Source: an optimization exercise on an open RTL-to-GDS flow (aim: small area and a short achievable clock period). Production flows keep margins and buffers that such runs may drop. The RTL was checked by simulation tests, not by an equivalence proof against the original design. Some runs may be left out. An edit can pass the tests and still lose a function that they never use.

==> run_1/clock_tree.png <==
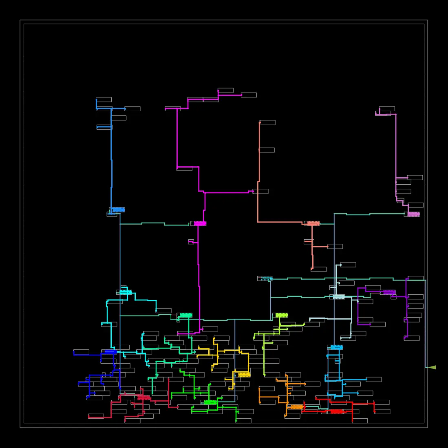
==> run_1/clk_routes.png <==
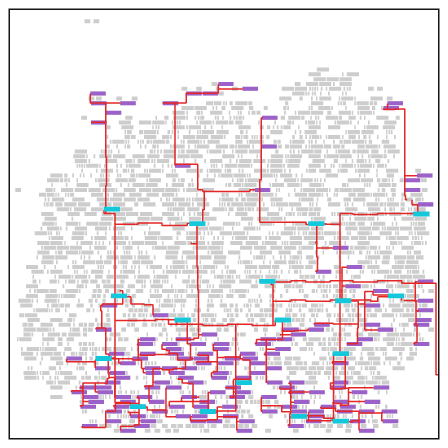
==> run_1/sizes.png <==
Scale bar: 50 microns.
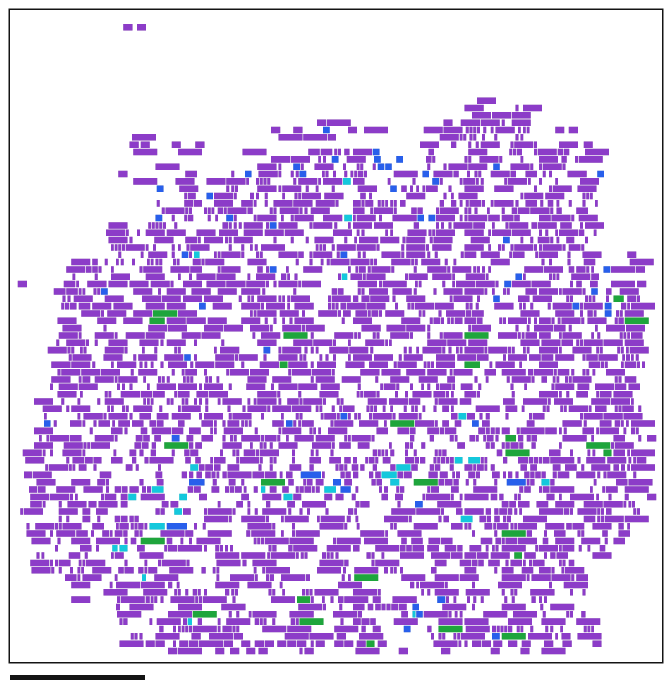
`flow/run.sh`:
```
#!/bin/bash
# synth_recipe.tcl (not shown) runs the flow's synth.tcl, then flattens the netlist and writes it again
# the make line also repeats each setting of config.mk as NAME=value (left out here)
make -C /OpenROAD-flow-scripts/flow DESIGN_CONFIG=/design/flow/config.mk WORK_HOME=/design/flow/orfs CLKGATE_MAP_FILE= SYNTH_SCRIPT=/design/flow/synth_recipe.tcl finish
```
`flow/config.mk`:
```
export PLATFORM = sky130hd
export DESIGN_NAME = TRN_RMS
export DESIGN_NICKNAME = TRN_RMS
export VERILOG_FILES = /design/flow/design.v
export SDC_FILE = /design/flow/constraint.sdc
export NUM_CORES = 4
export LEC_CHECK = 0
export CAP_MARGIN = 20
export CORE_MARGIN = 2
export CORE_UTILIZATION = 40
export SLEW_MARGIN = 20
```
`flow/constraint.sdc`:
```
create_clock -name core_clock -period 8.0 [get_ports {clk}]
set_input_delay 1.6000 -clock core_clock [delete_from_list [all_inputs] [get_ports {clk}]]
set_output_delay 1.6000 -clock core_clock [all_outputs]
set_load 0.01 [all_outputs]
```
`flow/design.v`:
```
module TRN_RMS(
    input wire clk,
    input wire reset,
    input wire [DATA_WIDTH-1:0] data_in,
	output wire rms_tlast,
    output wire [39:0] result
);
parameter DATA_WIDTH = 20;
parameter SAMPLE_COUNT = 128;
localparam SHIFT_AMOUNT = $clog2(SAMPLE_COUNT);  
reg signed [46:0] sum;  
reg [7:0] sample_counter;  
reg signed [DATA_WIDTH-1:0] square_input;
reg [39:0] result_reg;
reg [39:0] old_data;
reg rms_tlast_reg;
always @(posedge clk or posedge reset) begin
    if (reset) begin
        sum <= 0;
        sample_counter <= 0;
        square_input <= 0;
        result_reg <= 0;
		rms_tlast_reg <= 0;
		old_data <= 0;
    end else begin
        square_input <= $signed(data_in);
		sum <= sum + square_input * square_input;
		sample_counter <= sample_counter + 1;
        if (sample_counter == SAMPLE_COUNT - 1) begin
            result_reg <= sum >> SHIFT_AMOUNT;
            sum <= 0;
            sample_counter <= 0;
			old_data <= result_reg;
			rms_tlast_reg <= 1;			
        end else begin
			result_reg <= old_data;
			rms_tlast_reg <= 0;
		end 
    end
end 
assign result = result_reg;
assign rms_tlast = rms_tlast_reg;
endmodule
```
==> summary.md, run 1 <==
| Metric | Value |
|---|---|
| Estimated wirelength of the detail-placed design | `roughly 44000 microns` |
| DRT iter0 DRCs | `about 700` |
| RSZ-0062 raised after global routing | `no` |
| Row count | `between 80 and 90` |
| CP Buf/Inv Count | `7` |
| Starting Density | `between 40% and 50%` |
| WL final | `slightly above 50000 microns` |
| Placed cell count | `approximately 3100` |
| Residual DRC | `0` |
| Setup TNS | `0 ns` |
| Sequential share of the synthesized area | `17.3%` |
| Top Ports | `63` |
| Area grow syn2layout | `9.70%` |
| Final #Nets | `roughly 3000` |
| Max FFs per register | `47` |
| Setup Crit Path Kind | `register to register` |
| Via count | `roughly 15000` |
| Max_cap viols | `0` |
| Endpoint type of the worst setup path | `register` |
| Placer's final routability congestion estimate | `0.910` |
| Outcome | `complete, no violations` |
| Syn Inst Count | `2351` |
| Syn_area_per_cell | `between 9 and 10 sq um` |
| #FFs+latches synth | `~160` |
| Slowest-stage cell, CP | `dfrtp_1` |
| Grt ovf | `0` |
| Worst Path Max Fanout | `17` |
| Post-CTS Setup Bufs | `0` |
| Initial antenna violation count | `1` |
| Largest net degree at the start of global routing | `94` |
| Min Tclk post-route | `between 7 and 8 ns` |
| Die X | `242 microns` |
| Finished Layout Cells | `between 3000 and 4000` |
| Syn Std Cell Area | `around 23000 sq um` |
| ANT nets after route | `0` |
| Drt pass-1 iters | `6` |
| Bufs on Longest Clock Path | `2` |
| Total of warnings raised by yosys | `1` |
| Startpoint types | `register` |
| Synth async-reset ratio | `100%` |
| Adder-Cell Fraction of Synth Area | `around 51%` |
| Critical Path Max Stage Delay | `0.65 ns` |
| Final Hold Fails | `0` |
| Vias per cell | `between 4 and 5` |
| HP Class | `register to register` |
| First-pass GRT wire length | `86600 microns` |
| Critical path arrival | `a little under 8 ns` |
| XOR/XNOR share of the synthesized area | `2.13%` |
| CP required | `between 8 and 9 ns` |
| Hold Worst Slack | `between 0.4 and 0.5 ns` |
| Avg WL per Cell | `between 15 and 20 microns` |
| Rel. slew slack | `31.0%` |
| Compound-Gate Fraction of Synth Area | `~5.7%` |
| Crit share post-route | `a little over nine tenths` |
| Die area | `58400 sq um` |
| Worst-skew pair later-pin latency | `between 0.4 and 0.5 ns` |
| Number of flops mapped to enable cells by yosys | `0` |
| Cells along the critical path | `and2_1 > inv_1 > buf_4 > fa_1 > inv_1 > ha_1 > inv_1 > fa_1 > inv_1 > fa_1 > fa_1 > fa_1 > inv_1 > fa_1 > inv_1 > ha_1 > nand3_1 > nor3_1 > o211ai_1 > and3_1 > a211oi_1 > o21ai_0 > nor3b_1` |
| Number of global-route vias before repair | `~17000` |
| Final Max Slew Viols | `0` |
| CTS resizes | `0` |
| Layout cell share with drive strength beyond 1 | `under 10%` |
| Core area | `approximately 56000 sq um` |
| Unique masters post-synth | `between 60 and 70` |
| Cell family with most CP delay | `adder cells` |
| CTS tree | `built` |
| Fmax | `~0.13 GHz` |
| Final Setup Violations | `0` |
| Post-CTS Hold Fix Bufs | `0` |
| Clk_skew | `approximately 0.023 ns` |
| Simple-Gate Fraction of Synth Area | `a little over 10%` |
| Die Height | `approximately 240 microns` |
| Tot GR Track Use | `between 10% and 20%` |
| Mux contribution to synthesized area | `less than 1%` |
| Port bufs | `62` |
| Ys flop type | `dfrtp_1` |
| Largest family of logic cells by synthesized area | `adder cells` |
| Least-Margin Pin Slew | `1.03 ns` |
| Worst-path clk slew | `around 0.090 ns` |
Back to the opening pictures, clock_tree.png:
H-Tree Depth: 4
clock root buffer: clkbuf_16
# clock sinks: 156
Num CTS Buffers: 17

Back to the opening pictures, clk_routes.png:
Cyan is clock drivers, count 17. Purple is flip-flops, count 156. Red is clock wires, length 2670 microns.
There are 18 routed clock nets.

Back to the opening pictures, sizes.png:
Green is _6 and larger, cells 26, most used clkbuf_16. Purple is _0 and _1 cells, cells 2311, most used inv_1. Blue is _3 and _4 cells, cells 55, most used buf_4. Cyan is _2 cells, cells 26, most used a31o_2.

run 1: worst reg2reg max path: cells and delay by family, from the launching register on:
family | cells | cell delay, ns
buf+inv | 7 | 0.89
fa+ha+maj | 8 | 3.67
compound gates | 3 | 0.75
simple gates | 5 | 1.43
flops | 1 | 0.65
run 1: stage by stage:
step | area, sq um | setup WS [ns] | utilization (%)
floorplan | 22600 | 0.660 | -
global placement | 24200 | 0.756 | 43.1
detailed placement | 24200 | 0.573 | 43.1
CTS | 24800 | 0.499 | 44.1
global route | 24800 | 0.0943 | 44.1
finish | 24800 | 0.429 | 44.1
run 1: cell families after synthesis:
family | count (synthesis)
AO/OA/AOI/OAI | 188
XOR/XNOR | 55
adder cells (fa/ha/maj) | 639
buffers and inverters | 789
flip-flops | 156
multiplexers | 8
AND/OR/NAND/NOR | 516
run 1: synthesized netlist by cell type (2+ instances only):
master / count / area (sq um)
a31oi_1: 6 / 37.5
a21oi_2: 3 / 26.3
a21o_1: 31 / 233
buf_6: 2 / 22.5
a31oi_4: 2 / 42.5
nand2b_1: 12 / 75.1
nor3_1: 13 / 65.1
dfrtp_1: 156 / 3900
o21ai_2: 2 / 17.5
buf_1: 10 / 37.5
and3_1: 7 / 43.8
or3_1: 2 / 12.5
nor4_1: 2 / 12.5
a31o_2: 4 / 35.0
nand3_1: 13 / 65.1
fa_1: 476 / 9530
a211oi_1: 7 / 52.6
or2_2: 2 / 12.5
a211o_1: 2 / 17.5
a311oi_1: 2 / 17.5
a21oi_1: 36 / 180
a211oi_2: 2 / 25.0
inv_1: 716 / 2690
o21ai_0: 54 / 270
o21ai_1: 3 / 15.0
nand2_1: 294 / 1100
o31ai_1: 4 / 30.0
ha_1: 163 / 2040
and2_1: 67 / 419
clkbuf_1: 54 / 203
o21a_1: 8 / 60.1
nand4_1: 10 / 62.6
nor2b_1: 5 / 31.3
buf_2: 5 / 25.0
o21bai_1: 3 / 22.5
xnor2_1: 37 / 324
o211ai_1: 3 / 22.5
mux2i_1: 8 / 80.1
xor2_1: 18 / 158
nor2_1: 80 / 300
run 1: metal layers:
layer | part of all wire [%] | global-route usage [%] | vias to the layer above
met4 | 2.1 | 4.77 | 2
met3 | 2.8 | 2.60 | 58
li1 | - | - | 6915
met1 | 39 | 22.2 | 7840
met2 | 56 | 35.8 | 199
met5 | 0.025 | 0 | -
run 1: path summary, 6_finish.rpt:
path	startpoint	end	slack [ns]	cells after the start
worst max-delay path	square_input[19]$_DFF_PP0_	sum[39]$_DFF_PP0_	0.43	23
worst min-delay path	old_data[18]$_DFFE_PP0P_	old_data[18]$_DFFE_PP0P_	0.46	2
worst max register to register	square_input[19]$_DFF_PP0_	sum[39]$_DFF_PP0_	0.43	23
worst min register to register	old_data[18]$_DFFE_PP0P_	old_data[18]$_DFFE_PP0P_	0.46	2
max in group asynchronous	reset	square_input[3]$_DFF_PP0_	4.95	3
min in group asynchronous	reset	sample_counter[2]$_DFF_PP0_	1.68	2
run 1: cell usage in the layout, fill, tap and decap left out, types with 3 or more instances in the layout:
master / instances
mux2i_1: 8
xnor2_1: 37
clkdlybuf4s50_1: 62
a211oi_1: 7
a21oi_2: 3
o31ai_1: 4
nand2_1: 293
o21ai_1: 3
xor2_1: 18
inv_1: 715
o21ai_0: 54
dfrtp_1: 156
nand3_1: 13
a31oi_1: 6
o21bai_1: 3
buf_4: 45
nand4_1: 10
nor2_1: 80
a21oi_1: 36
nor3_1: 13
clkbuf_16: 17
and2_1: 67
nand2b_1: 12
ha_1: 163
a21o_1: 31
o211ai_1: 3
fa_1: 476
o21a_1: 8
and3_1: 7
clkinv_2: 3
a31o_2: 4
clkinv_4: 4
nor2b_1: 5
inv_6: 4
run 1: layout make-up:
cell class,count,area (sq um)
Inverter,717,2700
Multi-Input combinational cell,1406,15700
Antenna cell,1,2.50
Timing Repair Buffer,107,958
Fill cell,5494,31400
Clock buffer,18,439
Sequential cell,156,3900
Tap cell,756,946
Clock inverter,14,131
--- run 2 (changed files replaced; the others as in run 1) ---
==> flow/design.v <==
module TRN_RMS(
    input wire clk,
    input wire reset,
    input wire [19:0] data_in,
    output wire rms_tlast,
    output wire [39:0] result
);
reg [18:0] v;
reg s;
reg xb0;             
reg [6:0] cnt;       
reg tlast;
reg ld;              
always @(posedge clk or posedge reset) begin
    if (reset) begin
        v <= 19'd0;
        s <= 1'b0;
        xb0 <= 1'b0;
        cnt <= 7'd0;
        tlast <= 1'b0;
    end else begin
        v <= data_in[18:0] ^ {19{data_in[19]}};
        s <= data_in[19];
        xb0 <= data_in[0];
        cnt <= cnt + 7'd1;
        tlast <= (cnt == 7'd127);
    end
end
always @(posedge clk)
    ld <= (cnt == 7'd0);
  wire s1 = v[8] ^ (v[0] & v[15]);
  wire c2 = v[8] & (v[0] & v[15]);
  wire s3 = (v[0] & v[16]) ^ (v[1] & v[15]);
  wire c4 = (v[0] & v[16]) & (v[1] & v[15]);
  wire s5 = v[9] ^ (v[0] & v[17]) ^ (v[1] & v[16]);
  wire c6 = (v[9] & (v[0] & v[17])) | (v[9] & (v[1] & v[16])) | ((v[0] & v[17]) & (v[1] & v[16]));
  wire s7 = (v[2] & v[15]) ^ (v[3] & v[14]);
  wire c8 = (v[2] & v[15]) & (v[3] & v[14]);
  wire s9 = (v[0] & v[18]) ^ (v[1] & v[17]) ^ (v[2] & v[16]);
  wire c10 = ((v[0] & v[18]) & (v[1] & v[17])) | ((v[0] & v[18]) & (v[2] & v[16])) | ((v[1] & v[17]) & (v[2] & v[16]));
  wire s11 = (v[3] & v[15]) ^ (v[4] & v[14]);
  wire c12 = (v[3] & v[15]) & (v[4] & v[14]);
  wire s13 = v[10] ^ (v[1] & v[18]) ^ (v[2] & v[17]);
  wire c14 = (v[10] & (v[1] & v[18])) | (v[10] & (v[2] & v[17])) | ((v[1] & v[18]) & (v[2] & v[17]));
  wire s15 = (v[3] & v[16]) ^ (v[4] & v[15]);
  wire c16 = (v[3] & v[16]) & (v[4] & v[15]);
  wire s17 = (v[2] & v[18]) ^ (v[3] & v[17]);
  wire c18 = (v[2] & v[18]) & (v[3] & v[17]);
  wire s19 = v[11] ^ (v[3] & v[18]);
  wire c20 = v[11] & (v[3] & v[18]);
  wire s21 = v[5] ^ (v[0] & v[9]);
  wire c22 = v[5] & (v[0] & v[9]);
  wire s23 = (v[0] & v[10]) ^ (v[1] & v[9]);
  wire c24 = (v[0] & v[10]) & (v[1] & v[9]);
  wire s25 = v[6] ^ (v[0] & v[11]) ^ (v[1] & v[10]);
  wire c26 = (v[6] & (v[0] & v[11])) | (v[6] & (v[1] & v[10])) | ((v[0] & v[11]) & (v[1] & v[10]));
  wire s27 = (v[2] & v[9]) ^ (v[3] & v[8]);
  wire c28 = (v[2] & v[9]) & (v[3] & v[8]);
  wire s29 = (v[0] & v[12]) ^ (v[1] & v[11]) ^ (v[2] & v[10]);
  wire c30 = ((v[0] & v[12]) & (v[1] & v[11])) | ((v[0] & v[12]) & (v[2] & v[10])) | ((v[1] & v[11]) & (v[2] & v[10]));
  wire s31 = (v[3] & v[9]) ^ (v[4] & v[8]);
  wire c32 = (v[3] & v[9]) & (v[4] & v[8]);
  wire s33 = v[7] ^ (v[0] & v[13]) ^ (v[1] & v[12]);
  wire c34 = (v[7] & (v[0] & v[13])) | (v[7] & (v[1] & v[12])) | ((v[0] & v[13]) & (v[1] & v[12]));
  wire s35 = (v[2] & v[11]) ^ (v[3] & v[10]) ^ (v[4] & v[9]);
  wire c36 = ((v[2] & v[11]) & (v[3] & v[10])) | ((v[2] & v[11]) & (v[4] & v[9])) | ((v[3] & v[10]) & (v[4] & v[9]));
  wire s37 = (v[5] & v[8]) ^ (v[6] & v[7]);
  wire c38 = (v[5] & v[8]) & (v[6] & v[7]);
  wire s39 = (v[0] & v[14]) ^ (v[1] & v[13]) ^ (v[2] & v[12]);
  wire c40 = ((v[0] & v[14]) & (v[1] & v[13])) | ((v[0] & v[14]) & (v[2] & v[12])) | ((v[1] & v[13]) & (v[2] & v[12]));
  wire s41 = (v[3] & v[11]) ^ (v[4] & v[10]) ^ (v[5] & v[9]);
  wire c42 = ((v[3] & v[11]) & (v[4] & v[10])) | ((v[3] & v[11]) & (v[5] & v[9])) | ((v[4] & v[10]) & (v[5] & v[9]));
  wire s43 = (v[6] & v[8]) ^ (s & v[14]);
  wire c44 = (v[6] & v[8]) & (s & v[14]);
  wire s45 = (v[1] & v[14]) ^ (v[2] & v[13]) ^ (v[3] & v[12]);
  wire c46 = ((v[1] & v[14]) & (v[2] & v[13])) | ((v[1] & v[14]) & (v[3] & v[12])) | ((v[2] & v[13]) & (v[3] & v[12]));
  wire s47 = (v[4] & v[11]) ^ (v[5] & v[10]) ^ (v[6] & v[9]);
  wire c48 = ((v[4] & v[11]) & (v[5] & v[10])) | ((v[4] & v[11]) & (v[6] & v[9])) | ((v[5] & v[10]) & (v[6] & v[9]));
  wire s49 = (v[7] & v[8]) ^ (s & v[15]) ^ s1;
  wire c50 = ((v[7] & v[8]) & (s & v[15])) | ((v[7] & v[8]) & s1) | ((s & v[15]) & s1);
  wire s51 = (v[2] & v[14]) ^ (v[3] & v[13]) ^ (v[4] & v[12]);
  wire c52 = ((v[2] & v[14]) & (v[3] & v[13])) | ((v[2] & v[14]) & (v[4] & v[12])) | ((v[3] & v[13]) & (v[4] & v[12]));
  wire s53 = (v[5] & v[11]) ^ (v[6] & v[10]) ^ (v[7] & v[9]);
  wire c54 = ((v[5] & v[11]) & (v[6] & v[10])) | ((v[5] & v[11]) & (v[7] & v[9])) | ((v[6] & v[10]) & (v[7] & v[9]));
  wire s55 = (s & v[16]) ^ c2 ^ s3;
  wire c56 = ((s & v[16]) & c2) | ((s & v[16]) & s3) | (c2 & s3);
  wire s57 = (v[4] & v[13]) ^ (v[5] & v[12]) ^ (v[6] & v[11]);
  wire c58 = ((v[4] & v[13]) & (v[5] & v[12])) | ((v[4] & v[13]) & (v[6] & v[11])) | ((v[5] & v[12]) & (v[6] & v[11]));
  wire s59 = (v[7] & v[10]) ^ (v[8] & v[9]) ^ (s & v[17]);
  wire c60 = ((v[7] & v[10]) & (v[8] & v[9])) | ((v[7] & v[10]) & (s & v[17])) | ((v[8] & v[9]) & (s & v[17]));
  wire s61 = c4 ^ s7 ^ s5;
  wire c62 = (c4 & s7) | (c4 & s5) | (s7 & s5);
  wire s63 = (v[5] & v[13]) ^ (v[6] & v[12]) ^ (v[7] & v[11]);
  wire c64 = ((v[5] & v[13]) & (v[6] & v[12])) | ((v[5] & v[13]) & (v[7] & v[11])) | ((v[6] & v[12]) & (v[7] & v[11]));
  wire s65 = (v[8] & v[10]) ^ (s & v[18]) ^ c8;
  wire c66 = ((v[8] & v[10]) & (s & v[18])) | ((v[8] & v[10]) & c8) | ((s & v[18]) & c8);
  wire s67 = s11 ^ c6 ^ s9;
  wire c68 = (s11 & c6) | (s11 & s9) | (c6 & s9);
  wire s69 = (v[5] & v[14]) ^ (v[6] & v[13]) ^ (v[7] & v[12]);
  wire c70 = ((v[5] & v[14]) & (v[6] & v[13])) | ((v[5] & v[14]) & (v[7] & v[12])) | ((v[6] & v[13]) & (v[7] & v[12]));
  wire s71 = (v[8] & v[11]) ^ (v[9] & v[10]) ^ c12;
  wire c72 = ((v[8] & v[11]) & (v[9] & v[10])) | ((v[8] & v[11]) & c12) | ((v[9] & v[10]) & c12);
  wire s73 = s15 ^ c10 ^ s13;
  wire c74 = (s15 & c10) | (s15 & s13) | (c10 & s13);
  wire s75 = (v[4] & v[16]) ^ (v[5] & v[15]) ^ (v[6] & v[14]);
  wire c76 = ((v[4] & v[16]) & (v[5] & v[15])) | ((v[4] & v[16]) & (v[6] & v[14])) | ((v[5] & v[15]) & (v[6] & v[14]));
  wire s77 = (v[7] & v[13]) ^ (v[8] & v[12]) ^ (v[9] & v[11]);
  wire c78 = ((v[7] & v[13]) & (v[8] & v[12])) | ((v[7] & v[13]) & (v[9] & v[11])) | ((v[8] & v[12]) & (v[9] & v[11]));
  wire s79 = c16 ^ s17 ^ c14;
  wire c80 = (c16 & s17) | (c16 & c14) | (s17 & c14);
  wire s81 = (v[4] & v[17]) ^ (v[5] & v[16]) ^ (v[6] & v[15]);
  wire c82 = ((v[4] & v[17]) & (v[5] & v[16])) | ((v[4] & v[17]) & (v[6] & v[15])) | ((v[5] & v[16]) & (v[6] & v[15]));
  wire s83 = (v[7] & v[14]) ^ (v[8] & v[13]) ^ (v[9] & v[12]);
  wire c84 = ((v[7] & v[14]) & (v[8] & v[13])) | ((v[7] & v[14]) & (v[9] & v[12])) | ((v[8] & v[13]) & (v[9] & v[12]));
  wire s85 = (v[10] & v[11]) ^ c18 ^ s19;
  wire c86 = ((v[10] & v[11]) & c18) | ((v[10] & v[11]) & s19) | (c18 & s19);
  wire s87 = (v[4] & v[18]) ^ (v[5] & v[17]) ^ (v[6] & v[16]);
  wire c88 = ((v[4] & v[18]) & (v[5] & v[17])) | ((v[4] & v[18]) & (v[6] & v[16])) | ((v[5] & v[17]) & (v[6] & v[16]));
  wire s89 = (v[7] & v[15]) ^ (v[8] & v[14]) ^ (v[9] & v[13]);
  wire c90 = ((v[7] & v[15]) & (v[8] & v[14])) | ((v[7] & v[15]) & (v[9] & v[13])) | ((v[8] & v[14]) & (v[9] & v[13]));
  wire s91 = (v[10] & v[12]) ^ c20;
  wire c92 = (v[10] & v[12]) & c20;
  wire s93 = v[12] ^ (v[5] & v[18]) ^ (v[6] & v[17]);
  wire c94 = (v[12] & (v[5] & v[18])) | (v[12] & (v[6] & v[17])) | ((v[5] & v[18]) & (v[6] & v[17]));
  wire s95 = (v[7] & v[16]) ^ (v[8] & v[15]) ^ (v[9] & v[14]);
  wire c96 = ((v[7] & v[16]) & (v[8] & v[15])) | ((v[7] & v[16]) & (v[9] & v[14])) | ((v[8] & v[15]) & (v[9] & v[14]));
  wire s97 = (v[10] & v[13]) ^ (v[11] & v[12]);
  wire c98 = (v[10] & v[13]) & (v[11] & v[12]);
  wire s99 = (v[6] & v[18]) ^ (v[7] & v[17]) ^ (v[8] & v[16]);
  wire c100 = ((v[6] & v[18]) & (v[7] & v[17])) | ((v[6] & v[18]) & (v[8] & v[16])) | ((v[7] & v[17]) & (v[8] & v[16]));
  wire s101 = (v[9] & v[15]) ^ (v[10] & v[14]);
  wire c102 = (v[9] & v[15]) & (v[10] & v[14]);
  wire s103 = v[13] ^ (v[7] & v[18]) ^ (v[8] & v[17]);
  wire c104 = (v[13] & (v[7] & v[18])) | (v[13] & (v[8] & v[17])) | ((v[7] & v[18]) & (v[8] & v[17]));
  wire s105 = (v[9] & v[16]) ^ (v[10] & v[15]);
  wire c106 = (v[9] & v[16]) & (v[10] & v[15]);
  wire s107 = (v[8] & v[18]) ^ (v[9] & v[17]);
  wire c108 = (v[8] & v[18]) & (v[9] & v[17]);
  wire s109 = v[14] ^ (v[9] & v[18]);
  wire c110 = v[14] & (v[9] & v[18]);
  wire s111 = v[3] ^ (v[0] & v[5]);
  wire c112 = v[3] & (v[0] & v[5]);
  wire s113 = (v[0] & v[6]) ^ (v[1] & v[5]);
  wire c114 = (v[0] & v[6]) & (v[1] & v[5]);
  wire s115 = v[4] ^ (v[0] & v[7]) ^ (v[1] & v[6]);
  wire c116 = (v[4] & (v[0] & v[7])) | (v[4] & (v[1] & v[6])) | ((v[0] & v[7]) & (v[1] & v[6]));
  wire s117 = (v[2] & v[5]) ^ (v[3] & v[4]);
  wire c118 = (v[2] & v[5]) & (v[3] & v[4]);
  wire s119 = (v[0] & v[8]) ^ (v[1] & v[7]) ^ (v[2] & v[6]);
  wire c120 = ((v[0] & v[8]) & (v[1] & v[7])) | ((v[0] & v[8]) & (v[2] & v[6])) | ((v[1] & v[7]) & (v[2] & v[6]));
  wire s121 = (v[3] & v[5]) ^ (s & v[8]);
  wire c122 = (v[3] & v[5]) & (s & v[8]);
  wire s123 = (v[1] & v[8]) ^ (v[2] & v[7]) ^ (v[3] & v[6]);
  wire c124 = ((v[1] & v[8]) & (v[2] & v[7])) | ((v[1] & v[8]) & (v[3] & v[6])) | ((v[2] & v[7]) & (v[3] & v[6]));
  wire s125 = (v[4] & v[5]) ^ (s & v[9]) ^ s21;
  wire c126 = ((v[4] & v[5]) & (s & v[9])) | ((v[4] & v[5]) & s21) | ((s & v[9]) & s21);
  wire s127 = (v[2] & v[8]) ^ (v[3] & v[7]) ^ (v[4] & v[6]);
  wire c128 = ((v[2] & v[8]) & (v[3] & v[7])) | ((v[2] & v[8]) & (v[4] & v[6])) | ((v[3] & v[7]) & (v[4] & v[6]));
  wire s129 = (s & v[10]) ^ c22 ^ s23;
  wire c130 = ((s & v[10]) & c22) | ((s & v[10]) & s23) | (c22 & s23);
  wire s131 = (v[4] & v[7]) ^ (v[5] & v[6]) ^ (s & v[11]);
  wire c132 = ((v[4] & v[7]) & (v[5] & v[6])) | ((v[4] & v[7]) & (s & v[11])) | ((v[5] & v[6]) & (s & v[11]));
  wire s133 = c24 ^ s27 ^ s25;
  wire c134 = (c24 & s27) | (c24 & s25) | (s27 & s25);
  wire s135 = (v[5] & v[7]) ^ (s & v[12]) ^ c28;
  wire c136 = ((v[5] & v[7]) & (s & v[12])) | ((v[5] & v[7]) & c28) | ((s & v[12]) & c28);
  wire s137 = s31 ^ c26 ^ s29;
  wire c138 = (s31 & c26) | (s31 & s29) | (c26 & s29);
  wire s139 = (s & v[13]) ^ c32 ^ s37;
  wire c140 = ((s & v[13]) & c32) | ((s & v[13]) & s37) | (c32 & s37);
  wire s141 = c30 ^ s33 ^ s35;
  wire c142 = (c30 & s33) | (c30 & s35) | (s33 & s35);
  wire s143 = c38 ^ s43 ^ c34;
  wire c144 = (c38 & s43) | (c38 & c34) | (s43 & c34);
  wire s145 = c36 ^ s39 ^ s41;
  wire c146 = (c36 & s39) | (c36 & s41) | (s39 & s41);
  wire s147 = c44 ^ c40 ^ c42;
  wire c148 = (c44 & c40) | (c44 & c42) | (c40 & c42);
  wire s149 = s45 ^ s47 ^ s49;
  wire c150 = (s45 & s47) | (s45 & s49) | (s47 & s49);
  wire s151 = c46 ^ c48 ^ s51;
  wire c152 = (c46 & c48) | (c46 & s51) | (c48 & s51);
  wire s153 = s53 ^ c50 ^ s55;
  wire c154 = (s53 & c50) | (s53 & s55) | (c50 & s55);
  wire s155 = c52 ^ c54 ^ s57;
  wire c156 = (c52 & c54) | (c52 & s57) | (c54 & s57);
  wire s157 = s59 ^ c56 ^ s61;
  wire c158 = (s59 & c56) | (s59 & s61) | (c56 & s61);
  wire s159 = c58 ^ c60 ^ s63;
  wire c160 = (c58 & c60) | (c58 & s63) | (c60 & s63);
  wire s161 = s65 ^ c62 ^ s67;
  wire c162 = (s65 & c62) | (s65 & s67) | (c62 & s67);
  wire s163 = c64 ^ s69 ^ s71;
  wire c164 = (c64 & s69) | (c64 & s71) | (s69 & s71);
  wire s165 = c66 ^ c68 ^ s73;
  wire c166 = (c66 & c68) | (c66 & s73) | (c68 & s73);
  wire s167 = c70 ^ s75 ^ s77;
  wire c168 = (c70 & s75) | (c70 & s77) | (s75 & s77);
  wire s169 = c72 ^ s79 ^ c74;
  wire c170 = (c72 & s79) | (c72 & c74) | (s79 & c74);
  wire s171 = c76 ^ c78 ^ s81;
  wire c172 = (c76 & c78) | (c76 & s81) | (c78 & s81);
  wire s173 = s83 ^ s85 ^ c80;
  wire c174 = (s83 & s85) | (s83 & c80) | (s85 & c80);
  wire s175 = c82 ^ c84 ^ s87;
  wire c176 = (c82 & c84) | (c82 & s87) | (c84 & s87);
  wire s177 = s89 ^ s91 ^ c86;
  wire c178 = (s89 & s91) | (s89 & c86) | (s91 & c86);
  wire s179 = s97 ^ c88 ^ c90;
  wire c180 = (s97 & c88) | (s97 & c90) | (c88 & c90);
  wire s181 = c92 ^ s93 ^ s95;
  wire c182 = (c92 & s93) | (c92 & s95) | (s93 & s95);
  wire s183 = (v[11] & v[13]) ^ c98 ^ s101;
  wire c184 = ((v[11] & v[13]) & c98) | ((v[11] & v[13]) & s101) | (c98 & s101);
  wire s185 = c94 ^ c96 ^ s99;
  wire c186 = (c94 & c96) | (c94 & s99) | (c96 & s99);
  wire s187 = (v[11] & v[14]) ^ (v[12] & v[13]) ^ c102;
  wire c188 = ((v[11] & v[14]) & (v[12] & v[13])) | ((v[11] & v[14]) & c102) | ((v[12] & v[13]) & c102);
  wire s189 = s105 ^ c100 ^ s103;
  wire c190 = (s105 & c100) | (s105 & s103) | (c100 & s103);
  wire s191 = (v[10] & v[16]) ^ (v[11] & v[15]) ^ (v[12] & v[14]);
  wire c192 = ((v[10] & v[16]) & (v[11] & v[15])) | ((v[10] & v[16]) & (v[12] & v[14])) | ((v[11] & v[15]) & (v[12] & v[14]));
  wire s193 = c106 ^ s107 ^ c104;
  wire c194 = (c106 & s107) | (c106 & c104) | (s107 & c104);
  wire s195 = (v[10] & v[17]) ^ (v[11] & v[16]) ^ (v[12] & v[15]);
  wire c196 = ((v[10] & v[17]) & (v[11] & v[16])) | ((v[10] & v[17]) & (v[12] & v[15])) | ((v[11] & v[16]) & (v[12] & v[15]));
  wire s197 = (v[13] & v[14]) ^ c108 ^ s109;
  wire c198 = ((v[13] & v[14]) & c108) | ((v[13] & v[14]) & s109) | (c108 & s109);
  wire s199 = (v[10] & v[18]) ^ (v[11] & v[17]) ^ (v[12] & v[16]);
  wire c200 = ((v[10] & v[18]) & (v[11] & v[17])) | ((v[10] & v[18]) & (v[12] & v[16])) | ((v[11] & v[17]) & (v[12] & v[16]));
  wire s201 = (v[13] & v[15]) ^ c110;
  wire c202 = (v[13] & v[15]) & c110;
  wire s203 = v[15] ^ (v[11] & v[18]) ^ (v[12] & v[17]);
  wire c204 = (v[15] & (v[11] & v[18])) | (v[15] & (v[12] & v[17])) | ((v[11] & v[18]) & (v[12] & v[17]));
  wire s205 = (v[13] & v[16]) ^ (v[14] & v[15]);
  wire c206 = (v[13] & v[16]) & (v[14] & v[15]);
  wire s207 = (v[12] & v[18]) ^ (v[13] & v[17]);
  wire c208 = (v[12] & v[18]) & (v[13] & v[17]);
  wire s209 = v[16] ^ (v[13] & v[18]);
  wire c210 = v[16] & (v[13] & v[18]);
  wire s211 = v[1] ^ (s & v[0]);
  wire c212 = v[1] & (s & v[0]);
  wire s213 = v[2] ^ (v[0] & v[3]);
  wire c214 = v[2] & (v[0] & v[3]);
  wire s215 = (v[0] & v[4]) ^ (v[1] & v[3]);
  wire c216 = (v[0] & v[4]) & (v[1] & v[3]);
  wire s217 = (v[1] & v[4]) ^ (v[2] & v[3]) ^ (s & v[5]);
  wire c218 = ((v[1] & v[4]) & (v[2] & v[3])) | ((v[1] & v[4]) & (s & v[5])) | ((v[2] & v[3]) & (s & v[5]));
  wire s219 = (v[2] & v[4]) ^ (s & v[6]) ^ c112;
  wire c220 = ((v[2] & v[4]) & (s & v[6])) | ((v[2] & v[4]) & c112) | ((s & v[6]) & c112);
  wire s221 = (s & v[7]) ^ c114 ^ s117;
  wire c222 = ((s & v[7]) & c114) | ((s & v[7]) & s117) | (c114 & s117);
  wire s223 = c118 ^ s121 ^ c116;
  wire c224 = (c118 & s121) | (c118 & c116) | (s121 & c116);
  wire s225 = c122 ^ c120 ^ s123;
  wire c226 = (c122 & c120) | (c122 & s123) | (c120 & s123);
  wire s227 = c124 ^ s127 ^ c126;
  wire c228 = (c124 & s127) | (c124 & c126) | (s127 & c126);
  wire s229 = c128 ^ s131 ^ c130;
  wire c230 = (c128 & s131) | (c128 & c130) | (s131 & c130);
  wire s231 = c132 ^ s135 ^ c134;
  wire c232 = (c132 & s135) | (c132 & c134) | (s135 & c134);
  wire s233 = c136 ^ s139 ^ c138;
  wire c234 = (c136 & s139) | (c136 & c138) | (s139 & c138);
  wire s235 = c140 ^ s143 ^ c142;
  wire c236 = (c140 & s143) | (c140 & c142) | (s143 & c142);
  wire s237 = c144 ^ c146 ^ s147;
  wire c238 = (c144 & c146) | (c144 & s147) | (c146 & s147);
  wire s239 = c148 ^ s151 ^ c150;
  wire c240 = (c148 & s151) | (c148 & c150) | (s151 & c150);
  wire s241 = c152 ^ s155 ^ c154;
  wire c242 = (c152 & s155) | (c152 & c154) | (s155 & c154);
  wire s243 = c156 ^ s159 ^ c158;
  wire c244 = (c156 & s159) | (c156 & c158) | (s159 & c158);
  wire s245 = c160 ^ s163 ^ c162;
  wire c246 = (c160 & s163) | (c160 & c162) | (s163 & c162);
  wire s247 = s167 ^ c164 ^ s169;
  wire c248 = (s167 & c164) | (s167 & s169) | (c164 & s169);
  wire s249 = c168 ^ s171 ^ s173;
  wire c250 = (c168 & s171) | (c168 & s173) | (s171 & s173);
  wire s251 = c172 ^ s175 ^ s177;
  wire c252 = (c172 & s175) | (c172 & s177) | (s175 & s177);
  wire s253 = c176 ^ s179 ^ s181;
  wire c254 = (c176 & s179) | (c176 & s181) | (s179 & s181);
  wire s255 = s183 ^ c180 ^ c182;
  wire c256 = (s183 & c180) | (s183 & c182) | (c180 & c182);
  wire s257 = s187 ^ c184 ^ c186;
  wire c258 = (s187 & c184) | (s187 & c186) | (c184 & c186);
  wire s259 = s191 ^ c188 ^ s193;
  wire c260 = (s191 & c188) | (s191 & s193) | (c188 & s193);
  wire s261 = c192 ^ s195 ^ s197;
  wire c262 = (c192 & s195) | (c192 & s197) | (s195 & s197);
  wire s263 = c196 ^ s199 ^ s201;
  wire c264 = (c196 & s199) | (c196 & s201) | (s199 & s201);
  wire s265 = s205 ^ c200 ^ c202;
  wire c266 = (s205 & c200) | (s205 & c202) | (c200 & c202);
  wire s267 = (v[14] & v[16]) ^ c206 ^ s207;
  wire c268 = ((v[14] & v[16]) & c206) | ((v[14] & v[16]) & s207) | (c206 & s207);
  wire s269 = (v[14] & v[17]) ^ (v[15] & v[16]) ^ c208;
  wire c270 = ((v[14] & v[17]) & (v[15] & v[16])) | ((v[14] & v[17]) & c208) | ((v[15] & v[16]) & c208);
  wire s271 = (v[14] & v[18]) ^ (v[15] & v[17]);
  wire c272 = (v[14] & v[18]) & (v[15] & v[17]);
  wire s273 = v[17] ^ (v[15] & v[18]);
  wire c274 = v[17] & (v[15] & v[18]);
  wire s275 = (v[0] & v[1]) ^ (s & v[1]);
  wire c276 = (v[0] & v[1]) & (s & v[1]);
  wire s277 = (v[0] & v[2]) ^ (s & v[2]) ^ c212;
  wire c278 = ((v[0] & v[2]) & (s & v[2])) | ((v[0] & v[2]) & c212) | ((s & v[2]) & c212);
  wire s279 = (v[1] & v[2]) ^ (s & v[3]) ^ s213;
  wire c280 = ((v[1] & v[2]) & (s & v[3])) | ((v[1] & v[2]) & s213) | ((s & v[3]) & s213);
  wire s281 = (s & v[4]) ^ c214 ^ s215;
  wire c282 = ((s & v[4]) & c214) | ((s & v[4]) & s215) | (c214 & s215);
  wire s283 = c216 ^ s111 ^ s217;
  wire c284 = (c216 & s111) | (c216 & s217) | (s111 & s217);
  wire s285 = s113 ^ c218 ^ s219;
  wire c286 = (s113 & c218) | (s113 & s219) | (c218 & s219);
  wire s287 = s115 ^ c220 ^ s221;
  wire c288 = (s115 & c220) | (s115 & s221) | (c220 & s221);
  wire s289 = s119 ^ c222 ^ s223;
  wire c290 = (s119 & c222) | (s119 & s223) | (c222 & s223);
  wire s291 = s125 ^ c224 ^ s225;
  wire c292 = (s125 & c224) | (s125 & s225) | (c224 & s225);
  wire s293 = s129 ^ c226 ^ s227;
  wire c294 = (s129 & c226) | (s129 & s227) | (c226 & s227);
  wire s295 = s133 ^ s229 ^ c228;
  wire c296 = (s133 & s229) | (s133 & c228) | (s229 & c228);
  wire s297 = s137 ^ c230 ^ s231;
  wire c298 = (s137 & c230) | (s137 & s231) | (c230 & s231);
  wire s299 = s141 ^ s233 ^ c232;
  wire c300 = (s141 & s233) | (s141 & c232) | (s233 & c232);
  wire s301 = s145 ^ s235 ^ c234;
  wire c302 = (s145 & s235) | (s145 & c234) | (s235 & c234);
  wire s303 = s149 ^ c236 ^ s237;
  wire c304 = (s149 & c236) | (s149 & s237) | (c236 & s237);
  wire s305 = s153 ^ c238 ^ s239;
  wire c306 = (s153 & c238) | (s153 & s239) | (c238 & s239);
  wire s307 = s157 ^ s241 ^ c240;
  wire c308 = (s157 & s241) | (s157 & c240) | (s241 & c240);
  wire s309 = s161 ^ c242 ^ s243;
  wire c310 = (s161 & c242) | (s161 & s243) | (c242 & s243);
  wire s311 = s165 ^ s245 ^ c244;
  wire c312 = (s165 & s245) | (s165 & c244) | (s245 & c244);
  wire s313 = c166 ^ s247 ^ c246;
  wire c314 = (c166 & s247) | (c166 & c246) | (s247 & c246);
  wire s315 = c170 ^ s249 ^ c248;
  wire c316 = (c170 & s249) | (c170 & c248) | (s249 & c248);
  wire s317 = c174 ^ s251 ^ c250;
  wire c318 = (c174 & s251) | (c174 & c250) | (s251 & c250);
  wire s319 = c178 ^ s253 ^ c252;
  wire c320 = (c178 & s253) | (c178 & c252) | (s253 & c252);
  wire s321 = s185 ^ s255 ^ c254;
  wire c322 = (s185 & s255) | (s185 & c254) | (s255 & c254);
  wire s323 = s189 ^ s257 ^ c256;
  wire c324 = (s189 & s257) | (s189 & c256) | (s257 & c256);
  wire s325 = c190 ^ s259 ^ c258;
  wire c326 = (c190 & s259) | (c190 & c258) | (s259 & c258);
  wire s327 = c194 ^ s261 ^ c260;
  wire c328 = (c194 & s261) | (c194 & c260) | (s261 & c260);
  wire s329 = c198 ^ s263 ^ c262;
  wire c330 = (c198 & s263) | (c198 & c262) | (s263 & c262);
  wire s331 = s203 ^ c264 ^ s265;
  wire c332 = (s203 & c264) | (s203 & s265) | (c264 & s265);
  wire s333 = c204 ^ s267 ^ c266;
  wire c334 = (c204 & s267) | (c204 & c266) | (s267 & c266);
  wire s335 = s209 ^ s269 ^ c268;
  wire c336 = (s209 & s269) | (s209 & c268) | (s269 & c268);
  wire s337 = c210 ^ s271 ^ c270;
  wire c338 = (c210 & s271) | (c210 & c270) | (s271 & c270);
  wire s339 = (v[16] & v[17]) ^ c272 ^ s273;
  wire c340 = ((v[16] & v[17]) & c272) | ((v[16] & v[17]) & s273) | (c272 & s273);
  wire s341 = (v[16] & v[18]) ^ c274;
  wire c342 = (v[16] & v[18]) & c274;
  wire s343 = v[18] ^ (v[17] & v[18]);
  wire c344 = v[18] & (v[17] & v[18]);
  reg [36:0] sq_s;
  reg [34:0] sq_c;
  always @(posedge clk) begin
    sq_s[0] <= xb0;
    sq_s[1] <= s275;
    sq_s[2] <= c276;
    sq_s[3] <= c278;
    sq_s[4] <= c280;
    sq_s[5] <= c282;
    sq_s[6] <= c284;
    sq_s[7] <= c286;
    sq_s[8] <= c288;
    sq_s[9] <= c290;
    sq_s[10] <= c292;
    sq_s[11] <= c294;
    sq_s[12] <= c296;
    sq_s[13] <= c298;
    sq_s[14] <= c300;
    sq_s[15] <= c302;
    sq_s[16] <= c304;
    sq_s[17] <= c306;
    sq_s[18] <= c308;
    sq_s[19] <= c310;
    sq_s[20] <= c312;
    sq_s[21] <= c314;
    sq_s[22] <= c316;
    sq_s[23] <= c318;
    sq_s[24] <= c320;
    sq_s[25] <= c322;
    sq_s[26] <= c324;
    sq_s[27] <= c326;
    sq_s[28] <= c328;
    sq_s[29] <= c330;
    sq_s[30] <= c332;
    sq_s[31] <= c334;
    sq_s[32] <= c336;
    sq_s[33] <= c338;
    sq_s[34] <= c340;
    sq_s[35] <= c342;
    sq_s[36] <= c344;
    sq_c[0] <= s211;
    sq_c[1] <= s277;
    sq_c[2] <= s279;
    sq_c[3] <= s281;
    sq_c[4] <= s283;
    sq_c[5] <= s285;
    sq_c[6] <= s287;
    sq_c[7] <= s289;
    sq_c[8] <= s291;
    sq_c[9] <= s293;
    sq_c[10] <= s295;
    sq_c[11] <= s297;
    sq_c[12] <= s299;
    sq_c[13] <= s301;
    sq_c[14] <= s303;
    sq_c[15] <= s305;
    sq_c[16] <= s307;
    sq_c[17] <= s309;
    sq_c[18] <= s311;
    sq_c[19] <= s313;
    sq_c[20] <= s315;
    sq_c[21] <= s317;
    sq_c[22] <= s319;
    sq_c[23] <= s321;
    sq_c[24] <= s323;
    sq_c[25] <= s325;
    sq_c[26] <= s327;
    sq_c[27] <= s329;
    sq_c[28] <= s331;
    sq_c[29] <= s333;
    sq_c[30] <= s335;
    sq_c[31] <= s337;
    sq_c[32] <= s339;
    sq_c[33] <= s341;
    sq_c[34] <= s343;
  end
  wire [44:0] row_s = {1'b0, 1'b0, 1'b0, 1'b0, 1'b0, 1'b0, 1'b0, sq_s[36], sq_s[35], sq_s[34], sq_s[33], sq_s[32], sq_s[31], sq_s[30], sq_s[29], sq_s[28], sq_s[27], sq_s[26], sq_s[25], sq_s[24], sq_s[23], sq_s[22], sq_s[21], sq_s[20], sq_s[19], sq_s[18], sq_s[17], sq_s[16], sq_s[15], sq_s[14], sq_s[13], sq_s[12], sq_s[11], sq_s[10], sq_s[9], sq_s[8], sq_s[7], sq_s[6], sq_s[5], sq_s[4], sq_s[3], sq_s[2], sq_s[1], 1'b0, sq_s[0]};
  wire [44:0] row_c = {1'b0, 1'b0, 1'b0, 1'b0, 1'b0, 1'b0, 1'b0, 1'b0, sq_c[34], sq_c[33], sq_c[32], sq_c[31], sq_c[30], sq_c[29], sq_c[28], sq_c[27], sq_c[26], sq_c[25], sq_c[24], sq_c[23], sq_c[22], sq_c[21], sq_c[20], sq_c[19], sq_c[18], sq_c[17], sq_c[16], sq_c[15], sq_c[14], sq_c[13], sq_c[12], sq_c[11], sq_c[10], sq_c[9], sq_c[8], sq_c[7], sq_c[6], sq_c[5], sq_c[4], sq_c[3], sq_c[2], sq_c[1], sq_c[0], 1'b0, 1'b0};
reg [44:0] acc;
always @(posedge clk)
    acc <= (ld ? 45'd0 : acc) + row_s + row_c;
assign rms_tlast = tlast;
assign result = {2'b00, acc[44:7]};
endmodule
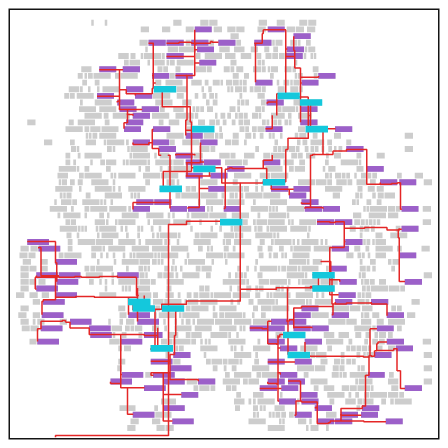
(run_2/clk_routes.png)
Purple is flip-flops, count 147. Red is clock wires, length 2100 microns. Cyan is clock drivers, count 17.
There are 18 routed clock nets.

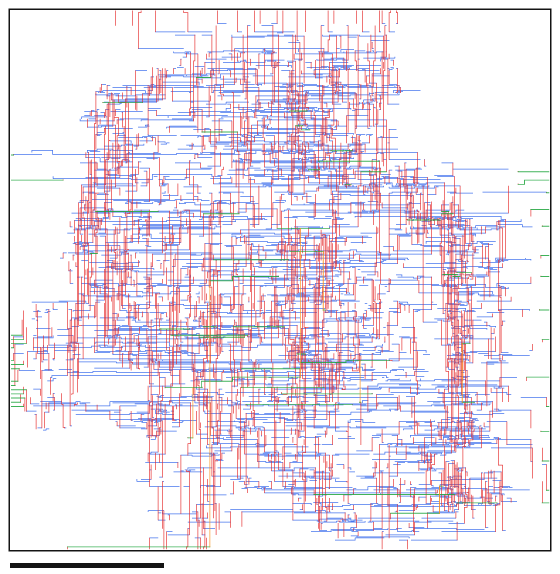
(run_2/wires.png)
Scale bar: 50 microns.
Red is metal 2, wire length 10900 microns. Green is metal 3, wire length 724 microns. Blue is metal 1, wire length 12800 microns. Orange is metal 4, wire length 212 microns.

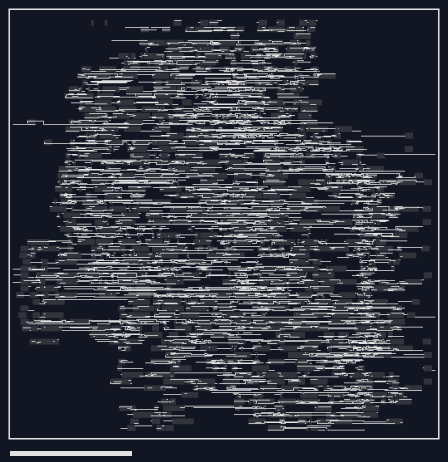
(run_2/layer_met1.png)
Scale bar: 50 microns. Cells faint in the background.
1326 nets have wire on it. The wires run mostly horizontal. The longest straight run is 44.2 microns. The layer carries 12800 microns of wire. The layer holds 52% of the routed length.

==> run 2 against run 1 <==
Against the previous run:
- wire length fell by 52%
- area after synthesis shrank 48%
- first-iteration DRC count shrank 35%
- via count is 50% lower
- non-clock buffer count is 46 lower
- critical endpoint is now acc[33]$_DFF_P_
- global-route usage decreased by 1.4 points
==> summary.md, run 2 <==
| Metric | Value |
|---|---|
| Outcome | `complete, no violations` |
| CTS tree | `built` |
| Footprint of the multi-input gates | `about 7600 sq um` |
| Area grow syn2layout | `10.7%` |
| Residual DRC | `0` |
| Clock root buffer | `clkbuf_16` |
| Hold_sp | `xb0$_DFF_PP0_` |
| Die X | `175 microns` |
| R2r worst-path depth | `13` |
| Min Tclk post-route | `roughly 3.8 ns` |
| Vias per cell | `roughly 4.7` |
| Worst R2R End | `acc[33]$_DFF_P_` |
| Number of global-route vias before repair | `8125` |
| Via count | `around 7500` |
| Slowest-stage cell, CP | `buf_4` |
| Clk_skew | `between 0.015 and 0.02 ns` |
| RSZ-0062 raised after global routing | `no` |
| Max FFs per register | `45` |
| Die area | `roughly 31000 sq um` |
| Largest net degree at the start of global routing | `47` |
| Final Max Slew Viols | `0` |
| Total of warnings raised by yosys | `1` |
| Initial antenna violation count | `0` |
| Cells along the critical path | `buf_4 > nor2b_1 > fa_1 > ha_1 > nand3_1 > o22ai_1 > o21ai_1 > a31oi_1 > a21oi_1 > o41ai_1 > o22a_1 > a21boi_1 > xnor2_1` |
| Worst-path clk slew | `~0.07 ns` |
| Cell family with most CP delay | `compound AO/OA/AOI/OAI gates` |
| Crit path launch | `ld$_DFF_P_` |
| Dominant cell type by area after synthesis | `fa_1` |
| Most frequent cell after synthesis | `inv_1` |
| Critical Path Max Stage Delay | `between 0.4 and 0.5 ns` |
| Syn Inst Count | `~1200` |
| Number of flops mapped to enable cells by yosys | `0` |
| Fmax | `0.262 GHz` |
| Placer's final routability congestion estimate | `about 0.84` |
| Grt ovf | `0` |
| Syn Std Cell Area | `approximately 12000 sq um` |
| Hold Path Sink | `sq_s[0]$_DFF_P_` |
| CP required | `8.31 ns` |
| Tot GR Track Use | `17.4%` |
| Crit share post-route | `a little under half` |
| Starting Density | `40.8%` |
| Avg WL per Cell | `15.6 microns` |
| Worst Path Max Fanout | `46` |
| Worst Hold Path Cells | `0` |
| Setup Crit Path Kind | `register to register` |
| Final #Nets | `~1500` |
| DRT iter0 DRCs | `about 470` |
| # clock sinks | `between 100 and 150` |
| Port bufs | `60` |
| Sequential share of the synthesized area | `26.3%` |
| Commonest cells after routing, fill and taps aside | `172 x inv_1, 172 x fa_1, 124 x and2_1` |
| Setup TNS | `0 ns` |
| CTS resizes | `0` |
| Synth cell count leaders | `173 x inv_1, 172 x fa_1, 124 x and2_1, 118 x dfxtp_1, 101 x nand2_1` |
| Finished Core Util | `about 45%` |
| H-Tree Depth | `4` |
| Die Height | `around 180 microns` |
| #FFs+latches synth | `147` |
| Rel. slew slack | `43.5%` |
| CP Buf/Inv Count | `1` |
| Top Ports | `63` |
| Drt pass-1 iters | `5` |
| Ys flop type | `dfxtp_1` |
| ANT nets after route | `0` |
| Unique masters post-synth | `50` |
| Reg2Reg Setup Slack | `~4.2 ns` |
| Yosys top cell area share | `about 29%` |
| Row count | `just over 60` |
| Ant. Diodes | `0` |
| Final Setup Violations | `0` |
| Filler Cell Count | `~2700` |
| Core area | `28800 sq um` |
| Worst-skew pair later-pin latency | `0.44 ns` |
| FF-to-FF Start | `ld$_DFF_P_` |
| Layout cell share with drive strength beyond 1 | `approximately 3.3%` |
| Estimated wirelength of the detail-placed design | `18900 microns` |
| Syn_area_per_cell | `about 10 sq um` |
| Post-CTS Hold Fix Bufs | `0` |
| Num CTS Buffers | `17` |
| Synth async-reset ratio | `19.7%` |
| Endpoint type of the worst setup path | `register` |
| Max_cap viols | `0` |
| Synth top area cells | `fa_1 29%, dfxtp_1 20%, ha_1 8.1%` |
| Final Hold Fails | `0` |
| Storage cell area | `between 3000 and 4000 sq um` |
| Least-Margin Pin Slew | `~0.85 ns` |
| Post-CTS Setup Bufs | `0` |
| Startpoint types | `register` |
| Bufs on Longest Clock Path | `2` |
| Critical path arrival | `slightly above 4 ns` |
| HP Class | `register to register` |
| WL final | `around 25000 microns` |
run 2: changes by cell type in the layout (fill, tap and decap cells not counted), sizes merged, moves of 10 or more:
cell	delta
inv	-541
ha	-87
nor2b	+38
xor2	+19
a21o	-13
dfrtp	-127
buf	-43
dfxtp	+118
o21ai	-41
nand2	-193
fa	-304
xnor2	-10
and2	+56
nor2	-54
run 2: cell type report:
type	instances	area share (%)
Inverter	173	5.00
Multi-Input combinational cell	782	58.2
Timing Repair Buffer	61	4.64
Clock buffer	17	3.28
Sequential cell	147	23.8
Tap cell	384	3.70
Clock inverter	15	1.41
run 2: worst max path at each step:
stage                                  to  depth (start not counted)
after floorplan           acc[42]$_DFF_P_                         13
after global placement    acc[29]$_DFF_P_                         13
after detailed placement  acc[42]$_DFF_P_                         13
after CTS                 acc[42]$_DFF_P_                         13
after global routing      acc[33]$_DFF_P_                         13
final                     acc[33]$_DFF_P_                         13
run 2: worst reg2reg max path, delay by kind of cell, from the launching register on:
family,cells,cell delay [ns]
XOR/XNOR,1,0.13
flip-flops,1,0.31
buffers and inverters,1,0.46
AO/OA/AOI/OAI,7,1.73
adder cells (fa/ha/maj),2,0.82
AND/OR/NAND/NOR,2,0.23
run 2: metrics by stage:
stage	area [sq um]	setup WS (ns)	cells	hold slack, ns
final	13000	4.19	1579	0.367
after floorplan	11700	4.55	1178	0.324
after CTS	13000	4.14	1579	0.377
after global routing	13000	3.86	1579	0.382
after detailed placement	12400	4.17	1547	0.353
after global placement	12400	4.24	1547	0.333
run 2: cell families (layout without fill, tap and decap cells):
kind of cell,count (synthesis),after routing,share of synthesized area [%]
simple gates,351,351,15.8
buf+inv,249,266,9.26
fa+ha+maj,248,248,37.5
flops,147,147,26.3
compound gates,117,117,6.34
xor+xnor,64,64,4.78
other cells,1,2,0.0320
run 2: metal layers:
metal | part of all wire [%] | track usage, % | vias up
li1 | - | - | 3612
met1 | 52 | 25.7 | 3722
met3 | 2.9 | 2.65 | 16
met5 | 0 | 0 | -
met2 | 44 | 26.8 | 119
met4 | 0.86 | 4.41 | 0
==> run 3, diff against run 2 <==
--- a/flow/config.mk
+++ b/flow/config.mk
@@ -7,2 +7,3 @@
 export LEC_CHECK = 0
+export ABC_AREA = 1
 export CAP_MARGIN = 20
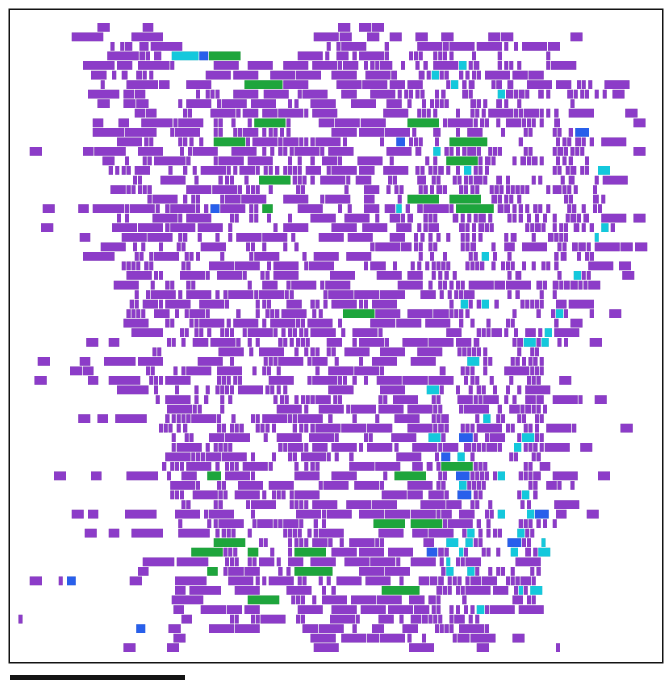
(run_3/sizes.png)
Scale bar: 50 microns.
Green is _6 and larger, cells 26, most used clkbuf_16. Blue is _3 and _4 cells, cells 13, most used nor2_4. Purple is _0 and _1 cells, cells 1661, most used nand2_1. Cyan is _2 cells, cells 45, most used nand2_2.

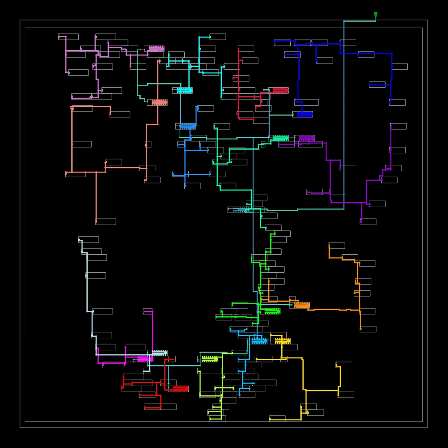
(run_3/clock_tree.png)
# clock sinks: 147
seq_cells: 147

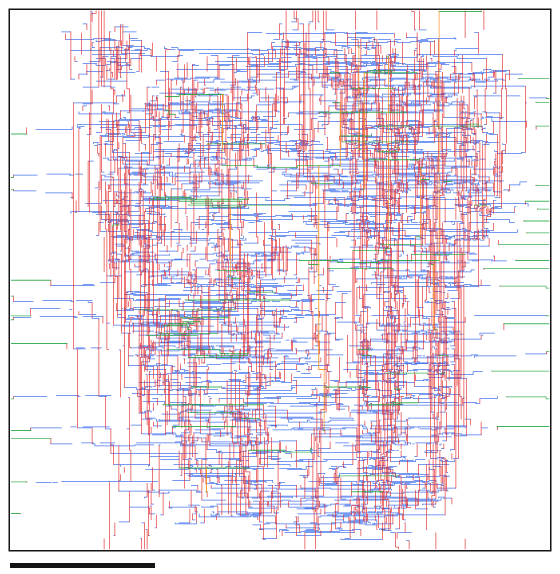
(run_3/wires.png)
Scale bar: 50 microns.
Red is metal 2, wire length 13900 microns. Blue is metal 1, wire length 14400 microns. Green is metal 3, wire length 1280 microns. Orange is metal 4, wire length 439 microns.

==> run 3 against run 2 <==
Against the previous run:
- global-route usage grew 1.3 points
- final area grew 12%
- maximum frequency is 6.9% higher
- first-iteration DRC count grew 16%
- sequential cell count stayed put
- clock skew down 0.0012 ns
- wire length increased by 21%
- critical path type unchanged
- non-clock buffer count is 2 higher
- register-to-register slack improved by 0.25 ns
- area after synthesis grew 13%
- highest routed layer unchanged
- die area rose by 12%
==> summary.md, run 3 <==
| Metric | Value |
|---|---|
| Least-Margin Pin Slew | `about 0.83 ns` |
| Met1 Track Usage GR | `25.8%` |
| Met3 Use GR | `between 2 and 2.5%` |
| Commonest cells after routing, fill and taps aside | `488 x nand2_1, 477 x inv_1, 172 x fa_1` |
| Hold_sp | `xb0$_DFF_PP0_` |
| Critical Path Max Stage Delay | `approximately 0.80 ns` |
| Starting Density | `40.6%` |
| Worst-skew pair later-pin latency | `approximately 0.44 ns` |
| WL final | `roughly 30000 microns` |
| ANT nets after route | `0` |
| Final Hold Fails | `0` |
| GRT busiest layer | `met2` |
| Total of warnings raised by yosys | `1` |
| Crit share post-route | `roughly 45%` |
| Syn_area_per_cell | `between 7 and 8 sq um` |
| Top Ports | `between 60 and 70` |
| Setup Crit Path Kind | `register to register` |
| Vias per cell | `4.34` |
| Unique masters post-synth | `35` |
| Final Cell Area | `roughly 15000 sq um` |
| Synth cell count leaders | `488 x nand2_1, 477 x inv_1, 172 x fa_1, 118 x dfxtp_1, 111 x nor2_1` |
| Num CTS Buffers | `17` |
| Die Height | `186 microns` |
| Area grow syn2layout | `10.2%` |
| FF-to-FF Start | `v[1]$_DFF_PP0_` |
| Placer's final routability congestion estimate | `between 0.8 and 0.9` |
| Grt met2 use | `30.9%` |
| Crit path launch | `v[1]$_DFF_PP0_` |
| H-Tree Depth | `4` |
| Initial antenna violation count | `0` |
| Slowest-stage cell, CP | `dfrtp_1` |
| Syn Std Cell Area | `13200 sq um` |
| RSZ-0062 raised after global routing | `no` |
| Sequential share of the synthesized area | `between 20% and 30%` |
| Max_cap viols | `0` |
| Via count | `9489` |
| Cells along the critical path | `nand2_1 > fa_1 > fa_1 > inv_1 > fa_1 > inv_1 > fa_1 > inv_1 > fa_1` |
| Grt ovf | `0` |
| Endpoint type of the worst setup path | `register` |
| CTS resizes | `0` |
| Final Setup Violations | `0` |
| Outcome | `complete, no violations` |
| Bufs on Longest Clock Path | `2` |
| Worst-path clk slew | `0.07 ns` |
| CP Buf/Inv Count | `3` |
| Most frequent cell after synthesis | `nand2_1` |
| Clock root buffer | `clkbuf_16` |
| CTS tree | `built` |
| Port bufs | `60` |
| Estimated wirelength of the detail-placed design | `~24000 microns` |
| Post-CTS Setup Bufs | `0` |
| Min Tclk post-route | `roughly 3.6 ns` |
| Avg WL per Cell | `roughly 14 microns` |
| Critical path arrival | `roughly 3.9 ns` |
| Clk_skew | `about 0.017 ns` |
| Filler Cell Count | `around 3300` |
| Worst Path Max Fanout | `20` |
| Core area | `approximately 33000 sq um` |
| Final #Nets | `between 2000 and 2500` |
| Fmax | `0.281 GHz` |
| Drt pass-1 iters | `6` |
| Rel. slew slack | `between 40% and 50%` |
| Die X | `186 microns` |
-- run 3: cell count changes in the layout (fill, tap and decap cells not counted), moves of 19 or more --
cell,before,now
and2_1,124,2
xnor2_1,27,5
inv_1,172,477
nand2_2,0,22
nor2_1,26,111
a21oi_1,43,24
nand2_1,101,488
nor2b_1,43,0
-- run 3: kinds of logic (layout without fill, tap and decap cells) --
| group | count (synthesis) | count (layout) | synth area share [%] |
|---|---|---|---|
| DFF | 147 | 147 | 23.4 |
| buffers and inverters | 569 | 577 | 17.4 |
| adders and majority gates | 248 | 248 | 33.2 |
| other | 1 | 2 | 0.0284 |
| AOI/OAI and AO/OA | 35 | 35 | 1.45 |
| xor gates and xnor gates | 49 | 49 | 3.25 |
| and+or+nand+nor | 687 | 687 | 21.3 |
-- run 3: metrics by stage --
| stage | setup slack, ns | utilization [%] | cells |
|---|---|---|---|
| 2_1_floorplan | 4.48 | - | 1737 |
| 3_3_place_gp | 4.46 | 42.8 | 2155 |
| 3_5_place_dp | 4.43 | 42.8 | 2155 |
| 4_1_cts | 4.42 | 44.8 | 2187 |
| 5_1_grt | 4.24 | 44.8 | 2187 |
| 6_report | 4.44 | 44.8 | 2187 |
-- run 3: metal layers --
metal	wire length, microns	part of all wire [%]
met4	439	1.5
met5	0	0
met2	13900	46
met3	1280	4.3
met1	14400	48
-- run 3: final timing paths --
kind	endpoint	slack (ns)	cells past startpoint
max	sq_c[19]$_DFF_P_	4.44	9
min	sq_s[0]$_DFF_P_	0.34	0
max reg2reg	sq_c[19]$_DFF_P_	4.44	9
min reg2reg	sq_s[0]$_DFF_P_	0.34	0
max in group asynchronous	cnt[4]$_DFF_PP0_	6.17	3
min in group asynchronous	v[18]$_DFF_PP0_	1.54	3
-- run 3: area by class of cell --
cell class,count,area [sq um],area share (%)
Clock buffer,18,429,2.95
Clock inverter,14,224,1.54
Inverter,482,1810,12.4
Multi-Input combinational cell,1021,7840,53.8
Sequential cell,147,3090,21.2
Tap cell,442,553,3.80
Timing Repair Buffer,63,623,4.28
==> run 4, diff against run 3 <==
--- a/flow/design.v
+++ b/flow/design.v
@@ -12,3 +12,2 @@
 reg tlast;
-reg ld;              
 always @(posedge clk or posedge reset) begin
@@ -28,4 +27,2 @@
 end
-always @(posedge clk)
-    ld <= (cnt == 7'd0);
   wire s1 = v[8] ^ (v[0] & v[15]);
@@ -453,4 +450,5 @@
 reg [44:0] acc;
+wire [44:0] acc_sum = acc + row_s + row_c;
 always @(posedge clk)
-    acc <= (ld ? 45'd0 : acc) + row_s + row_c;
+    acc <= (cnt == 7'd0) ? 45'd0 : acc_sum;
 assign rms_tlast = tlast;
--- a/flow/config.mk
+++ b/flow/config.mk
@@ -7,3 +7,2 @@
 export LEC_CHECK = 0
-export ABC_AREA = 1
 export CAP_MARGIN = 20
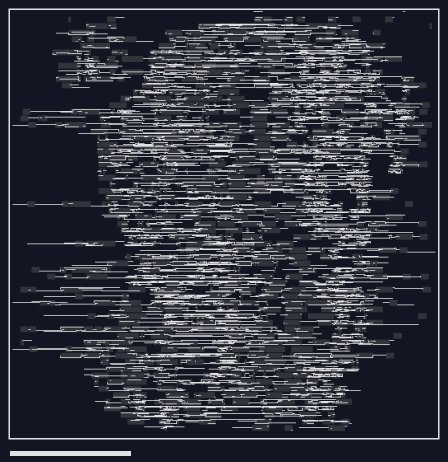
(run_4/layer_met1.png)
Scale bar: 50 microns. Cells faint in the background.
The layer carries 13300 microns of wire. 1359 nets have wire on it. The layer holds 50% of the routed length. The wires run mostly horizontal. The longest straight run is 48.3 microns.

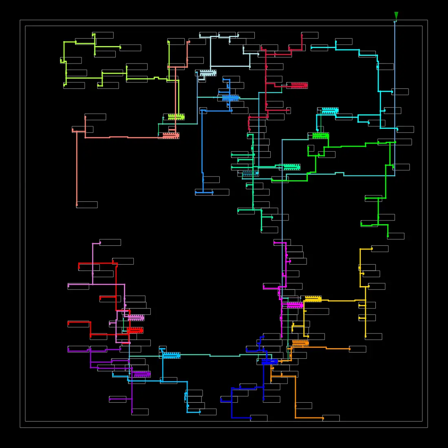
(run_4/clock_tree.png)
# clock sinks: 146
seq_cells: 146

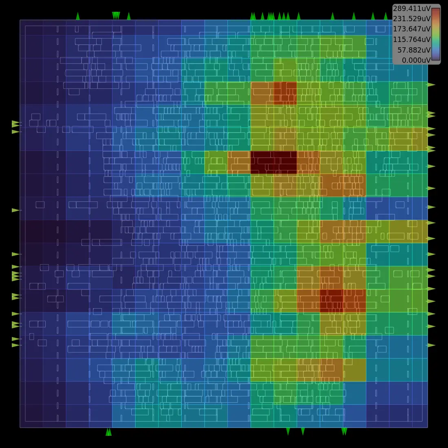
(run_4/ir_drop.png)

==> run 4 against run 3 <==
Against the previous run:
- still clean on timing, DRC and antenna
- count of clock-buffer cells in the layout up 1
- sequential share of layout area up 2.2 points
- critical path type unchanged
- largest cell class unchanged
==> summary.md, run 4 <==
| Metric | Value |
|---|---|
| Max_cap viols | `0` |
| Estimated wirelength of the detail-placed design | `around 20000 microns` |
| Outcome | `complete, no violations` |
| Largest net degree at the start of global routing | `a little over 40` |
| Die Height | `177 microns` |
| CTS tree | `built` |
| Worst-path clk slew | `0.06 ns` |
| Unique masters post-synth | `60` |
| Yosys top cell area share | `28.9%` |
| Residual DRC | `0` |
| Critical Path Max Stage Delay | `a little under 0.8 ns` |
| CTS resizes | `0` |
| Tot GR Track Use | `a little under a fifth` |
| Worst Hold Path Cells | `0` |
| Number of flops mapped to enable cells by yosys | `0` |
| Crit share post-route | `between 40 and 50%` |
| Grt ovf | `0` |
| CP Buf/Inv Count | `4` |
| Layout cell share with drive strength beyond 1 | `roughly 3.8%` |
| Placer's final routability congestion estimate | `0.864` |
| Filler Cell Count | `~2800` |
| Post-CTS Hold Fix Bufs | `0` |
| Slowest-stage cell, CP | `dfrtp_1` |
| Fmax | `between 0.2 and 0.3 GHz` |
| Synth top area cells | `fa_1 29%, dfxtp_1 20%, ha_1 8.0%` |
| Leading cell type in the layout, fill and taps excluded | `inv_1` |
| Area grow syn2layout | `10.2%` |
| Final Hold Fails | `0` |
| Max FFs per register | `45` |
| HP Class | `register to register` |
| Hold_sp | `xb0$_DFF_PP0_` |
| DRT iter0 DRCs | `roughly 440` |
| Initial antenna violation count | `0` |
| Ys flop type | `dfxtp_1` |
| Drt pass-1 iters | `4` |
| Min Tclk post-route | `about 3.6 ns` |
| CP required | `between 8 and 9 ns` |
| Ant. Diodes | `0` |
| Row count | `between 60 and 70` |
| Finished Layout Cells | `1615` |
| Final #Nets | `around 1500` |
| Setup TNS | `0 ns` |
| Hold Worst Slack | `0.342 ns` |
| #FFs+latches synth | `roughly 150` |
==> run 4: per-stage QoR <==
stage / utilization [%] / area (sq um) / worst slack [ns]
2_1_floorplan: - / 11900 / 4.67
3_3_place_gp: 42.5 / 12500 / 4.49
3_5_place_dp: 42.5 / 12500 / 4.43
4_1_cts: 44.5 / 13100 / 4.41
5_1_grt: 44.5 / 13100 / 4.26
6_report: 44.5 / 13100 / 4.42
==> run 4: worst reg2reg max path: cells and delay by family, from the launching register on <==
| kind | cells | cell delay, ns |
|---|---|---|
| adders and majority gates | 5 | 2.37 |
| buffers and inverters | 4 | 0.30 |
| DFF | 1 | 0.78 |
==> run 4: final timing paths <==
kind                                          to  slack [ns]
worst min-delay path             sq_s[0]$_DFF_P_        0.34
worst min register to register   sq_s[0]$_DFF_P_        0.34
min in group asynchronous       cnt[0]$_DFF_PP0_        1.55
max in group asynchronous         v[5]$_DFF_PP0_        6.17
worst max register to register  sq_c[19]$_DFF_P_        4.42
worst max-delay path            sq_c[19]$_DFF_P_        4.42
==> run 4: cell type report <==
cell class                      instances  share of cell area (%)
Clock buffer                           19                    3.45
Clock inverter                         13                    1.13
Inverter                              175                    5.00
Multi-Input combinational cell        810                    58.7
Sequential cell                       146                    23.4
Tap cell                              390                    3.72
Timing Repair Buffer                   62                    4.65
==> run 4: cell families after synthesis <==
group / after synthesis / share of synthesized area [%]
adder cells (fa/ha/maj): 248 / 36.9
XOR/XNOR: 56 / 4.11
AND/OR/NAND/NOR: 366 / 15.5
flip-flops: 146 / 25.7
multiplexers: 3 / 0.252
AO/OA/AOI/OAI: 135 / 7.85
buffers and inverters: 263 / 9.66
other: 1 / 0.0315
==> run 4: layer usage <==
metal / global-route usage [%] / share of wire, %
met1: 26.4 / 50
met2: 27.8 / 43
met3: 2.94 / 4.1
met4: 5.82 / 2.1
met5: 0 / 0
==> run 5, diff against run 4 <==
--- a/flow/config.mk
+++ b/flow/config.mk
@@ -10,2 +10,4 @@
 export CORE_UTILIZATION = 40
+export SETUP_SLACK_MARGIN = 5
 export SLEW_MARGIN = 20
+export TNS_END_PERCENT = 100
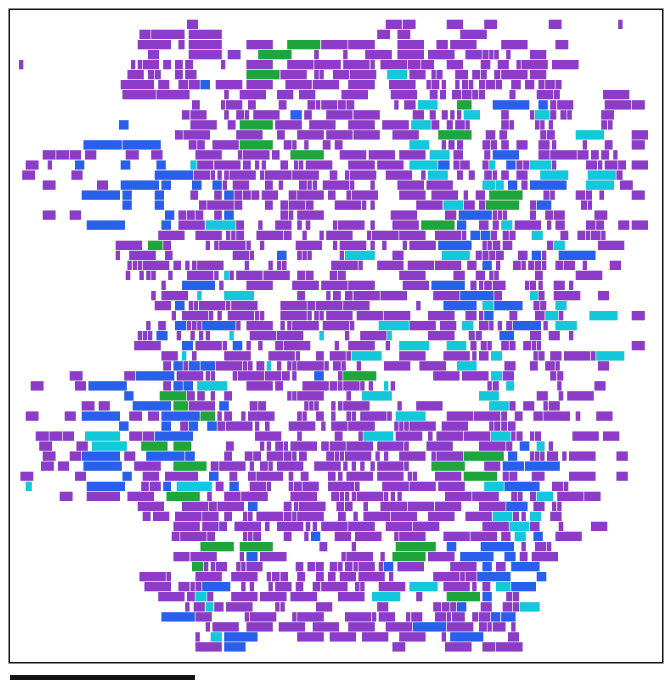
(run_5/sizes.png)
Scale bar: 50 microns.
Green is _6 and larger, cells 29, most used clkbuf_16. Purple is _0 and _1 cells, cells 1065, most used inv_1. Blue is _3 and _4 cells, cells 111, most used buf_4. Cyan is _2 cells, cells 75, most used ha_2.

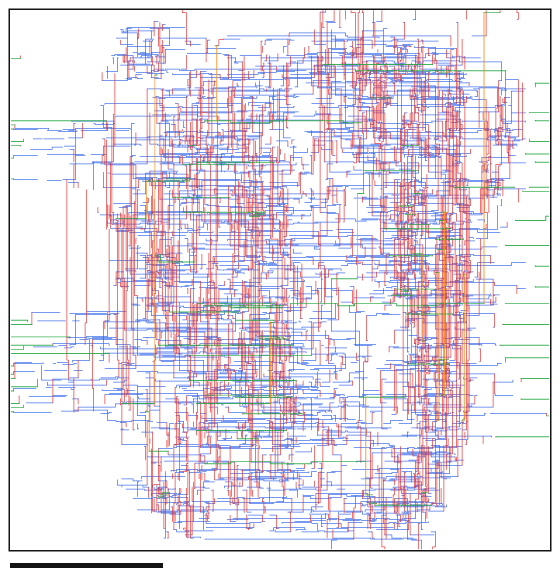
(run_5/wires.png)
Scale bar: 50 microns.
Blue is metal 1, wire length 13600 microns. Red is metal 2, wire length 13000 microns. Orange is metal 4, wire length 523 microns. Green is metal 3, wire length 1350 microns.

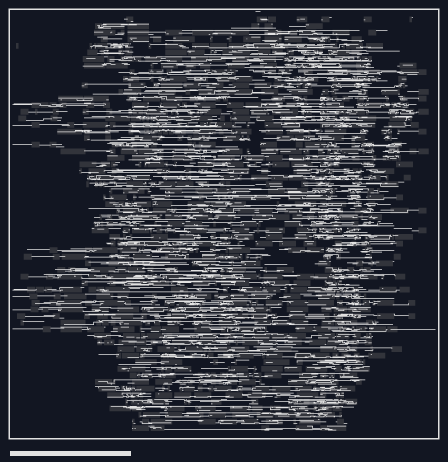
(run_5/layer_met1.png)
Scale bar: 50 microns. Cells faint in the background.
The longest straight run is 52.4 microns. The wires run mostly horizontal. The layer holds 48% of the routed length. The layer carries 13600 microns of wire. 1414 nets have wire on it.

==> run 5 against run 4 <==
Against the previous run:
- die area is the same
- first-iteration DRC count shrank 5.4%
- utilization up 3.6 points
- global-route usage increased by 0.98 points
- maximum frequency rose by 14%
- critical path type unchanged
- final area grew 8.0%
- still clean on timing, DRC and antenna
- critical endpoint unchanged
==> summary.md, run 5 <==
| Metric | Value |
|---|---|
| Outcome | `complete, no violations` |
| Cell family with most CP delay | `adder cells` |
| Number of global-route vias before repair | `~8700` |
| Area grow syn2layout | `19.0%` |
| ANT nets after route | `0` |
| HP Class | `register to register` |
| Total of warnings raised by yosys | `1` |
| Residual DRC | `0` |
| Rel. slew slack | `between 40% and 50%` |
| Dominant cell type by area after synthesis | `fa_1` |
| GRT busiest layer | `met2` |
| Min Tclk post-route | `between 3 and 4 ns` |
| Syn Std Cell Area | `~12000 sq um` |
| Clk_skew | `approximately 0.012 ns` |
| H-Tree Depth | `4` |
| Num CTS Buffers | `17` |
| FF-to-FF Start | `v[17]$_DFF_PP0_` |
| Die area | `around 31000 sq um` |
| Grt ovf | `0` |
| Worst-skew pair later-pin latency | `between 0.4 and 0.5 ns` |
| Ys flop type | `dfxtp_1` |
| XOR/XNOR share of the synthesized area | `between 4 and 5%` |
| Filler Cell Count | `around 2800` |
| Final worst setup slack | `between 4 and 5 ns` |
| Clock root buffer | `clkbuf_16` |
| CP required | `between 8 and 9 ns` |
| Fmax | `~0.32 GHz` |
| Crit path launch | `v[17]$_DFF_PP0_` |
| Crit share post-route | `39.2%` |
| Synth async-reset ratio | `19.9%` |
| Ant. Diodes | `0` |
| Slowest-stage cell, CP | `dfrtp_4` |
| Least-Margin Pin Slew | `around 0.76 ns` |
| First-pass GRT wire length | `~46000 microns` |
| Drt pass-1 iters | `5` |
| Initial antenna violation count | `0` |
| Adder-Cell Fraction of Synth Area | `36.9%` |
| Via count | `8113` |
| Final Setup Violations | `0` |
| Die X | `between 150 and 200 microns` |
| Top Ports | `63` |
| Sequential share of the synthesized area | `25.7%` |
| CTS tree | `built` |
| Avg WL per Cell | `~17 microns` |
| Layout cell share with drive strength beyond 1 | `between 10% and 20%` |
| Bufs on Longest Clock Path | `2` |
| # clock sinks | `146` |
| Yosys top cell area share | `28.9%` |
| Most frequent cell after synthesis | `inv_1` |
| Syn_area_per_cell | `between 9 and 10 sq um` |
| Met3 Use GR | `approximately 3.4%` |
| Port bufs | `60` |
| DRT iter0 DRCs | `418` |
| Cells along the critical path | `and2_4 > ha_4 > inv_2 > fa_1 > inv_1 > fa_1 > inv_2 > fa_1 > inv_1 > fa_1` |
| Setup TNS | `0 ns` |
| Starting Density | `40.4%` |
| #FFs+latches synth | `approximately 150` |
| Hold_sp | `xb0$_DFF_PP0_` |
| CP Buf/Inv Count | `4` |
| Post-Place Setup Slack | `4.45 ns` |
| Commonest cells after routing, fill and taps aside | `166 x inv_1, 162 x fa_1, 120 x and2_1` |
| Largest net degree at the start of global routing | `just over 40` |
| Row count | `63` |
| Die Height | `about 180 microns` |
| Top reg by flops | `acc` |
| WL final | `around 28000 microns` |
| Max FFs per register | `45` |
| Setup Crit Path Kind | `register to register` |
| Largest family of logic cells by synthesized area | `adder cells` |
| Worst-path clk slew | `about 0.070 ns` |
| Max_cap viols | `0` |
| Vias per cell | `~4.9` |
| Tot GR Track Use | `between 10% and 20%` |
| Final Max Slew Viols | `0` |
| Number of flops mapped to enable cells by yosys | `0` |
| Endpoint type of the worst setup path | `register` |
| Mux contribution to synthesized area | `less than 1%` |
| Unique masters post-synth | `60` |
| Grt met2 use | `between 20 and 30%` |
| Critical path arrival | `3.44 ns` |
| Final #Nets | `about 1500` |
| Estimated wirelength of the detail-placed design | `~20000 microns` |
| Syn Inst Count | `~1200` |
| Final Hold Fails | `0` |
| Synth cell count leaders | `175 x inv_1, 172 x fa_1, 125 x and2_1, 117 x dfxtp_1, 107 x nand2_1` |
| Placer's final routability congestion estimate | `approximately 0.9` |
| Startpoint types | `register` |
| Worst Path Max Fanout | `7` |
| Met1 Track Usage GR | `between 20% and 30%` |
| Finished Core Util | `between 40% and 50%` |
| Simple-Gate Fraction of Synth Area | `between 10% and 20%` |
| Synth top area cells | `fa_1 29%, dfxtp_1 20%, ha_1 8.0%` |
## run 5: worst paths after layout
path	end	slack (ns)	cells after the start
max reg2reg	sq_c[19]$_DFF_P_	4.86	10
min reg2reg	sq_s[0]$_DFF_P_	0.34	0
min	sq_s[0]$_DFF_P_	0.34	0
min in group asynchronous	v[13]$_DFF_PP0_	1.54	3
max	sq_c[19]$_DFF_P_	4.86	10
max in group asynchronous	v[1]$_DFF_PP0_	6.14	3
## run 5: what timing repair did
item | in CTS | in global routing
pin swaps | 17 | 36
gates resized for setup | 92 | 85
hold buffers | 0 | 0
setup endpoints to repair | 58 | 50
gates cloned | 0 | 0
buffers inserted | 37 | 19
## run 5: cell families after synthesis
logic type | count (synthesis)
adders and majority gates | 248
muxes | 3
and+or+nand+nor | 366
DFF | 146
xor gates and xnor gates | 56
buffers and inverters | 263
AOI/OAI and AO/OA | 135
other | 1
## run 5: per-stage QoR
stage	cells	instance area [sq um]	hold WS [ns]
3_3_place_gp	1583	12500	0.325
5_1_grt	1670	14200	0.346
3_5_place_dp	1583	12500	0.330
4_1_cts	1651	13700	0.344
2_1_floorplan	1219	12000	0.324
6_report	1670	14200	0.343
## run 5: layout make-up
cell class	count	area (sq um)	share of cell area, %
clock inverters	10	121	0.856
multi-input cells	810	8200	57.8
inverters	175	661	4.66
clock buffers	21	493	3.48
repair buffers	118	1080	7.62
flip-flops and latches	146	3140	22.2
well taps	390	488	3.44
## run 5: layer usage
metal,vias up,share of wire (%)
li1,3868,-
met1,4030,48
met2,190,46
met3,25,4.7
met4,0,1.8
met5,-,0
==> run 6, diff against run 5 <==
==> flow/flow/run.sh (new file) <==
#!/bin/bash
# Standard layout, run through the standard flow's own script.
bash standard.sh > standard.log 2>&1
==> flow/standard.sh (new file) <==
#!/bin/bash
# synth_recipe.tcl (not shown) runs the flow's synth.tcl, then flattens the netlist and writes it again
# the make line also repeats each setting of config.mk as NAME=value (left out here)
make -C /OpenROAD-flow-scripts/flow DESIGN_CONFIG=/design/flow/config.mk WORK_HOME=/design/flow/orfs CLKGATE_MAP_FILE= SYNTH_SCRIPT=/design/flow/synth_recipe.tcl "${@:-finish}"
removed: flow/run.sh
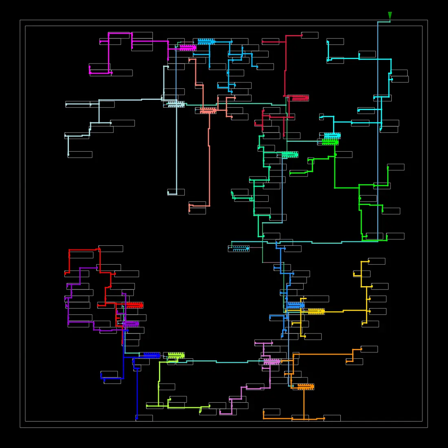
(run_6/clock_tree.png)

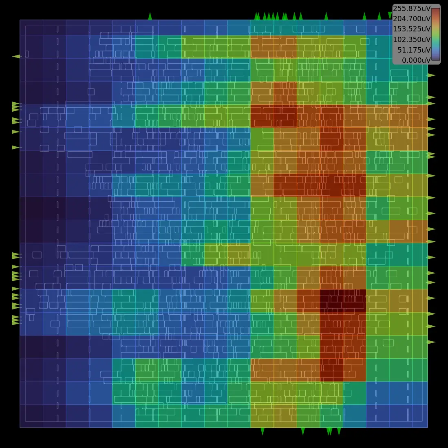
(run_6/ir_drop.png)

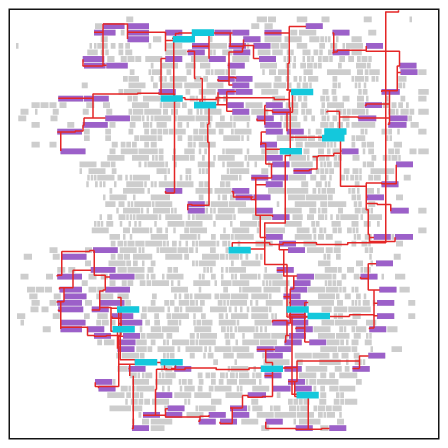
(run_6/clk_routes.png)
Cyan is clock drivers, count 17. Purple is flip-flops, count 146. Red is clock wires, length 2150 microns.
There are 18 routed clock nets. Position of the flops: spread over the die.

==> run 6 against run 5 <==
Against the previous run:
- register-to-register slack hardly changed
- die area did not move
- via count did not move
- wire length stayed put
- area after synthesis did not move
- non-clock buffer count is the same
- setup slack unchanged
- maximum frequency stayed put
- critical endpoint unchanged
==> summary.md, run 6 <==
| Metric | Value |
|---|---|
| Outcome | `complete, no violations` |
| Unique masters post-synth | `60` |
| Largest net degree at the start of global routing | `41` |
| Core area | `29500 sq um` |
| Commonest cells after routing, fill and taps aside | `166 x inv_1, 162 x fa_1, 120 x and2_1` |
| Vias per cell | `roughly 4.9` |
| Crit path launch | `v[17]$_DFF_PP0_` |
| Setup Crit Path Kind | `register to register` |
| Die Height | `around 180 microns` |
| Finished Core Util | `approximately half` |
| Initial antenna violation count | `0` |
| Footprint of the multi-input gates | `8200 sq um` |
| WL final | `roughly 28000 microns` |
| Avg WL per Cell | `between 15 and 20 microns` |
| Critical path arrival | `between 3 and 4 ns` |
| FF-to-FF Start | `v[17]$_DFF_PP0_` |
| Final Hold Fails | `0` |
| Cells along the critical path | `and2_4 > ha_4 > inv_2 > fa_1 > inv_1 > fa_1 > inv_2 > fa_1 > inv_1 > fa_1` |
| Startpoint types | `register` |
| # clock sinks | `146` |
| Placer's final routability congestion estimate | `between 0.8 and 0.9` |
| Rel. slew slack | `roughly half` |
| Max FFs per register | `45` |
| Number of global-route vias before repair | `8657` |
| Worst-path clk slew | `0.07 ns` |
| Most frequent cell after synthesis | `inv_1` |
| Hold_sp | `xb0$_DFF_PP0_` |
| Via count | `just over 8000` |
| Placed cell count | `between 1500 and 2000` |
| Final Setup Violations | `0` |
| CP required | `8.30 ns` |
| Clock root buffer | `clkbuf_16` |
| ANT nets after route | `0` |
| Estimated wirelength of the detail-placed design | `a little over 20000 microns` |
| Total of warnings raised by yosys | `1` |
| Final #Nets | `roughly 1500` |
| Largest family of logic cells by synthesized area | `adder cells` |
| Simple-Gate Fraction of Synth Area | `15.5%` |
| RSZ-0062 raised after global routing | `yes` |
| Mux contribution to synthesized area | `less than 1%` |
| Least-Margin Pin Slew | `between 0.7 and 0.8 ns` |
| Top Ports | `63` |
| XOR/XNOR share of the synthesized area | `just over 4%` |
| Post-CTS Hold Fix Bufs | `0` |
| Syn_area_per_cell | `around 9.8 sq um` |
| Top reg by flops | `acc` |
| Clk_skew | `0.0117 ns` |
| Worst-skew pair later-pin latency | `approximately 0.43 ns` |
| Storage cell area | `3140 sq um` |
| Yosys top cell area share | `between 20% and 30%` |
| Finished Layout Cells | `1670` |
| Fmax | `~0.32 GHz` |
| CTS tree | `built` |
| Max_cap viols | `0` |
| Die area | `31200 sq um` |
| CP Buf/Inv Count | `4` |
| Sequential share of the synthesized area | `25.7%` |
| Num CTS Buffers | `17` |
| Crit share post-route | `between 30% and 40%` |
| Final Max Slew Viols | `0` |
| Number of flops mapped to enable cells by yosys | `0` |
| Area grow syn2layout | `19.0%` |
| Critical Path Max Stage Delay | `around 0.54 ns` |
| Synth async-reset ratio | `~20%` |
| Endpoint type of the worst setup path | `register` |
| Setup TNS | `0 ns` |
| DRT iter0 DRCs | `418` |
| Layout cell share with drive strength beyond 1 | `between 10% and 20%` |
| Tot GR Track Use | `between 10% and 20%` |
| Dominant cell type by area after synthesis | `fa_1` |
| Cell family with most CP delay | `adder cells` |
| Synth top area cells | `fa_1 29%, dfxtp_1 20%, ha_1 8.0%` |
| Leading cell type in the layout, fill and taps excluded | `inv_1` |
| Min Tclk post-route | `between 3 and 4 ns` |
| Row count | `63` |
| Worst Path Max Fanout | `7` |
| Residual DRC | `0` |
| Ys flop type | `dfxtp_1` |
==> run 6: cell counts after synthesis <==
No cell type changed its count.
==> run 6: what timing repair did <==
action,CTS,global route
buffers inserted,37,19
hold endpoints to repair,0,0
gates resized for setup,92,85
pin swaps,17,36
setup endpoints to repair,58,50
==> run 6: path summary, 6_finish.rpt <==
| kind | cells after the start | end | slack, ns |
|---|---|---|---|
| setup / recovery | 10 | sq_c[19]$_DFF_P_ | 4.86 |
| hold / removal | 0 | sq_s[0]$_DFF_P_ | 0.34 |
| setup reg to reg | 10 | sq_c[19]$_DFF_P_ | 4.86 |
| hold reg to reg | 0 | sq_s[0]$_DFF_P_ | 0.34 |
| max in group asynchronous | 3 | v[1]$_DFF_PP0_ | 6.14 |
| min in group asynchronous | 3 | v[13]$_DFF_PP0_ | 1.54 |
==> run 6: cell families after synthesis <==
logic type                 after synthesis
and+or+nand+nor                        366
other                                    1
DFF                                    146
adders and majority gates              248
xor gates and xnor gates                56
buffers and inverters                  263
AOI/OAI and AO/OA                      135
muxes                                    3
==> run 6: cell type report <==
class | count | share of cell area, %
Clock buffer | 21 | 3.48
Clock inverter | 10 | 0.856
Inverter | 175 | 4.66
Multi-Input combinational cell | 810 | 57.8
Sequential cell | 146 | 22.2
Tap cell | 390 | 3.44
Timing Repair Buffer | 118 | 7.62
==> run 6: metrics by stage <==
step                      hold slack [ns]  worst slack [ns]  cell area [sq um]
after floorplan                     0.324              4.88              12000
after global placement              0.325              4.53              12500
after detailed placement            0.330              4.45              12500
after CTS                           0.344              4.89              13700
after global routing                0.346              4.82              14200
final                               0.343              4.86              14200
==> run 6: per-layer routing <==
metal,up-vias,share of wire (%),global-route usage [%]
li1,3868,-,-
met1,4030,48,27.0
met2,190,46,29.8
met3,25,4.7,3.35
met4,0,1.8,6.78
met5,-,0,0
--- run 7: outline of the changes from run 6 ---
flow/design.v: 456 -> 456 lines; modules unchanged: 0
  TRN_RMS: edited, 456 -> 456 lines
changed, not shown: flow/flow/run.sh
new, not shown: flow/flow/patch.py
new, not shown: flow/flow/tree.txt
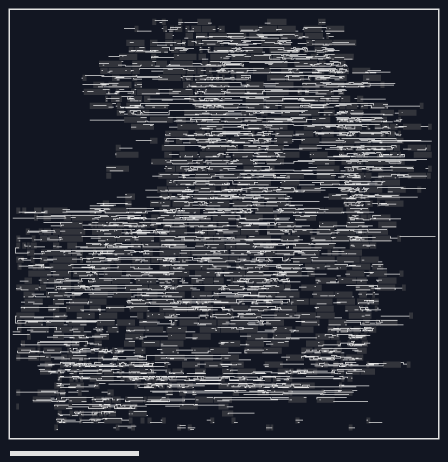
(run_7/layer_met1.png)
Scale bar: 50 microns. Cells faint in the background.
The wires run mostly horizontal. The layer holds 46% of the routed length. 1239 nets have wire on it. The layer carries 11800 microns of wire.

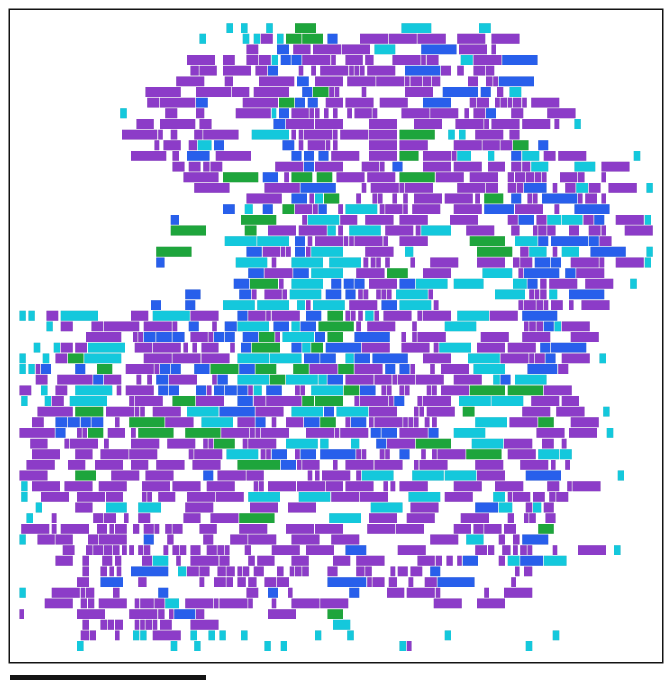
(run_7/sizes.png)
Scale bar: 50 microns.
Blue is _3 and _4 cells, cells 158, most used buf_4. Green is _6 and larger, cells 58, most used buf_6. Purple is _0 and _1 cells, cells 725, most used nor2_1. Cyan is _2 cells, cells 168, most used buf_2.

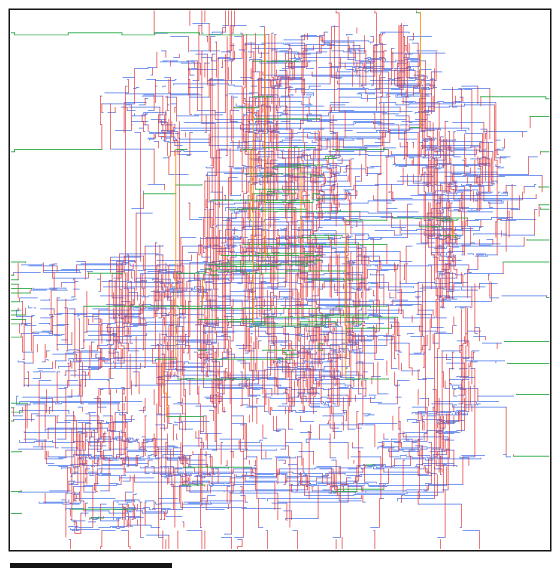
(run_7/wires.png)
Scale bar: 50 microns.
Orange is metal 4, wire length 361 microns. Blue is metal 1, wire length 11800 microns. Red is metal 2, wire length 12300 microns. Green is metal 3, wire length 1330 microns.

==> run 7 against run 6 <==
Against the previous run:
- still clean
- register-to-register slack improved by 0.05 ns
- worst hold slack got worse by 0.0023 ns
- synthesized cell count fell by 21%
- sequential cell count did not move
- critical path depth rose by 1
- highest routed layer unchanged
==> summary.md, run 7 <==
| Metric | Value |
|---|---|
| Clk_skew | `0.0203 ns` |
| Number of global-route vias before repair | `7595` |
| Final Setup Violations | `0` |
| Ant. Diodes | `0` |
| Top reg by flops | `acc` |
| Final Hold Fails | `0` |
| Row count | `59` |
| Grt ovf | `0` |
| Cells along the critical path | `fa_1 > ha_4 > nand2_2 > or3_4 > nor2_4 > a31oi_4 > a21oi_4 > a32oi_4 > o221ai_4 > nand3_2 > mux2_4` |
| Finished Core Util | `between 50% and 60%` |
| Core area | `between 20000 and 30000 sq um` |
| Final Max Slew Viols | `0` |
| WL final | `roughly 26000 microns` |
| Top Ports | `between 60 and 70` |
| Final #Nets | `roughly 1400` |
| CP required | `around 8.3 ns` |
| Outcome | `complete, no violations` |
| H-Tree Depth | `4` |
| CTS tree | `built` |
| Syn_area_per_cell | `between 10 and 15 sq um` |
| Min Tclk post-route | `roughly 3.1 ns` |
| Leading cell type in the layout, fill and taps excluded | `nor2_1` |
| Worst-path clk slew | `0.06 ns` |
| Startpoint types | `register` |
| Setup Crit Path Kind | `register to register` |
| Drt pass-1 iters | `5` |
| Num CTS Buffers | `17` |
| Largest net degree at the start of global routing | `30` |
| Slowest-stage cell, CP | `fa_1` |
| Worst-skew pair later-pin latency | `around 0.44 ns` |
| Commonest cells after routing, fill and taps aside | `195 x nor2_1, 122 x fa_1, 112 x dfxtp_1` |
| Worst Path Max Fanout | `4` |
| Syn Std Cell Area | `approximately 11000 sq um` |
| Critical path arrival | `3.40 ns` |
| ANT nets after route | `0` |
| Die Height | `approximately 170 microns` |
| Layout cell share with drive strength beyond 1 | `34.6%` |
| Starting Density | `between 40% and 50%` |
| Placed cell area | `11200 sq um` |
| Fmax | `approximately 0.32 GHz` |
| Hold_sp | `xb0$_DFF_PP0_` |
| Port bufs | `60` |
| Rel. slew slack | `32.8%` |
| Residual DRC | `0` |
| Crit share post-route | `between 30% and 40%` |
| Estimated wirelength of the detail-placed design | `around 17000 microns` |
| Filler Cell Count | `~2300` |
| Reg2Reg Setup Slack | `4.92 ns` |
| Vias per cell | `around 5.1` |
| Setup TNS | `0 ns` |
| FF-to-FF Start | `sq_c[14]$_DFF_P_` |
| Area grow syn2layout | `27.4%` |
| Bufs on Longest Clock Path | `2` |
| Worst R2R End | `acc[41]$_SDFF_PN0_` |
| Final Cell Area | `13400 sq um` |
| Tot GR Track Use | `between 10% and 20%` |
| Post-CTS Hold Fix Bufs | `0` |
| Critical Path Max Stage Delay | `roughly 0.52 ns` |
| Max_cap viols | `0` |
| Avg WL per Cell | `~18 microns` |
| Initial antenna violation count | `0` |
| RSZ-0062 raised after global routing | `yes` |
| Placer's final routability congestion estimate | `just under 0.9` |
| # clock sinks | `around 150` |
| Die area | `about 28000 sq um` |
| R2r worst-path depth | `11` |
| Hold Path Sink | `sq_s[0]$_DFF_P_` |
| Endpoint type of the worst setup path | `register` |
| Total of warnings raised by yosys | `1` |
| Die X | `166 microns` |
| Least-Margin Pin Slew | `1.00 ns` |
| Worst Hold Path Cells | `0` |
| First-pass GRT wire length | `between 40000 and 50000 microns` |
| Via count | `about 7400` |
| Clock root buffer | `clkbuf_16` |
| Syn Inst Count | `between 900 and 1000` |
| DRT iter0 DRCs | `between 400 and 500` |
| Max FFs per register | `45` |
| HP Class | `register to register` |
-- run 7: worst max path at each step --
stage,depth (start not counted),start,end,slack [ns]
6_report,11,sq_c[14]$_DFF_P_,acc[41]$_SDFF_PN0_,4.92
4_1_cts,11,acc[3]$_SDFF_PN0_,acc[41]$_SDFF_PN0_,4.93
3_3_place_gp,11,sq_s[3]$_DFF_P_,acc[41]$_SDFF_PN0_,4.84
5_1_grt,11,sq_c[14]$_DFF_P_,acc[41]$_SDFF_PN0_,4.80
3_5_place_dp,11,sq_s[3]$_DFF_P_,acc[41]$_SDFF_PN0_,4.77
2_1_floorplan,7,v[17]$_DFF_PP0_,sq_c[18]$_DFF_P_,5.08
-- run 7: routing by layer --
metal	global-route usage [%]	vias to the layer above	part of all wire, %
met3	3.16	26	5.1
met1	26.8	3745	46
met2	29.8	192	48
met4	5.10	0	1.4
li1	-	3394	-
met5	0	-	0
-- run 7: worst max-delay path, delay by kind of cell, from the launching register on --
kind	cells	cell delay, ns
adders and majority gates	2	0.83
AOI/OAI and AO/OA	4	0.79
and+or+nand+nor	4	0.72
DFF	1	0.32
muxes	1	0.30
-- run 7: final cells by class --
type                            instances  area (sq um)  share of cell area, %
Timing Repair Buffer                  160          1240                   9.20
Sequential cell                       146          3080                   22.9
Tap cell                              335           419                   3.12
Clock buffer                           20           457                   3.40
Clock inverter                         11           104                  0.772
Multi-Input combinational cell        739          7920                   58.9
Timing Repair inverter                  1          8.76                 0.0651
Inverter                               32           223                   1.66
-- run 7: metrics by stage --
step	hold slack [ns]	cells	worst slack, ns
after floorplan	0.324	965	5.08
after global placement	0.329	1313	4.84
after detailed placement	0.330	1313	4.77
after CTS	0.344	1414	4.93
after global routing	0.359	1444	4.80
final	0.341	1444	4.92
-- run 7: what timing repair did --
item | in CTS | in global routing
setup endpoints to repair | 60 | 67
pin swaps | 67 | 68
gates cloned | 1 | 1
gates resized for setup | 147 | 96
buffers inserted | 69 | 29
hold endpoints to repair | 0 | 0
==> run 8, diff against run 7 <==
--- a/flow/flow/run.sh
+++ b/flow/flow/run.sh
@@ -8,3 +8,3 @@
 set -euo pipefail
-MARGIN=${MARGIN:-5.3}
+MARGIN=${MARGIN:-5.0}
 R=$PWD/orfs/results/sky130hd/TRN_RMS/base
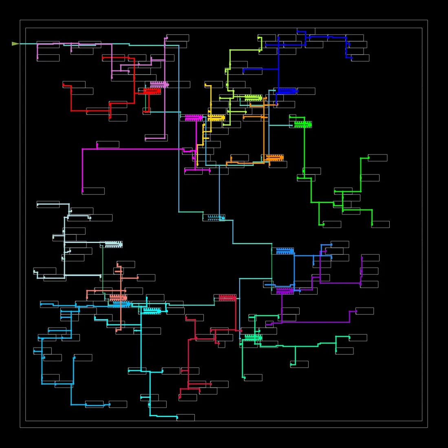
(run_8/clock_tree.png)

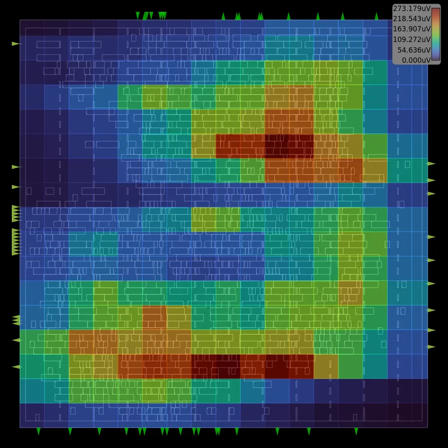
(run_8/ir_drop.png)

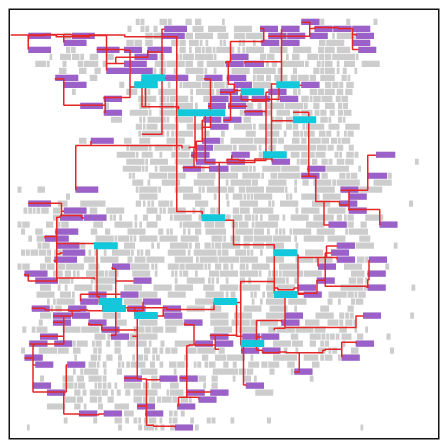
(run_8/clk_routes.png)
worst-skew pair later-pin latency: 0.43 ns
clk_skew: 0.0168 ns

==> run 8 against run 7 <==
Against the previous run:
- still clean on timing, DRC and antenna
- non-clock buffer count down 26
- count of clock-buffer cells in the layout unchanged
- clock skew down 0.0036 ns
- register-to-register slack about the same
- synthesized cell count unchanged
- critical path type unchanged
- highest routed layer unchanged
==> summary.md, run 8 <==
| Metric | Value |
|---|---|
| Setup Crit Path Kind | `register to register` |
| FF-to-FF Start | `acc[17]$_SDFF_PN0_` |
| Num CTS Buffers | `17` |
| Bufs on Longest Clock Path | `2` |
| Largest net degree at the start of global routing | `47` |
| Via count | `7309` |
| CP Buf/Inv Count | `1` |
| Least-Margin Pin Slew | `between 0.5 and 0.6 ns` |
| Reg2Reg Setup Slack | `4.93 ns` |
| Cell family with most CP delay | `adder cells` |
| Grt ovf | `0` |
| Endpoint type of the worst setup path | `register` |
| Max_cap viols | `0` |
| Vias per cell | `~5.2` |
| Top reg by flops | `acc` |
| HP Class | `register to register` |
| Port bufs | `60` |
| Tot GR Track Use | `between 10% and 20%` |
| Final Max Slew Viols | `0` |
| Leading cell type in the layout, fill and taps excluded | `nor2_1` |
| Residual DRC | `0` |
| Critical Path Max Stage Delay | `~0.52 ns` |
| Critical path arrival | `3.39 ns` |
| WL final | `24700 microns` |
| CTS tree | `built` |
| Syn Std Cell Area | `around 11000 sq um` |
| Clock root buffer | `clkbuf_16` |
| Footprint of the multi-input gates | `around 7600 sq um` |
| Final Hold Fails | `0` |
| First-pass GRT wire length | `about 40000 microns` |
| Row count | `59` |
| Placer's final routability congestion estimate | `approximately 0.8` |
| Worst Hold Path Cells | `0` |
| Syn_area_per_cell | `roughly 11 sq um` |
| R2r worst-path depth | `12` |
| Worst Path Max Fanout | `3` |
| Top Ports | `63` |
| Outcome | `complete, no violations` |
| Die area | `between 20000 and 30000 sq um` |
| Avg WL per Cell | `17.4 microns` |
| Worst-path clk slew | `approximately 0.070 ns` |
| Fmax | `~0.33 GHz` |
| Commonest cells after routing, fill and taps aside | `219 x nor2_1, 161 x fa_1, 111 x dfxtp_1` |
| Starting Density | `between 40% and 50%` |
| DRT iter0 DRCs | `about 510` |
| # clock sinks | `between 100 and 150` |
| Filler Cell Count | `approximately 2300` |
| Max FFs per register | `between 40 and 50` |
| Layout cell share with drive strength beyond 1 | `around 27%` |
| Ant. Diodes | `0` |
| Drt pass-1 iters | `7` |
| Rel. slew slack | `between 60% and 70%` |
| Startpoint types | `register` |
| Final Setup Violations | `0` |
| Syn Inst Count | `~960` |
| Hold_sp | `xb0$_DFF_PP0_` |
| Hold Worst Slack | `0.343 ns` |
| Core area | `~26000 sq um` |
| Cells along the critical path | `fa_1 > ha_4 > nand2_2 > or3_4 > nor2_4 > a31oi_2 > buf_4 > a21oi_4 > a32oi_4 > o221ai_4 > nand3_2 > mux2_4` |
| RSZ-0062 raised after global routing | `yes` |
| Die X | `between 150 and 200 microns` |
| Final #Nets | `about 1300` |
| Final worst setup slack | `approximately 4.9 ns` |
| CP required | `roughly 8.3 ns` |
| Hold Path Sink | `sq_s[0]$_DFF_P_` |
| Slowest-stage cell, CP | `fa_1` |
| Min Tclk post-route | `around 3 ns` |
| Post-Place Setup Slack | `~4.7 ns` |
| Number of global-route vias before repair | `7627` |
| Storage cell area | `roughly 3100 sq um` |
run 8: cell count changes in the layout (fill, tap and decap cells not counted), sizes merged:
cell,change
buf,-26
inv,+8
clkinv,-6
clkinvlp,-1
nor3,-1
run 8: worst max-delay path by stage:
stage | startpoint | to | slack [ns] | cells past startpoint
2_1_floorplan | v[1]$_DFF_PP0_ | sq_c[18]$_DFF_P_ | 5.01 | 7
3_3_place_gp | acc[12]$_SDFF_PN0_ | acc[41]$_SDFF_PN0_ | 4.72 | 11
3_5_place_dp | acc[12]$_SDFF_PN0_ | acc[41]$_SDFF_PN0_ | 4.66 | 11
4_1_cts | sq_c[13]$_DFF_P_ | acc[41]$_SDFF_PN0_ | 4.94 | 12
5_1_grt | sq_s[12]$_DFF_P_ | acc[42]$_SDFF_PN0_ | 4.81 | 13
6_report | acc[17]$_SDFF_PN0_ | acc[41]$_SDFF_PN0_ | 4.93 | 12
run 8: through the flow:
step                      util (%)  cells  cell area (sq um)
after global routing          49.3   1418              12800
final                         49.3   1418              12800
after CTS                     47.4   1398              12300
after global placement        42.2   1312              11000
after detailed placement      42.3   1313              11000
after floorplan                  -    965              10600
run 8: layer usage:
metal  global-route usage (%)  wire length, microns  vias to the layer above  share of wire (%)
li1                         -                     -                     3340                  -
met5                        0                     0                        -                  0
met2                     28.0                 11600                      215                 47
met1                     25.8                 11300                     3713                 46
met3                     4.09                  1390                       41                5.6
met4                     5.06                   442                        0                1.8
run 8: area by class of cell:
| type | instances | share of cell area, % |
|---|---|---|
| clock buffers | 20 | 3.74 |
| clock inverters | 12 | 1.02 |
| inverters | 32 | 1.51 |
| multi-input cells | 738 | 59.1 |
| flip-flops and latches | 146 | 24.0 |
| well taps | 335 | 3.27 |
| repair buffers | 134 | 7.25 |
| repair inverters | 1 | 0.0391 |
run 8: timing repair:
action	in CTS	in global routing
setup buffers	53	19
gates cloned	0	1
pin swaps	43	54
resized for setup	88	88
endpoints found under the setup margin	32	41
## Run 9: large edit since run 8, in outline
flow/design.v: 456 -> 454 lines; modules unchanged: 0
  TRN_RMS: edited, 456 -> 454 lines
changed, not shown: flow/flow/run.sh
changed, not shown: flow/flow/tree.txt
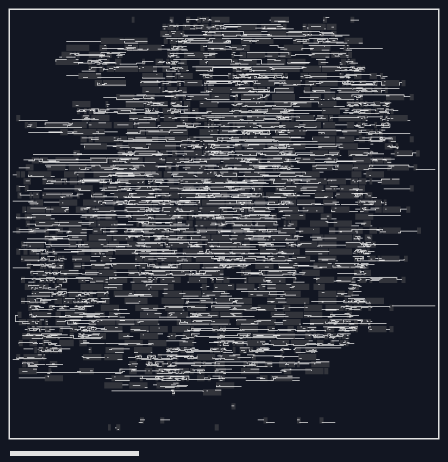
(run_9/layer_met1.png)
Scale bar: 50 microns. Cells faint in the background.
1337 nets have wire on it. The longest straight run is 43.2 microns. The wires run mostly horizontal. The layer holds 42% of the routed length. The layer carries 10700 microns of wire.

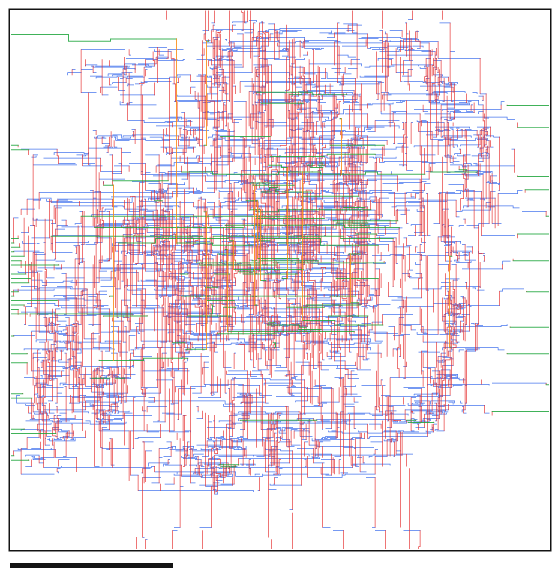
(run_9/wires.png)
Scale bar: 50 microns.
Blue is metal 1, wire length 10700 microns. Orange is metal 4, wire length 440 microns. Green is metal 3, wire length 1620 microns. Red is metal 2, wire length 12600 microns.

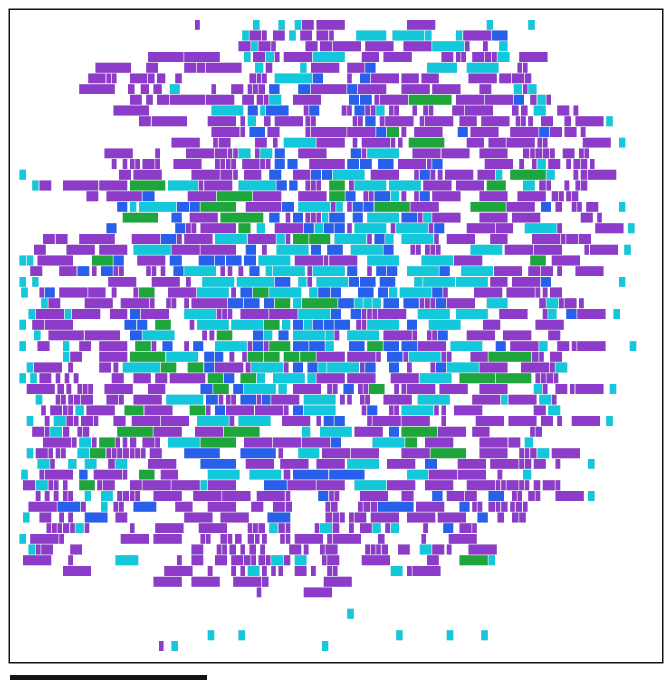
(run_9/sizes.png)
Scale bar: 50 microns.
Final Cell Area: 13500 sq um
final worst setup slack: 4.81 ns

==> run 9 against run 8 <==
Against the previous run:
- first-iteration DRC count is 11% lower
- worst hold slack lost 0.0023 ns
- area after synthesis fell by 1.0%
- highest routed layer unchanged
- clock skew fell by 0.0019 ns
- cell count up 11%
- die area is 1.0% lower
- global-route usage rose by 0.29 points
==> summary.md, run 9 <==
| Metric | Value |
|---|---|
| Outcome | `complete, no violations` |
| # clock sinks | `approximately 150` |
| Layout cell share with drive strength beyond 1 | `between 30 and 40%` |
| Bufs on Longest Clock Path | `2` |
| Worst-path clk slew | `~0.06 ns` |
| Number of global-route vias before repair | `8021` |
| Die area | `between 20000 and 30000 sq um` |
| Hold Path Sink | `sq_s[0]$_DFF_P_` |
| Rel. slew slack | `33.0%` |
| Final Setup Violations | `0` |
| HP Class | `register to register` |
| Estimated wirelength of the detail-placed design | `between 15000 and 20000 microns` |
| Setup TNS | `0 ns` |
| Drt pass-1 iters | `5` |
| FF-to-FF Start | `v[5]$_DFF_PP0_` |
| Worst-skew pair later-pin latency | `0.43 ns` |
| Num CTS Buffers | `17` |
| Endpoint type of the worst setup path | `register` |
| Die Height | `approximately 170 microns` |
| Top reg by flops | `acc` |
| Finished Core Util | `52.1%` |
| Setup Crit Path Kind | `register to register` |
| Leading cell type in the layout, fill and taps excluded | `nor2_1` |
| Critical Path Max Stage Delay | `~0.5 ns` |
| Worst R2R End | `sq_c[19]$_DFF_P_` |
| Final Max Slew Viols | `0` |
| Min Tclk post-route | `3.19 ns` |
| Largest net degree at the start of global routing | `46` |
| Syn Std Cell Area | `10400 sq um` |
| Worst Hold Path Cells | `0` |
| Ant. Diodes | `0` |
| Die X | `approximately 170 microns` |
| ANT nets after route | `0` |
| Total of warnings raised by yosys | `1` |
| Commonest cells after routing, fill and taps aside | `249 x nor2_1, 114 x dfxtp_1, 103 x fa_1` |
| Placed cell count | `between 1000 and 1500` |
| Grt ovf | `0` |
| Final Hold Fails | `0` |
| DRT iter0 DRCs | `between 400 and 500` |
| Max_cap viols | `0` |
| Hold_sp | `xb0$_DFF_PP0_` |
| Syn_area_per_cell | `around 9.8 sq um` |
| Footprint of the multi-input gates | `7570 sq um` |
| Clock root buffer | `clkbuf_16` |
| Worst Path Max Fanout | `8` |
| Crit share post-route | `between 30% and 40%` |
| Filler Cell Count | `around 2300` |
| RSZ-0062 raised after global routing | `yes` |
| Core area | `roughly 26000 sq um` |
| R2r worst-path depth | `8` |
| Avg WL per Cell | `roughly 16 microns` |
| Vias per cell | `roughly 4.9` |
| Finished Layout Cells | `1579` |
| Cells along the critical path | `clkinv_4 > nor2_4 > fa_1 > fa_2 > fa_2 > fa_1 > fa_1 > ha_1` |
| First-pass GRT wire length | `between 40000 and 50000 microns` |
| Reg2Reg Setup Slack | `about 4.8 ns` |
| Critical path arrival | `approximately 3.5 ns` |
| WL final | `roughly 25000 microns` |
| Area grow syn2layout | `28.8%` |
| Final #Nets | `around 1500` |
| CP required | `8.30 ns` |
| Starting Density | `approximately 40%` |
| Row count | `just under 60` |
[run 9: changes by cell type in the layout (fill, tap and decap cells not counted), sizes merged, moves of 9 or more]
cell,previous run,this run
buf,134,185
a21o,17,0
inv,30,55
clkinv,11,25
xor2,37,78
nand2,22,62
nor2,239,321
o21bai,9,0
ha,77,36
o21ai,18,58
[run 9: cell type report]
type                    instances  area share [%]
clock buffers                  20            3.40
clock inverters                12            1.14
inverters                      69            2.73
multi-input cells             806            56.3
flip-flops and latches        146            22.9
well taps                     335            3.12
repair buffers                185            10.2
repair inverters                6           0.251
[run 9: repair_timing]
item | 4_1_cts | 5_1_grt
resized for setup | 135 | 147
cloned | 6 | 1
setup buffers | 92 | 29
pin swaps | 34 | 70
endpoints found under the setup margin | 55 | 63
[run 9: how the worst max path moves through the flow]
stage | cells past startpoint | slack (ns) | endpoint
6_report | 8 | 4.81 | sq_c[19]$_DFF_P_
5_1_grt | 8 | 4.72 | sq_c[19]$_DFF_P_
4_1_cts | 8 | 4.82 | sq_c[19]$_DFF_P_
3_5_place_dp | 8 | 4.73 | sq_c[19]$_DFF_P_
3_3_place_gp | 8 | 4.76 | sq_c[17]$_DFF_P_
2_1_floorplan | 8 | 4.92 | sq_c[19]$_DFF_P_
[run 9: metrics by stage]
stage	area, sq um	setup slack (ns)
global placement	11000	4.76
finish	13500	4.81
CTS	12700	4.82
floorplan	10600	4.92
detailed placement	11000	4.73
global route	13500	4.72
[run 9: routing by layer]
layer / track usage [%] / vias to the layer above / share of wire, %
met3: 4.35 / 30 / 6.4
met4: 5.67 / 0 / 1.7
met1: 24.5 / 3845 / 42
met2: 30.0 / 232 / 50
met5: 0.522 / - / 0
li1: - / 3605 / -
==> run 10, diff against run 9 <==
--- a/flow/flow/run.sh
+++ b/flow/flow/run.sh
@@ -8,3 +8,3 @@
 set -euo pipefail
-MARGIN=${MARGIN:-5.3}
+MARGIN=${MARGIN:-5.0}
 R=$PWD/orfs/results/sky130hd/TRN_RMS/base
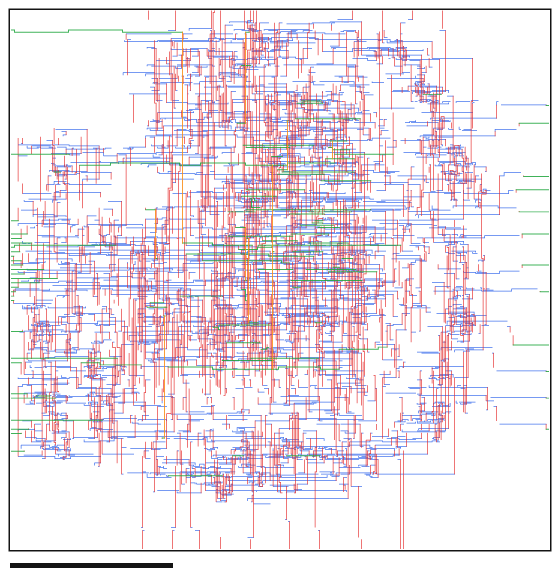
(run_10/wires.png)
Scale bar: 50 microns.
via count: 7505
Avg WL per Cell: 15.0 microns
Tot GR Track Use: 17.7%

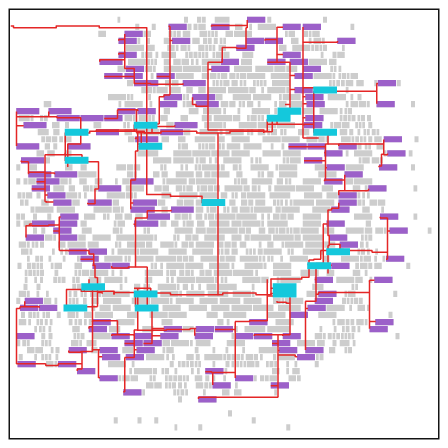
(run_10/clk_routes.png)
Purple is flip-flops, count 146. Red is clock wires, length 2040 microns. Cyan is clock drivers, count 17.
Position of the flops: spread over the die. There are 18 routed clock nets.

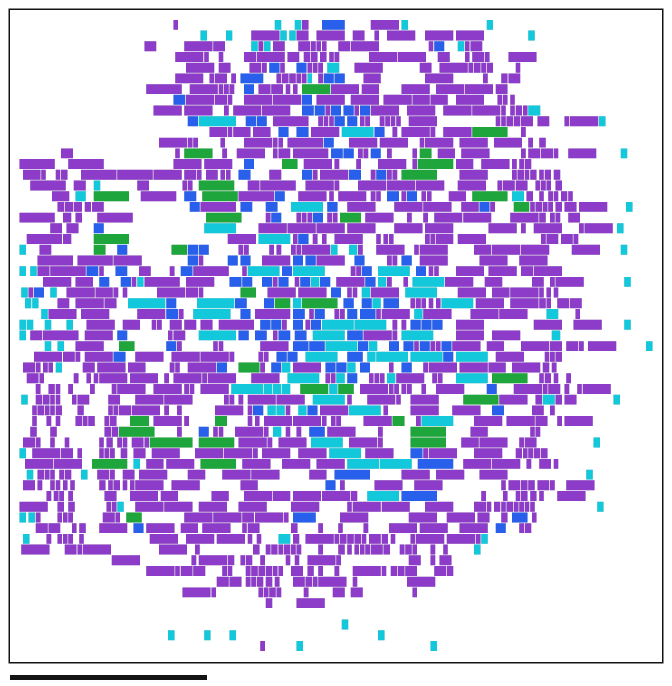
(run_10/sizes.png)
Scale bar: 50 microns.
Blue is _3 and _4 cells, cells 132, most used buf_4. Green is _6 and larger, cells 37, most used clkbuf_16. Cyan is _2 cells, cells 126, most used buf_2. Purple is _0 and _1 cells, cells 923, most used nor2_1.

==> run 10 against run 9 <==
Against the previous run:
- critical path depth is the same
- count of clock-buffer cells in the layout is the same
- via count shrank 2.7%
- global-route usage shrank 0.74 points
- critical path type unchanged
- cell count shrank 1.6%
==> summary.md, run 10 <==
| Metric | Value |
|---|---|
| Drt pass-1 iters | `5` |
| Die area | `27400 sq um` |
| Slowest-stage cell, CP | `fa_1` |
| WL final | `around 23000 microns` |
| Bufs on Longest Clock Path | `2` |
| RSZ-0062 raised after global routing | `yes` |
| Layout cell share with drive strength beyond 1 | `approximately a quarter` |
| Worst-skew pair later-pin latency | `approximately 0.42 ns` |
| Final #Nets | `between 1000 and 1500` |
| Cell family with most CP delay | `adder cells` |
| Largest net degree at the start of global routing | `46` |
| Syn_area_per_cell | `between 9 and 10 sq um` |
| Core area | `around 26000 sq um` |
| Total of warnings raised by yosys | `1` |
| Setup TNS | `0 ns` |
| HP Class | `register to register` |
| Critical Path Max Stage Delay | `0.51 ns` |
| CP Buf/Inv Count | `1` |
| Final worst setup slack | `4.79 ns` |
| CP required | `8.31 ns` |
| Worst-path clk slew | `around 0.070 ns` |
| Endpoint type of the worst setup path | `register` |
| Syn Std Cell Area | `10400 sq um` |
| Num CTS Buffers | `17` |
| Commonest cells after routing, fill and taps aside | `291 x nor2_1, 143 x fa_1, 117 x dfxtp_1` |
| Area grow syn2layout | `21.7%` |
| # clock sinks | `146` |
| Row count | `a little under 60` |
| Cells along the critical path | `clkinv_4 > nor2_2 > fa_2 > fa_2 > fa_2 > fa_1 > fa_1 > ha_1` |
| Ant. Diodes | `0` |
| Rel. slew slack | `a little under a third` |
| Crit share post-route | `roughly two fifths` |
| Worst Path Max Fanout | `5` |
| Post-Place Setup Slack | `4.30 ns` |
| Final Setup Violations | `0` |
| CTS tree | `built` |
| Final Max Slew Viols | `0` |
| Top reg by flops | `acc` |
| Die Height | `about 170 microns` |
| H-Tree Depth | `4` |
| DRT iter0 DRCs | `roughly 460` |
| Critical path arrival | `3.51 ns` |
| Max FFs per register | `45` |
| Leading cell type in the layout, fill and taps excluded | `nor2_1` |
| Top Ports | `63` |
| Setup Crit Path Kind | `register to register` |
| ANT nets after route | `0` |
| Die X | `approximately 170 microns` |
| Grt ovf | `0` |
| Clock root buffer | `clkbuf_16` |
| Number of global-route vias before repair | `just under 8000` |
| Outcome | `complete, no violations` |
| Estimated wirelength of the detail-placed design | `between 15000 and 20000 microns` |
| Clk_skew | `between 0.009 and 0.01 ns` |
| Filler Cell Count | `about 2400` |
| Starting Density | `40.4%` |
| Initial antenna violation count | `0` |
| Syn Inst Count | `approximately 1100` |
| Least-Margin Pin Slew | `just over 1 ns` |
| Min Tclk post-route | `around 3.2 ns` |
| Fmax | `just over 0.3 GHz` |
| Max_cap viols | `0` |
| Vias per cell | `approximately 4.8` |
| Port bufs | `60` |
| Placer's final routability congestion estimate | `just over 0.8` |
| Startpoint types | `register` |
| First-pass GRT wire length | `about 39000 microns` |
| Residual DRC | `0` |
| Most frequent CP cell | `fa_2` |
| Post-CTS Hold Fix Bufs | `0` |
| Final Hold Fails | `0` |
[run 10: worst reg2reg max path, stage by stage, from the launching register on]
cell	delay, ns
dfrtp_2	0.44
clkinv_4	0.11
nor2_2	0.16
fa_2	0.46
fa_2	0.37
fa_2	0.36
fa_1	0.51
fa_1	0.42
ha_1	0.28
[run 10: area by class of cell]
type | instances | area (sq um) | share of cell area, %
Clock buffer | 20 | 468 | 3.68
Clock inverter | 12 | 121 | 0.955
Inverter | 69 | 359 | 2.82
Multi-Input combinational cell | 806 | 7100 | 55.9
Sequential cell | 146 | 3070 | 24.2
Tap cell | 335 | 419 | 3.30
Timing Repair Buffer | 164 | 1160 | 9.15
Timing Repair inverter | 1 | 5.00 | 0.0394
[run 10: path summary, 6_finish.rpt]
check                          startpoint                to  slack [ns]  cells after the start
min in group asynchronous           reset   v[16]$_DFF_PP0_        1.24                      3
max in group asynchronous           reset   v[15]$_DFF_PP0_        6.45                      3
max                        v[2]$_DFF_PP0_  sq_c[19]$_DFF_P_        4.79                      8
min reg2reg                 xb0$_DFF_PP0_   sq_s[0]$_DFF_P_        0.33                      0
max reg2reg                v[2]$_DFF_PP0_  sq_c[19]$_DFF_P_        4.79                      8
min                         xb0$_DFF_PP0_   sq_s[0]$_DFF_P_        0.33                      0
[run 10: what timing repair did]
| action | CTS | global route |
|---|---|---|
| cloned | 0 | 1 |
| buffers inserted | 90 | 11 |
| pin swaps | 11 | 20 |
| resized for setup | 82 | 52 |
| setup endpoints to repair | 53 | 48 |
[run 10: per-stage QoR]
step / instances / util, % / area, sq um / hold slack, ns
5_1_grt: 1553 / 49.2 / 12700 / 0.343
6_report: 1553 / 49.2 / 12700 / 0.335
3_3_place_gp: 1419 / 42.5 / 11000 / 0.328
2_1_floorplan: 1063 / - / 10600 / 0.324
3_5_place_dp: 1419 / 42.5 / 11000 / 0.327
4_1_cts: 1541 / 48.2 / 12500 / 0.338
[run 10: routing by layer]
metal  track usage [%]  part of all wire [%]
met3              3.56                   5.3
met1              24.1                    45
met5                 0                     0
met2              29.2                    49
met4              4.20                   1.2

what the ideal ports hide:
How much do the figures lean on ideal ports? The routed layouts below were timed once more, with nothing changed but the port constraints. Step 1 sets driving cells, clkbuf_16 on the clock port and buf_2 on the other inputs (assumed; they add their load-dependent delay and slew). Step 2 moves the port delays by t, midway between the first and last clock arrival at a register: inputs arrive t later, outputs are due t later. That takes back most of the time a late clock gives input paths. a / b / c = ideal ports / drivers / drivers and shift; a / b = the first two.
| run | t (ns) | setup slack, ns | worst register clock-pin slew, ns | pins driven straight from the clock port |
|---|---|---|---|---|
| run 1 | 0.529 | 0.429 / 0.429 / 0.429 | 0.09 / 0.09 | 1 |
| run 2 | 0.478 | 4.189 / 4.189 / 4.189 | 0.08 / 0.08 | 1 |
| run 3 | 0.479 | 4.435 / 4.435 / 4.435 | 0.08 / 0.08 | 1 |
| run 4 | 0.470 | 4.418 / 4.418 / 4.418 | 0.07 / 0.07 | 1 |
| run 5 | 0.477 | 4.864 / 4.864 / 4.864 | 0.07 / 0.07 | 1 |
| run 6 | 0.477 | 4.864 / 4.864 / 4.864 | 0.07 / 0.07 | 1 |
| run 7 | 0.472 | 4.916 / 4.916 / 4.916 | 0.07 / 0.07 | 1 |
| run 8 | 0.469 | 4.931 / 4.931 / 4.931 | 0.07 / 0.07 | 1 |
| run 9 | 0.470 | 4.808 / 4.808 / 4.808 | 0.07 / 0.07 | 1 |
| run 10 | 0.463 | 4.794 / 4.794 / 4.794 | 0.07 / 0.07 | 1 |
After both steps every run listed still meets setup and hold.
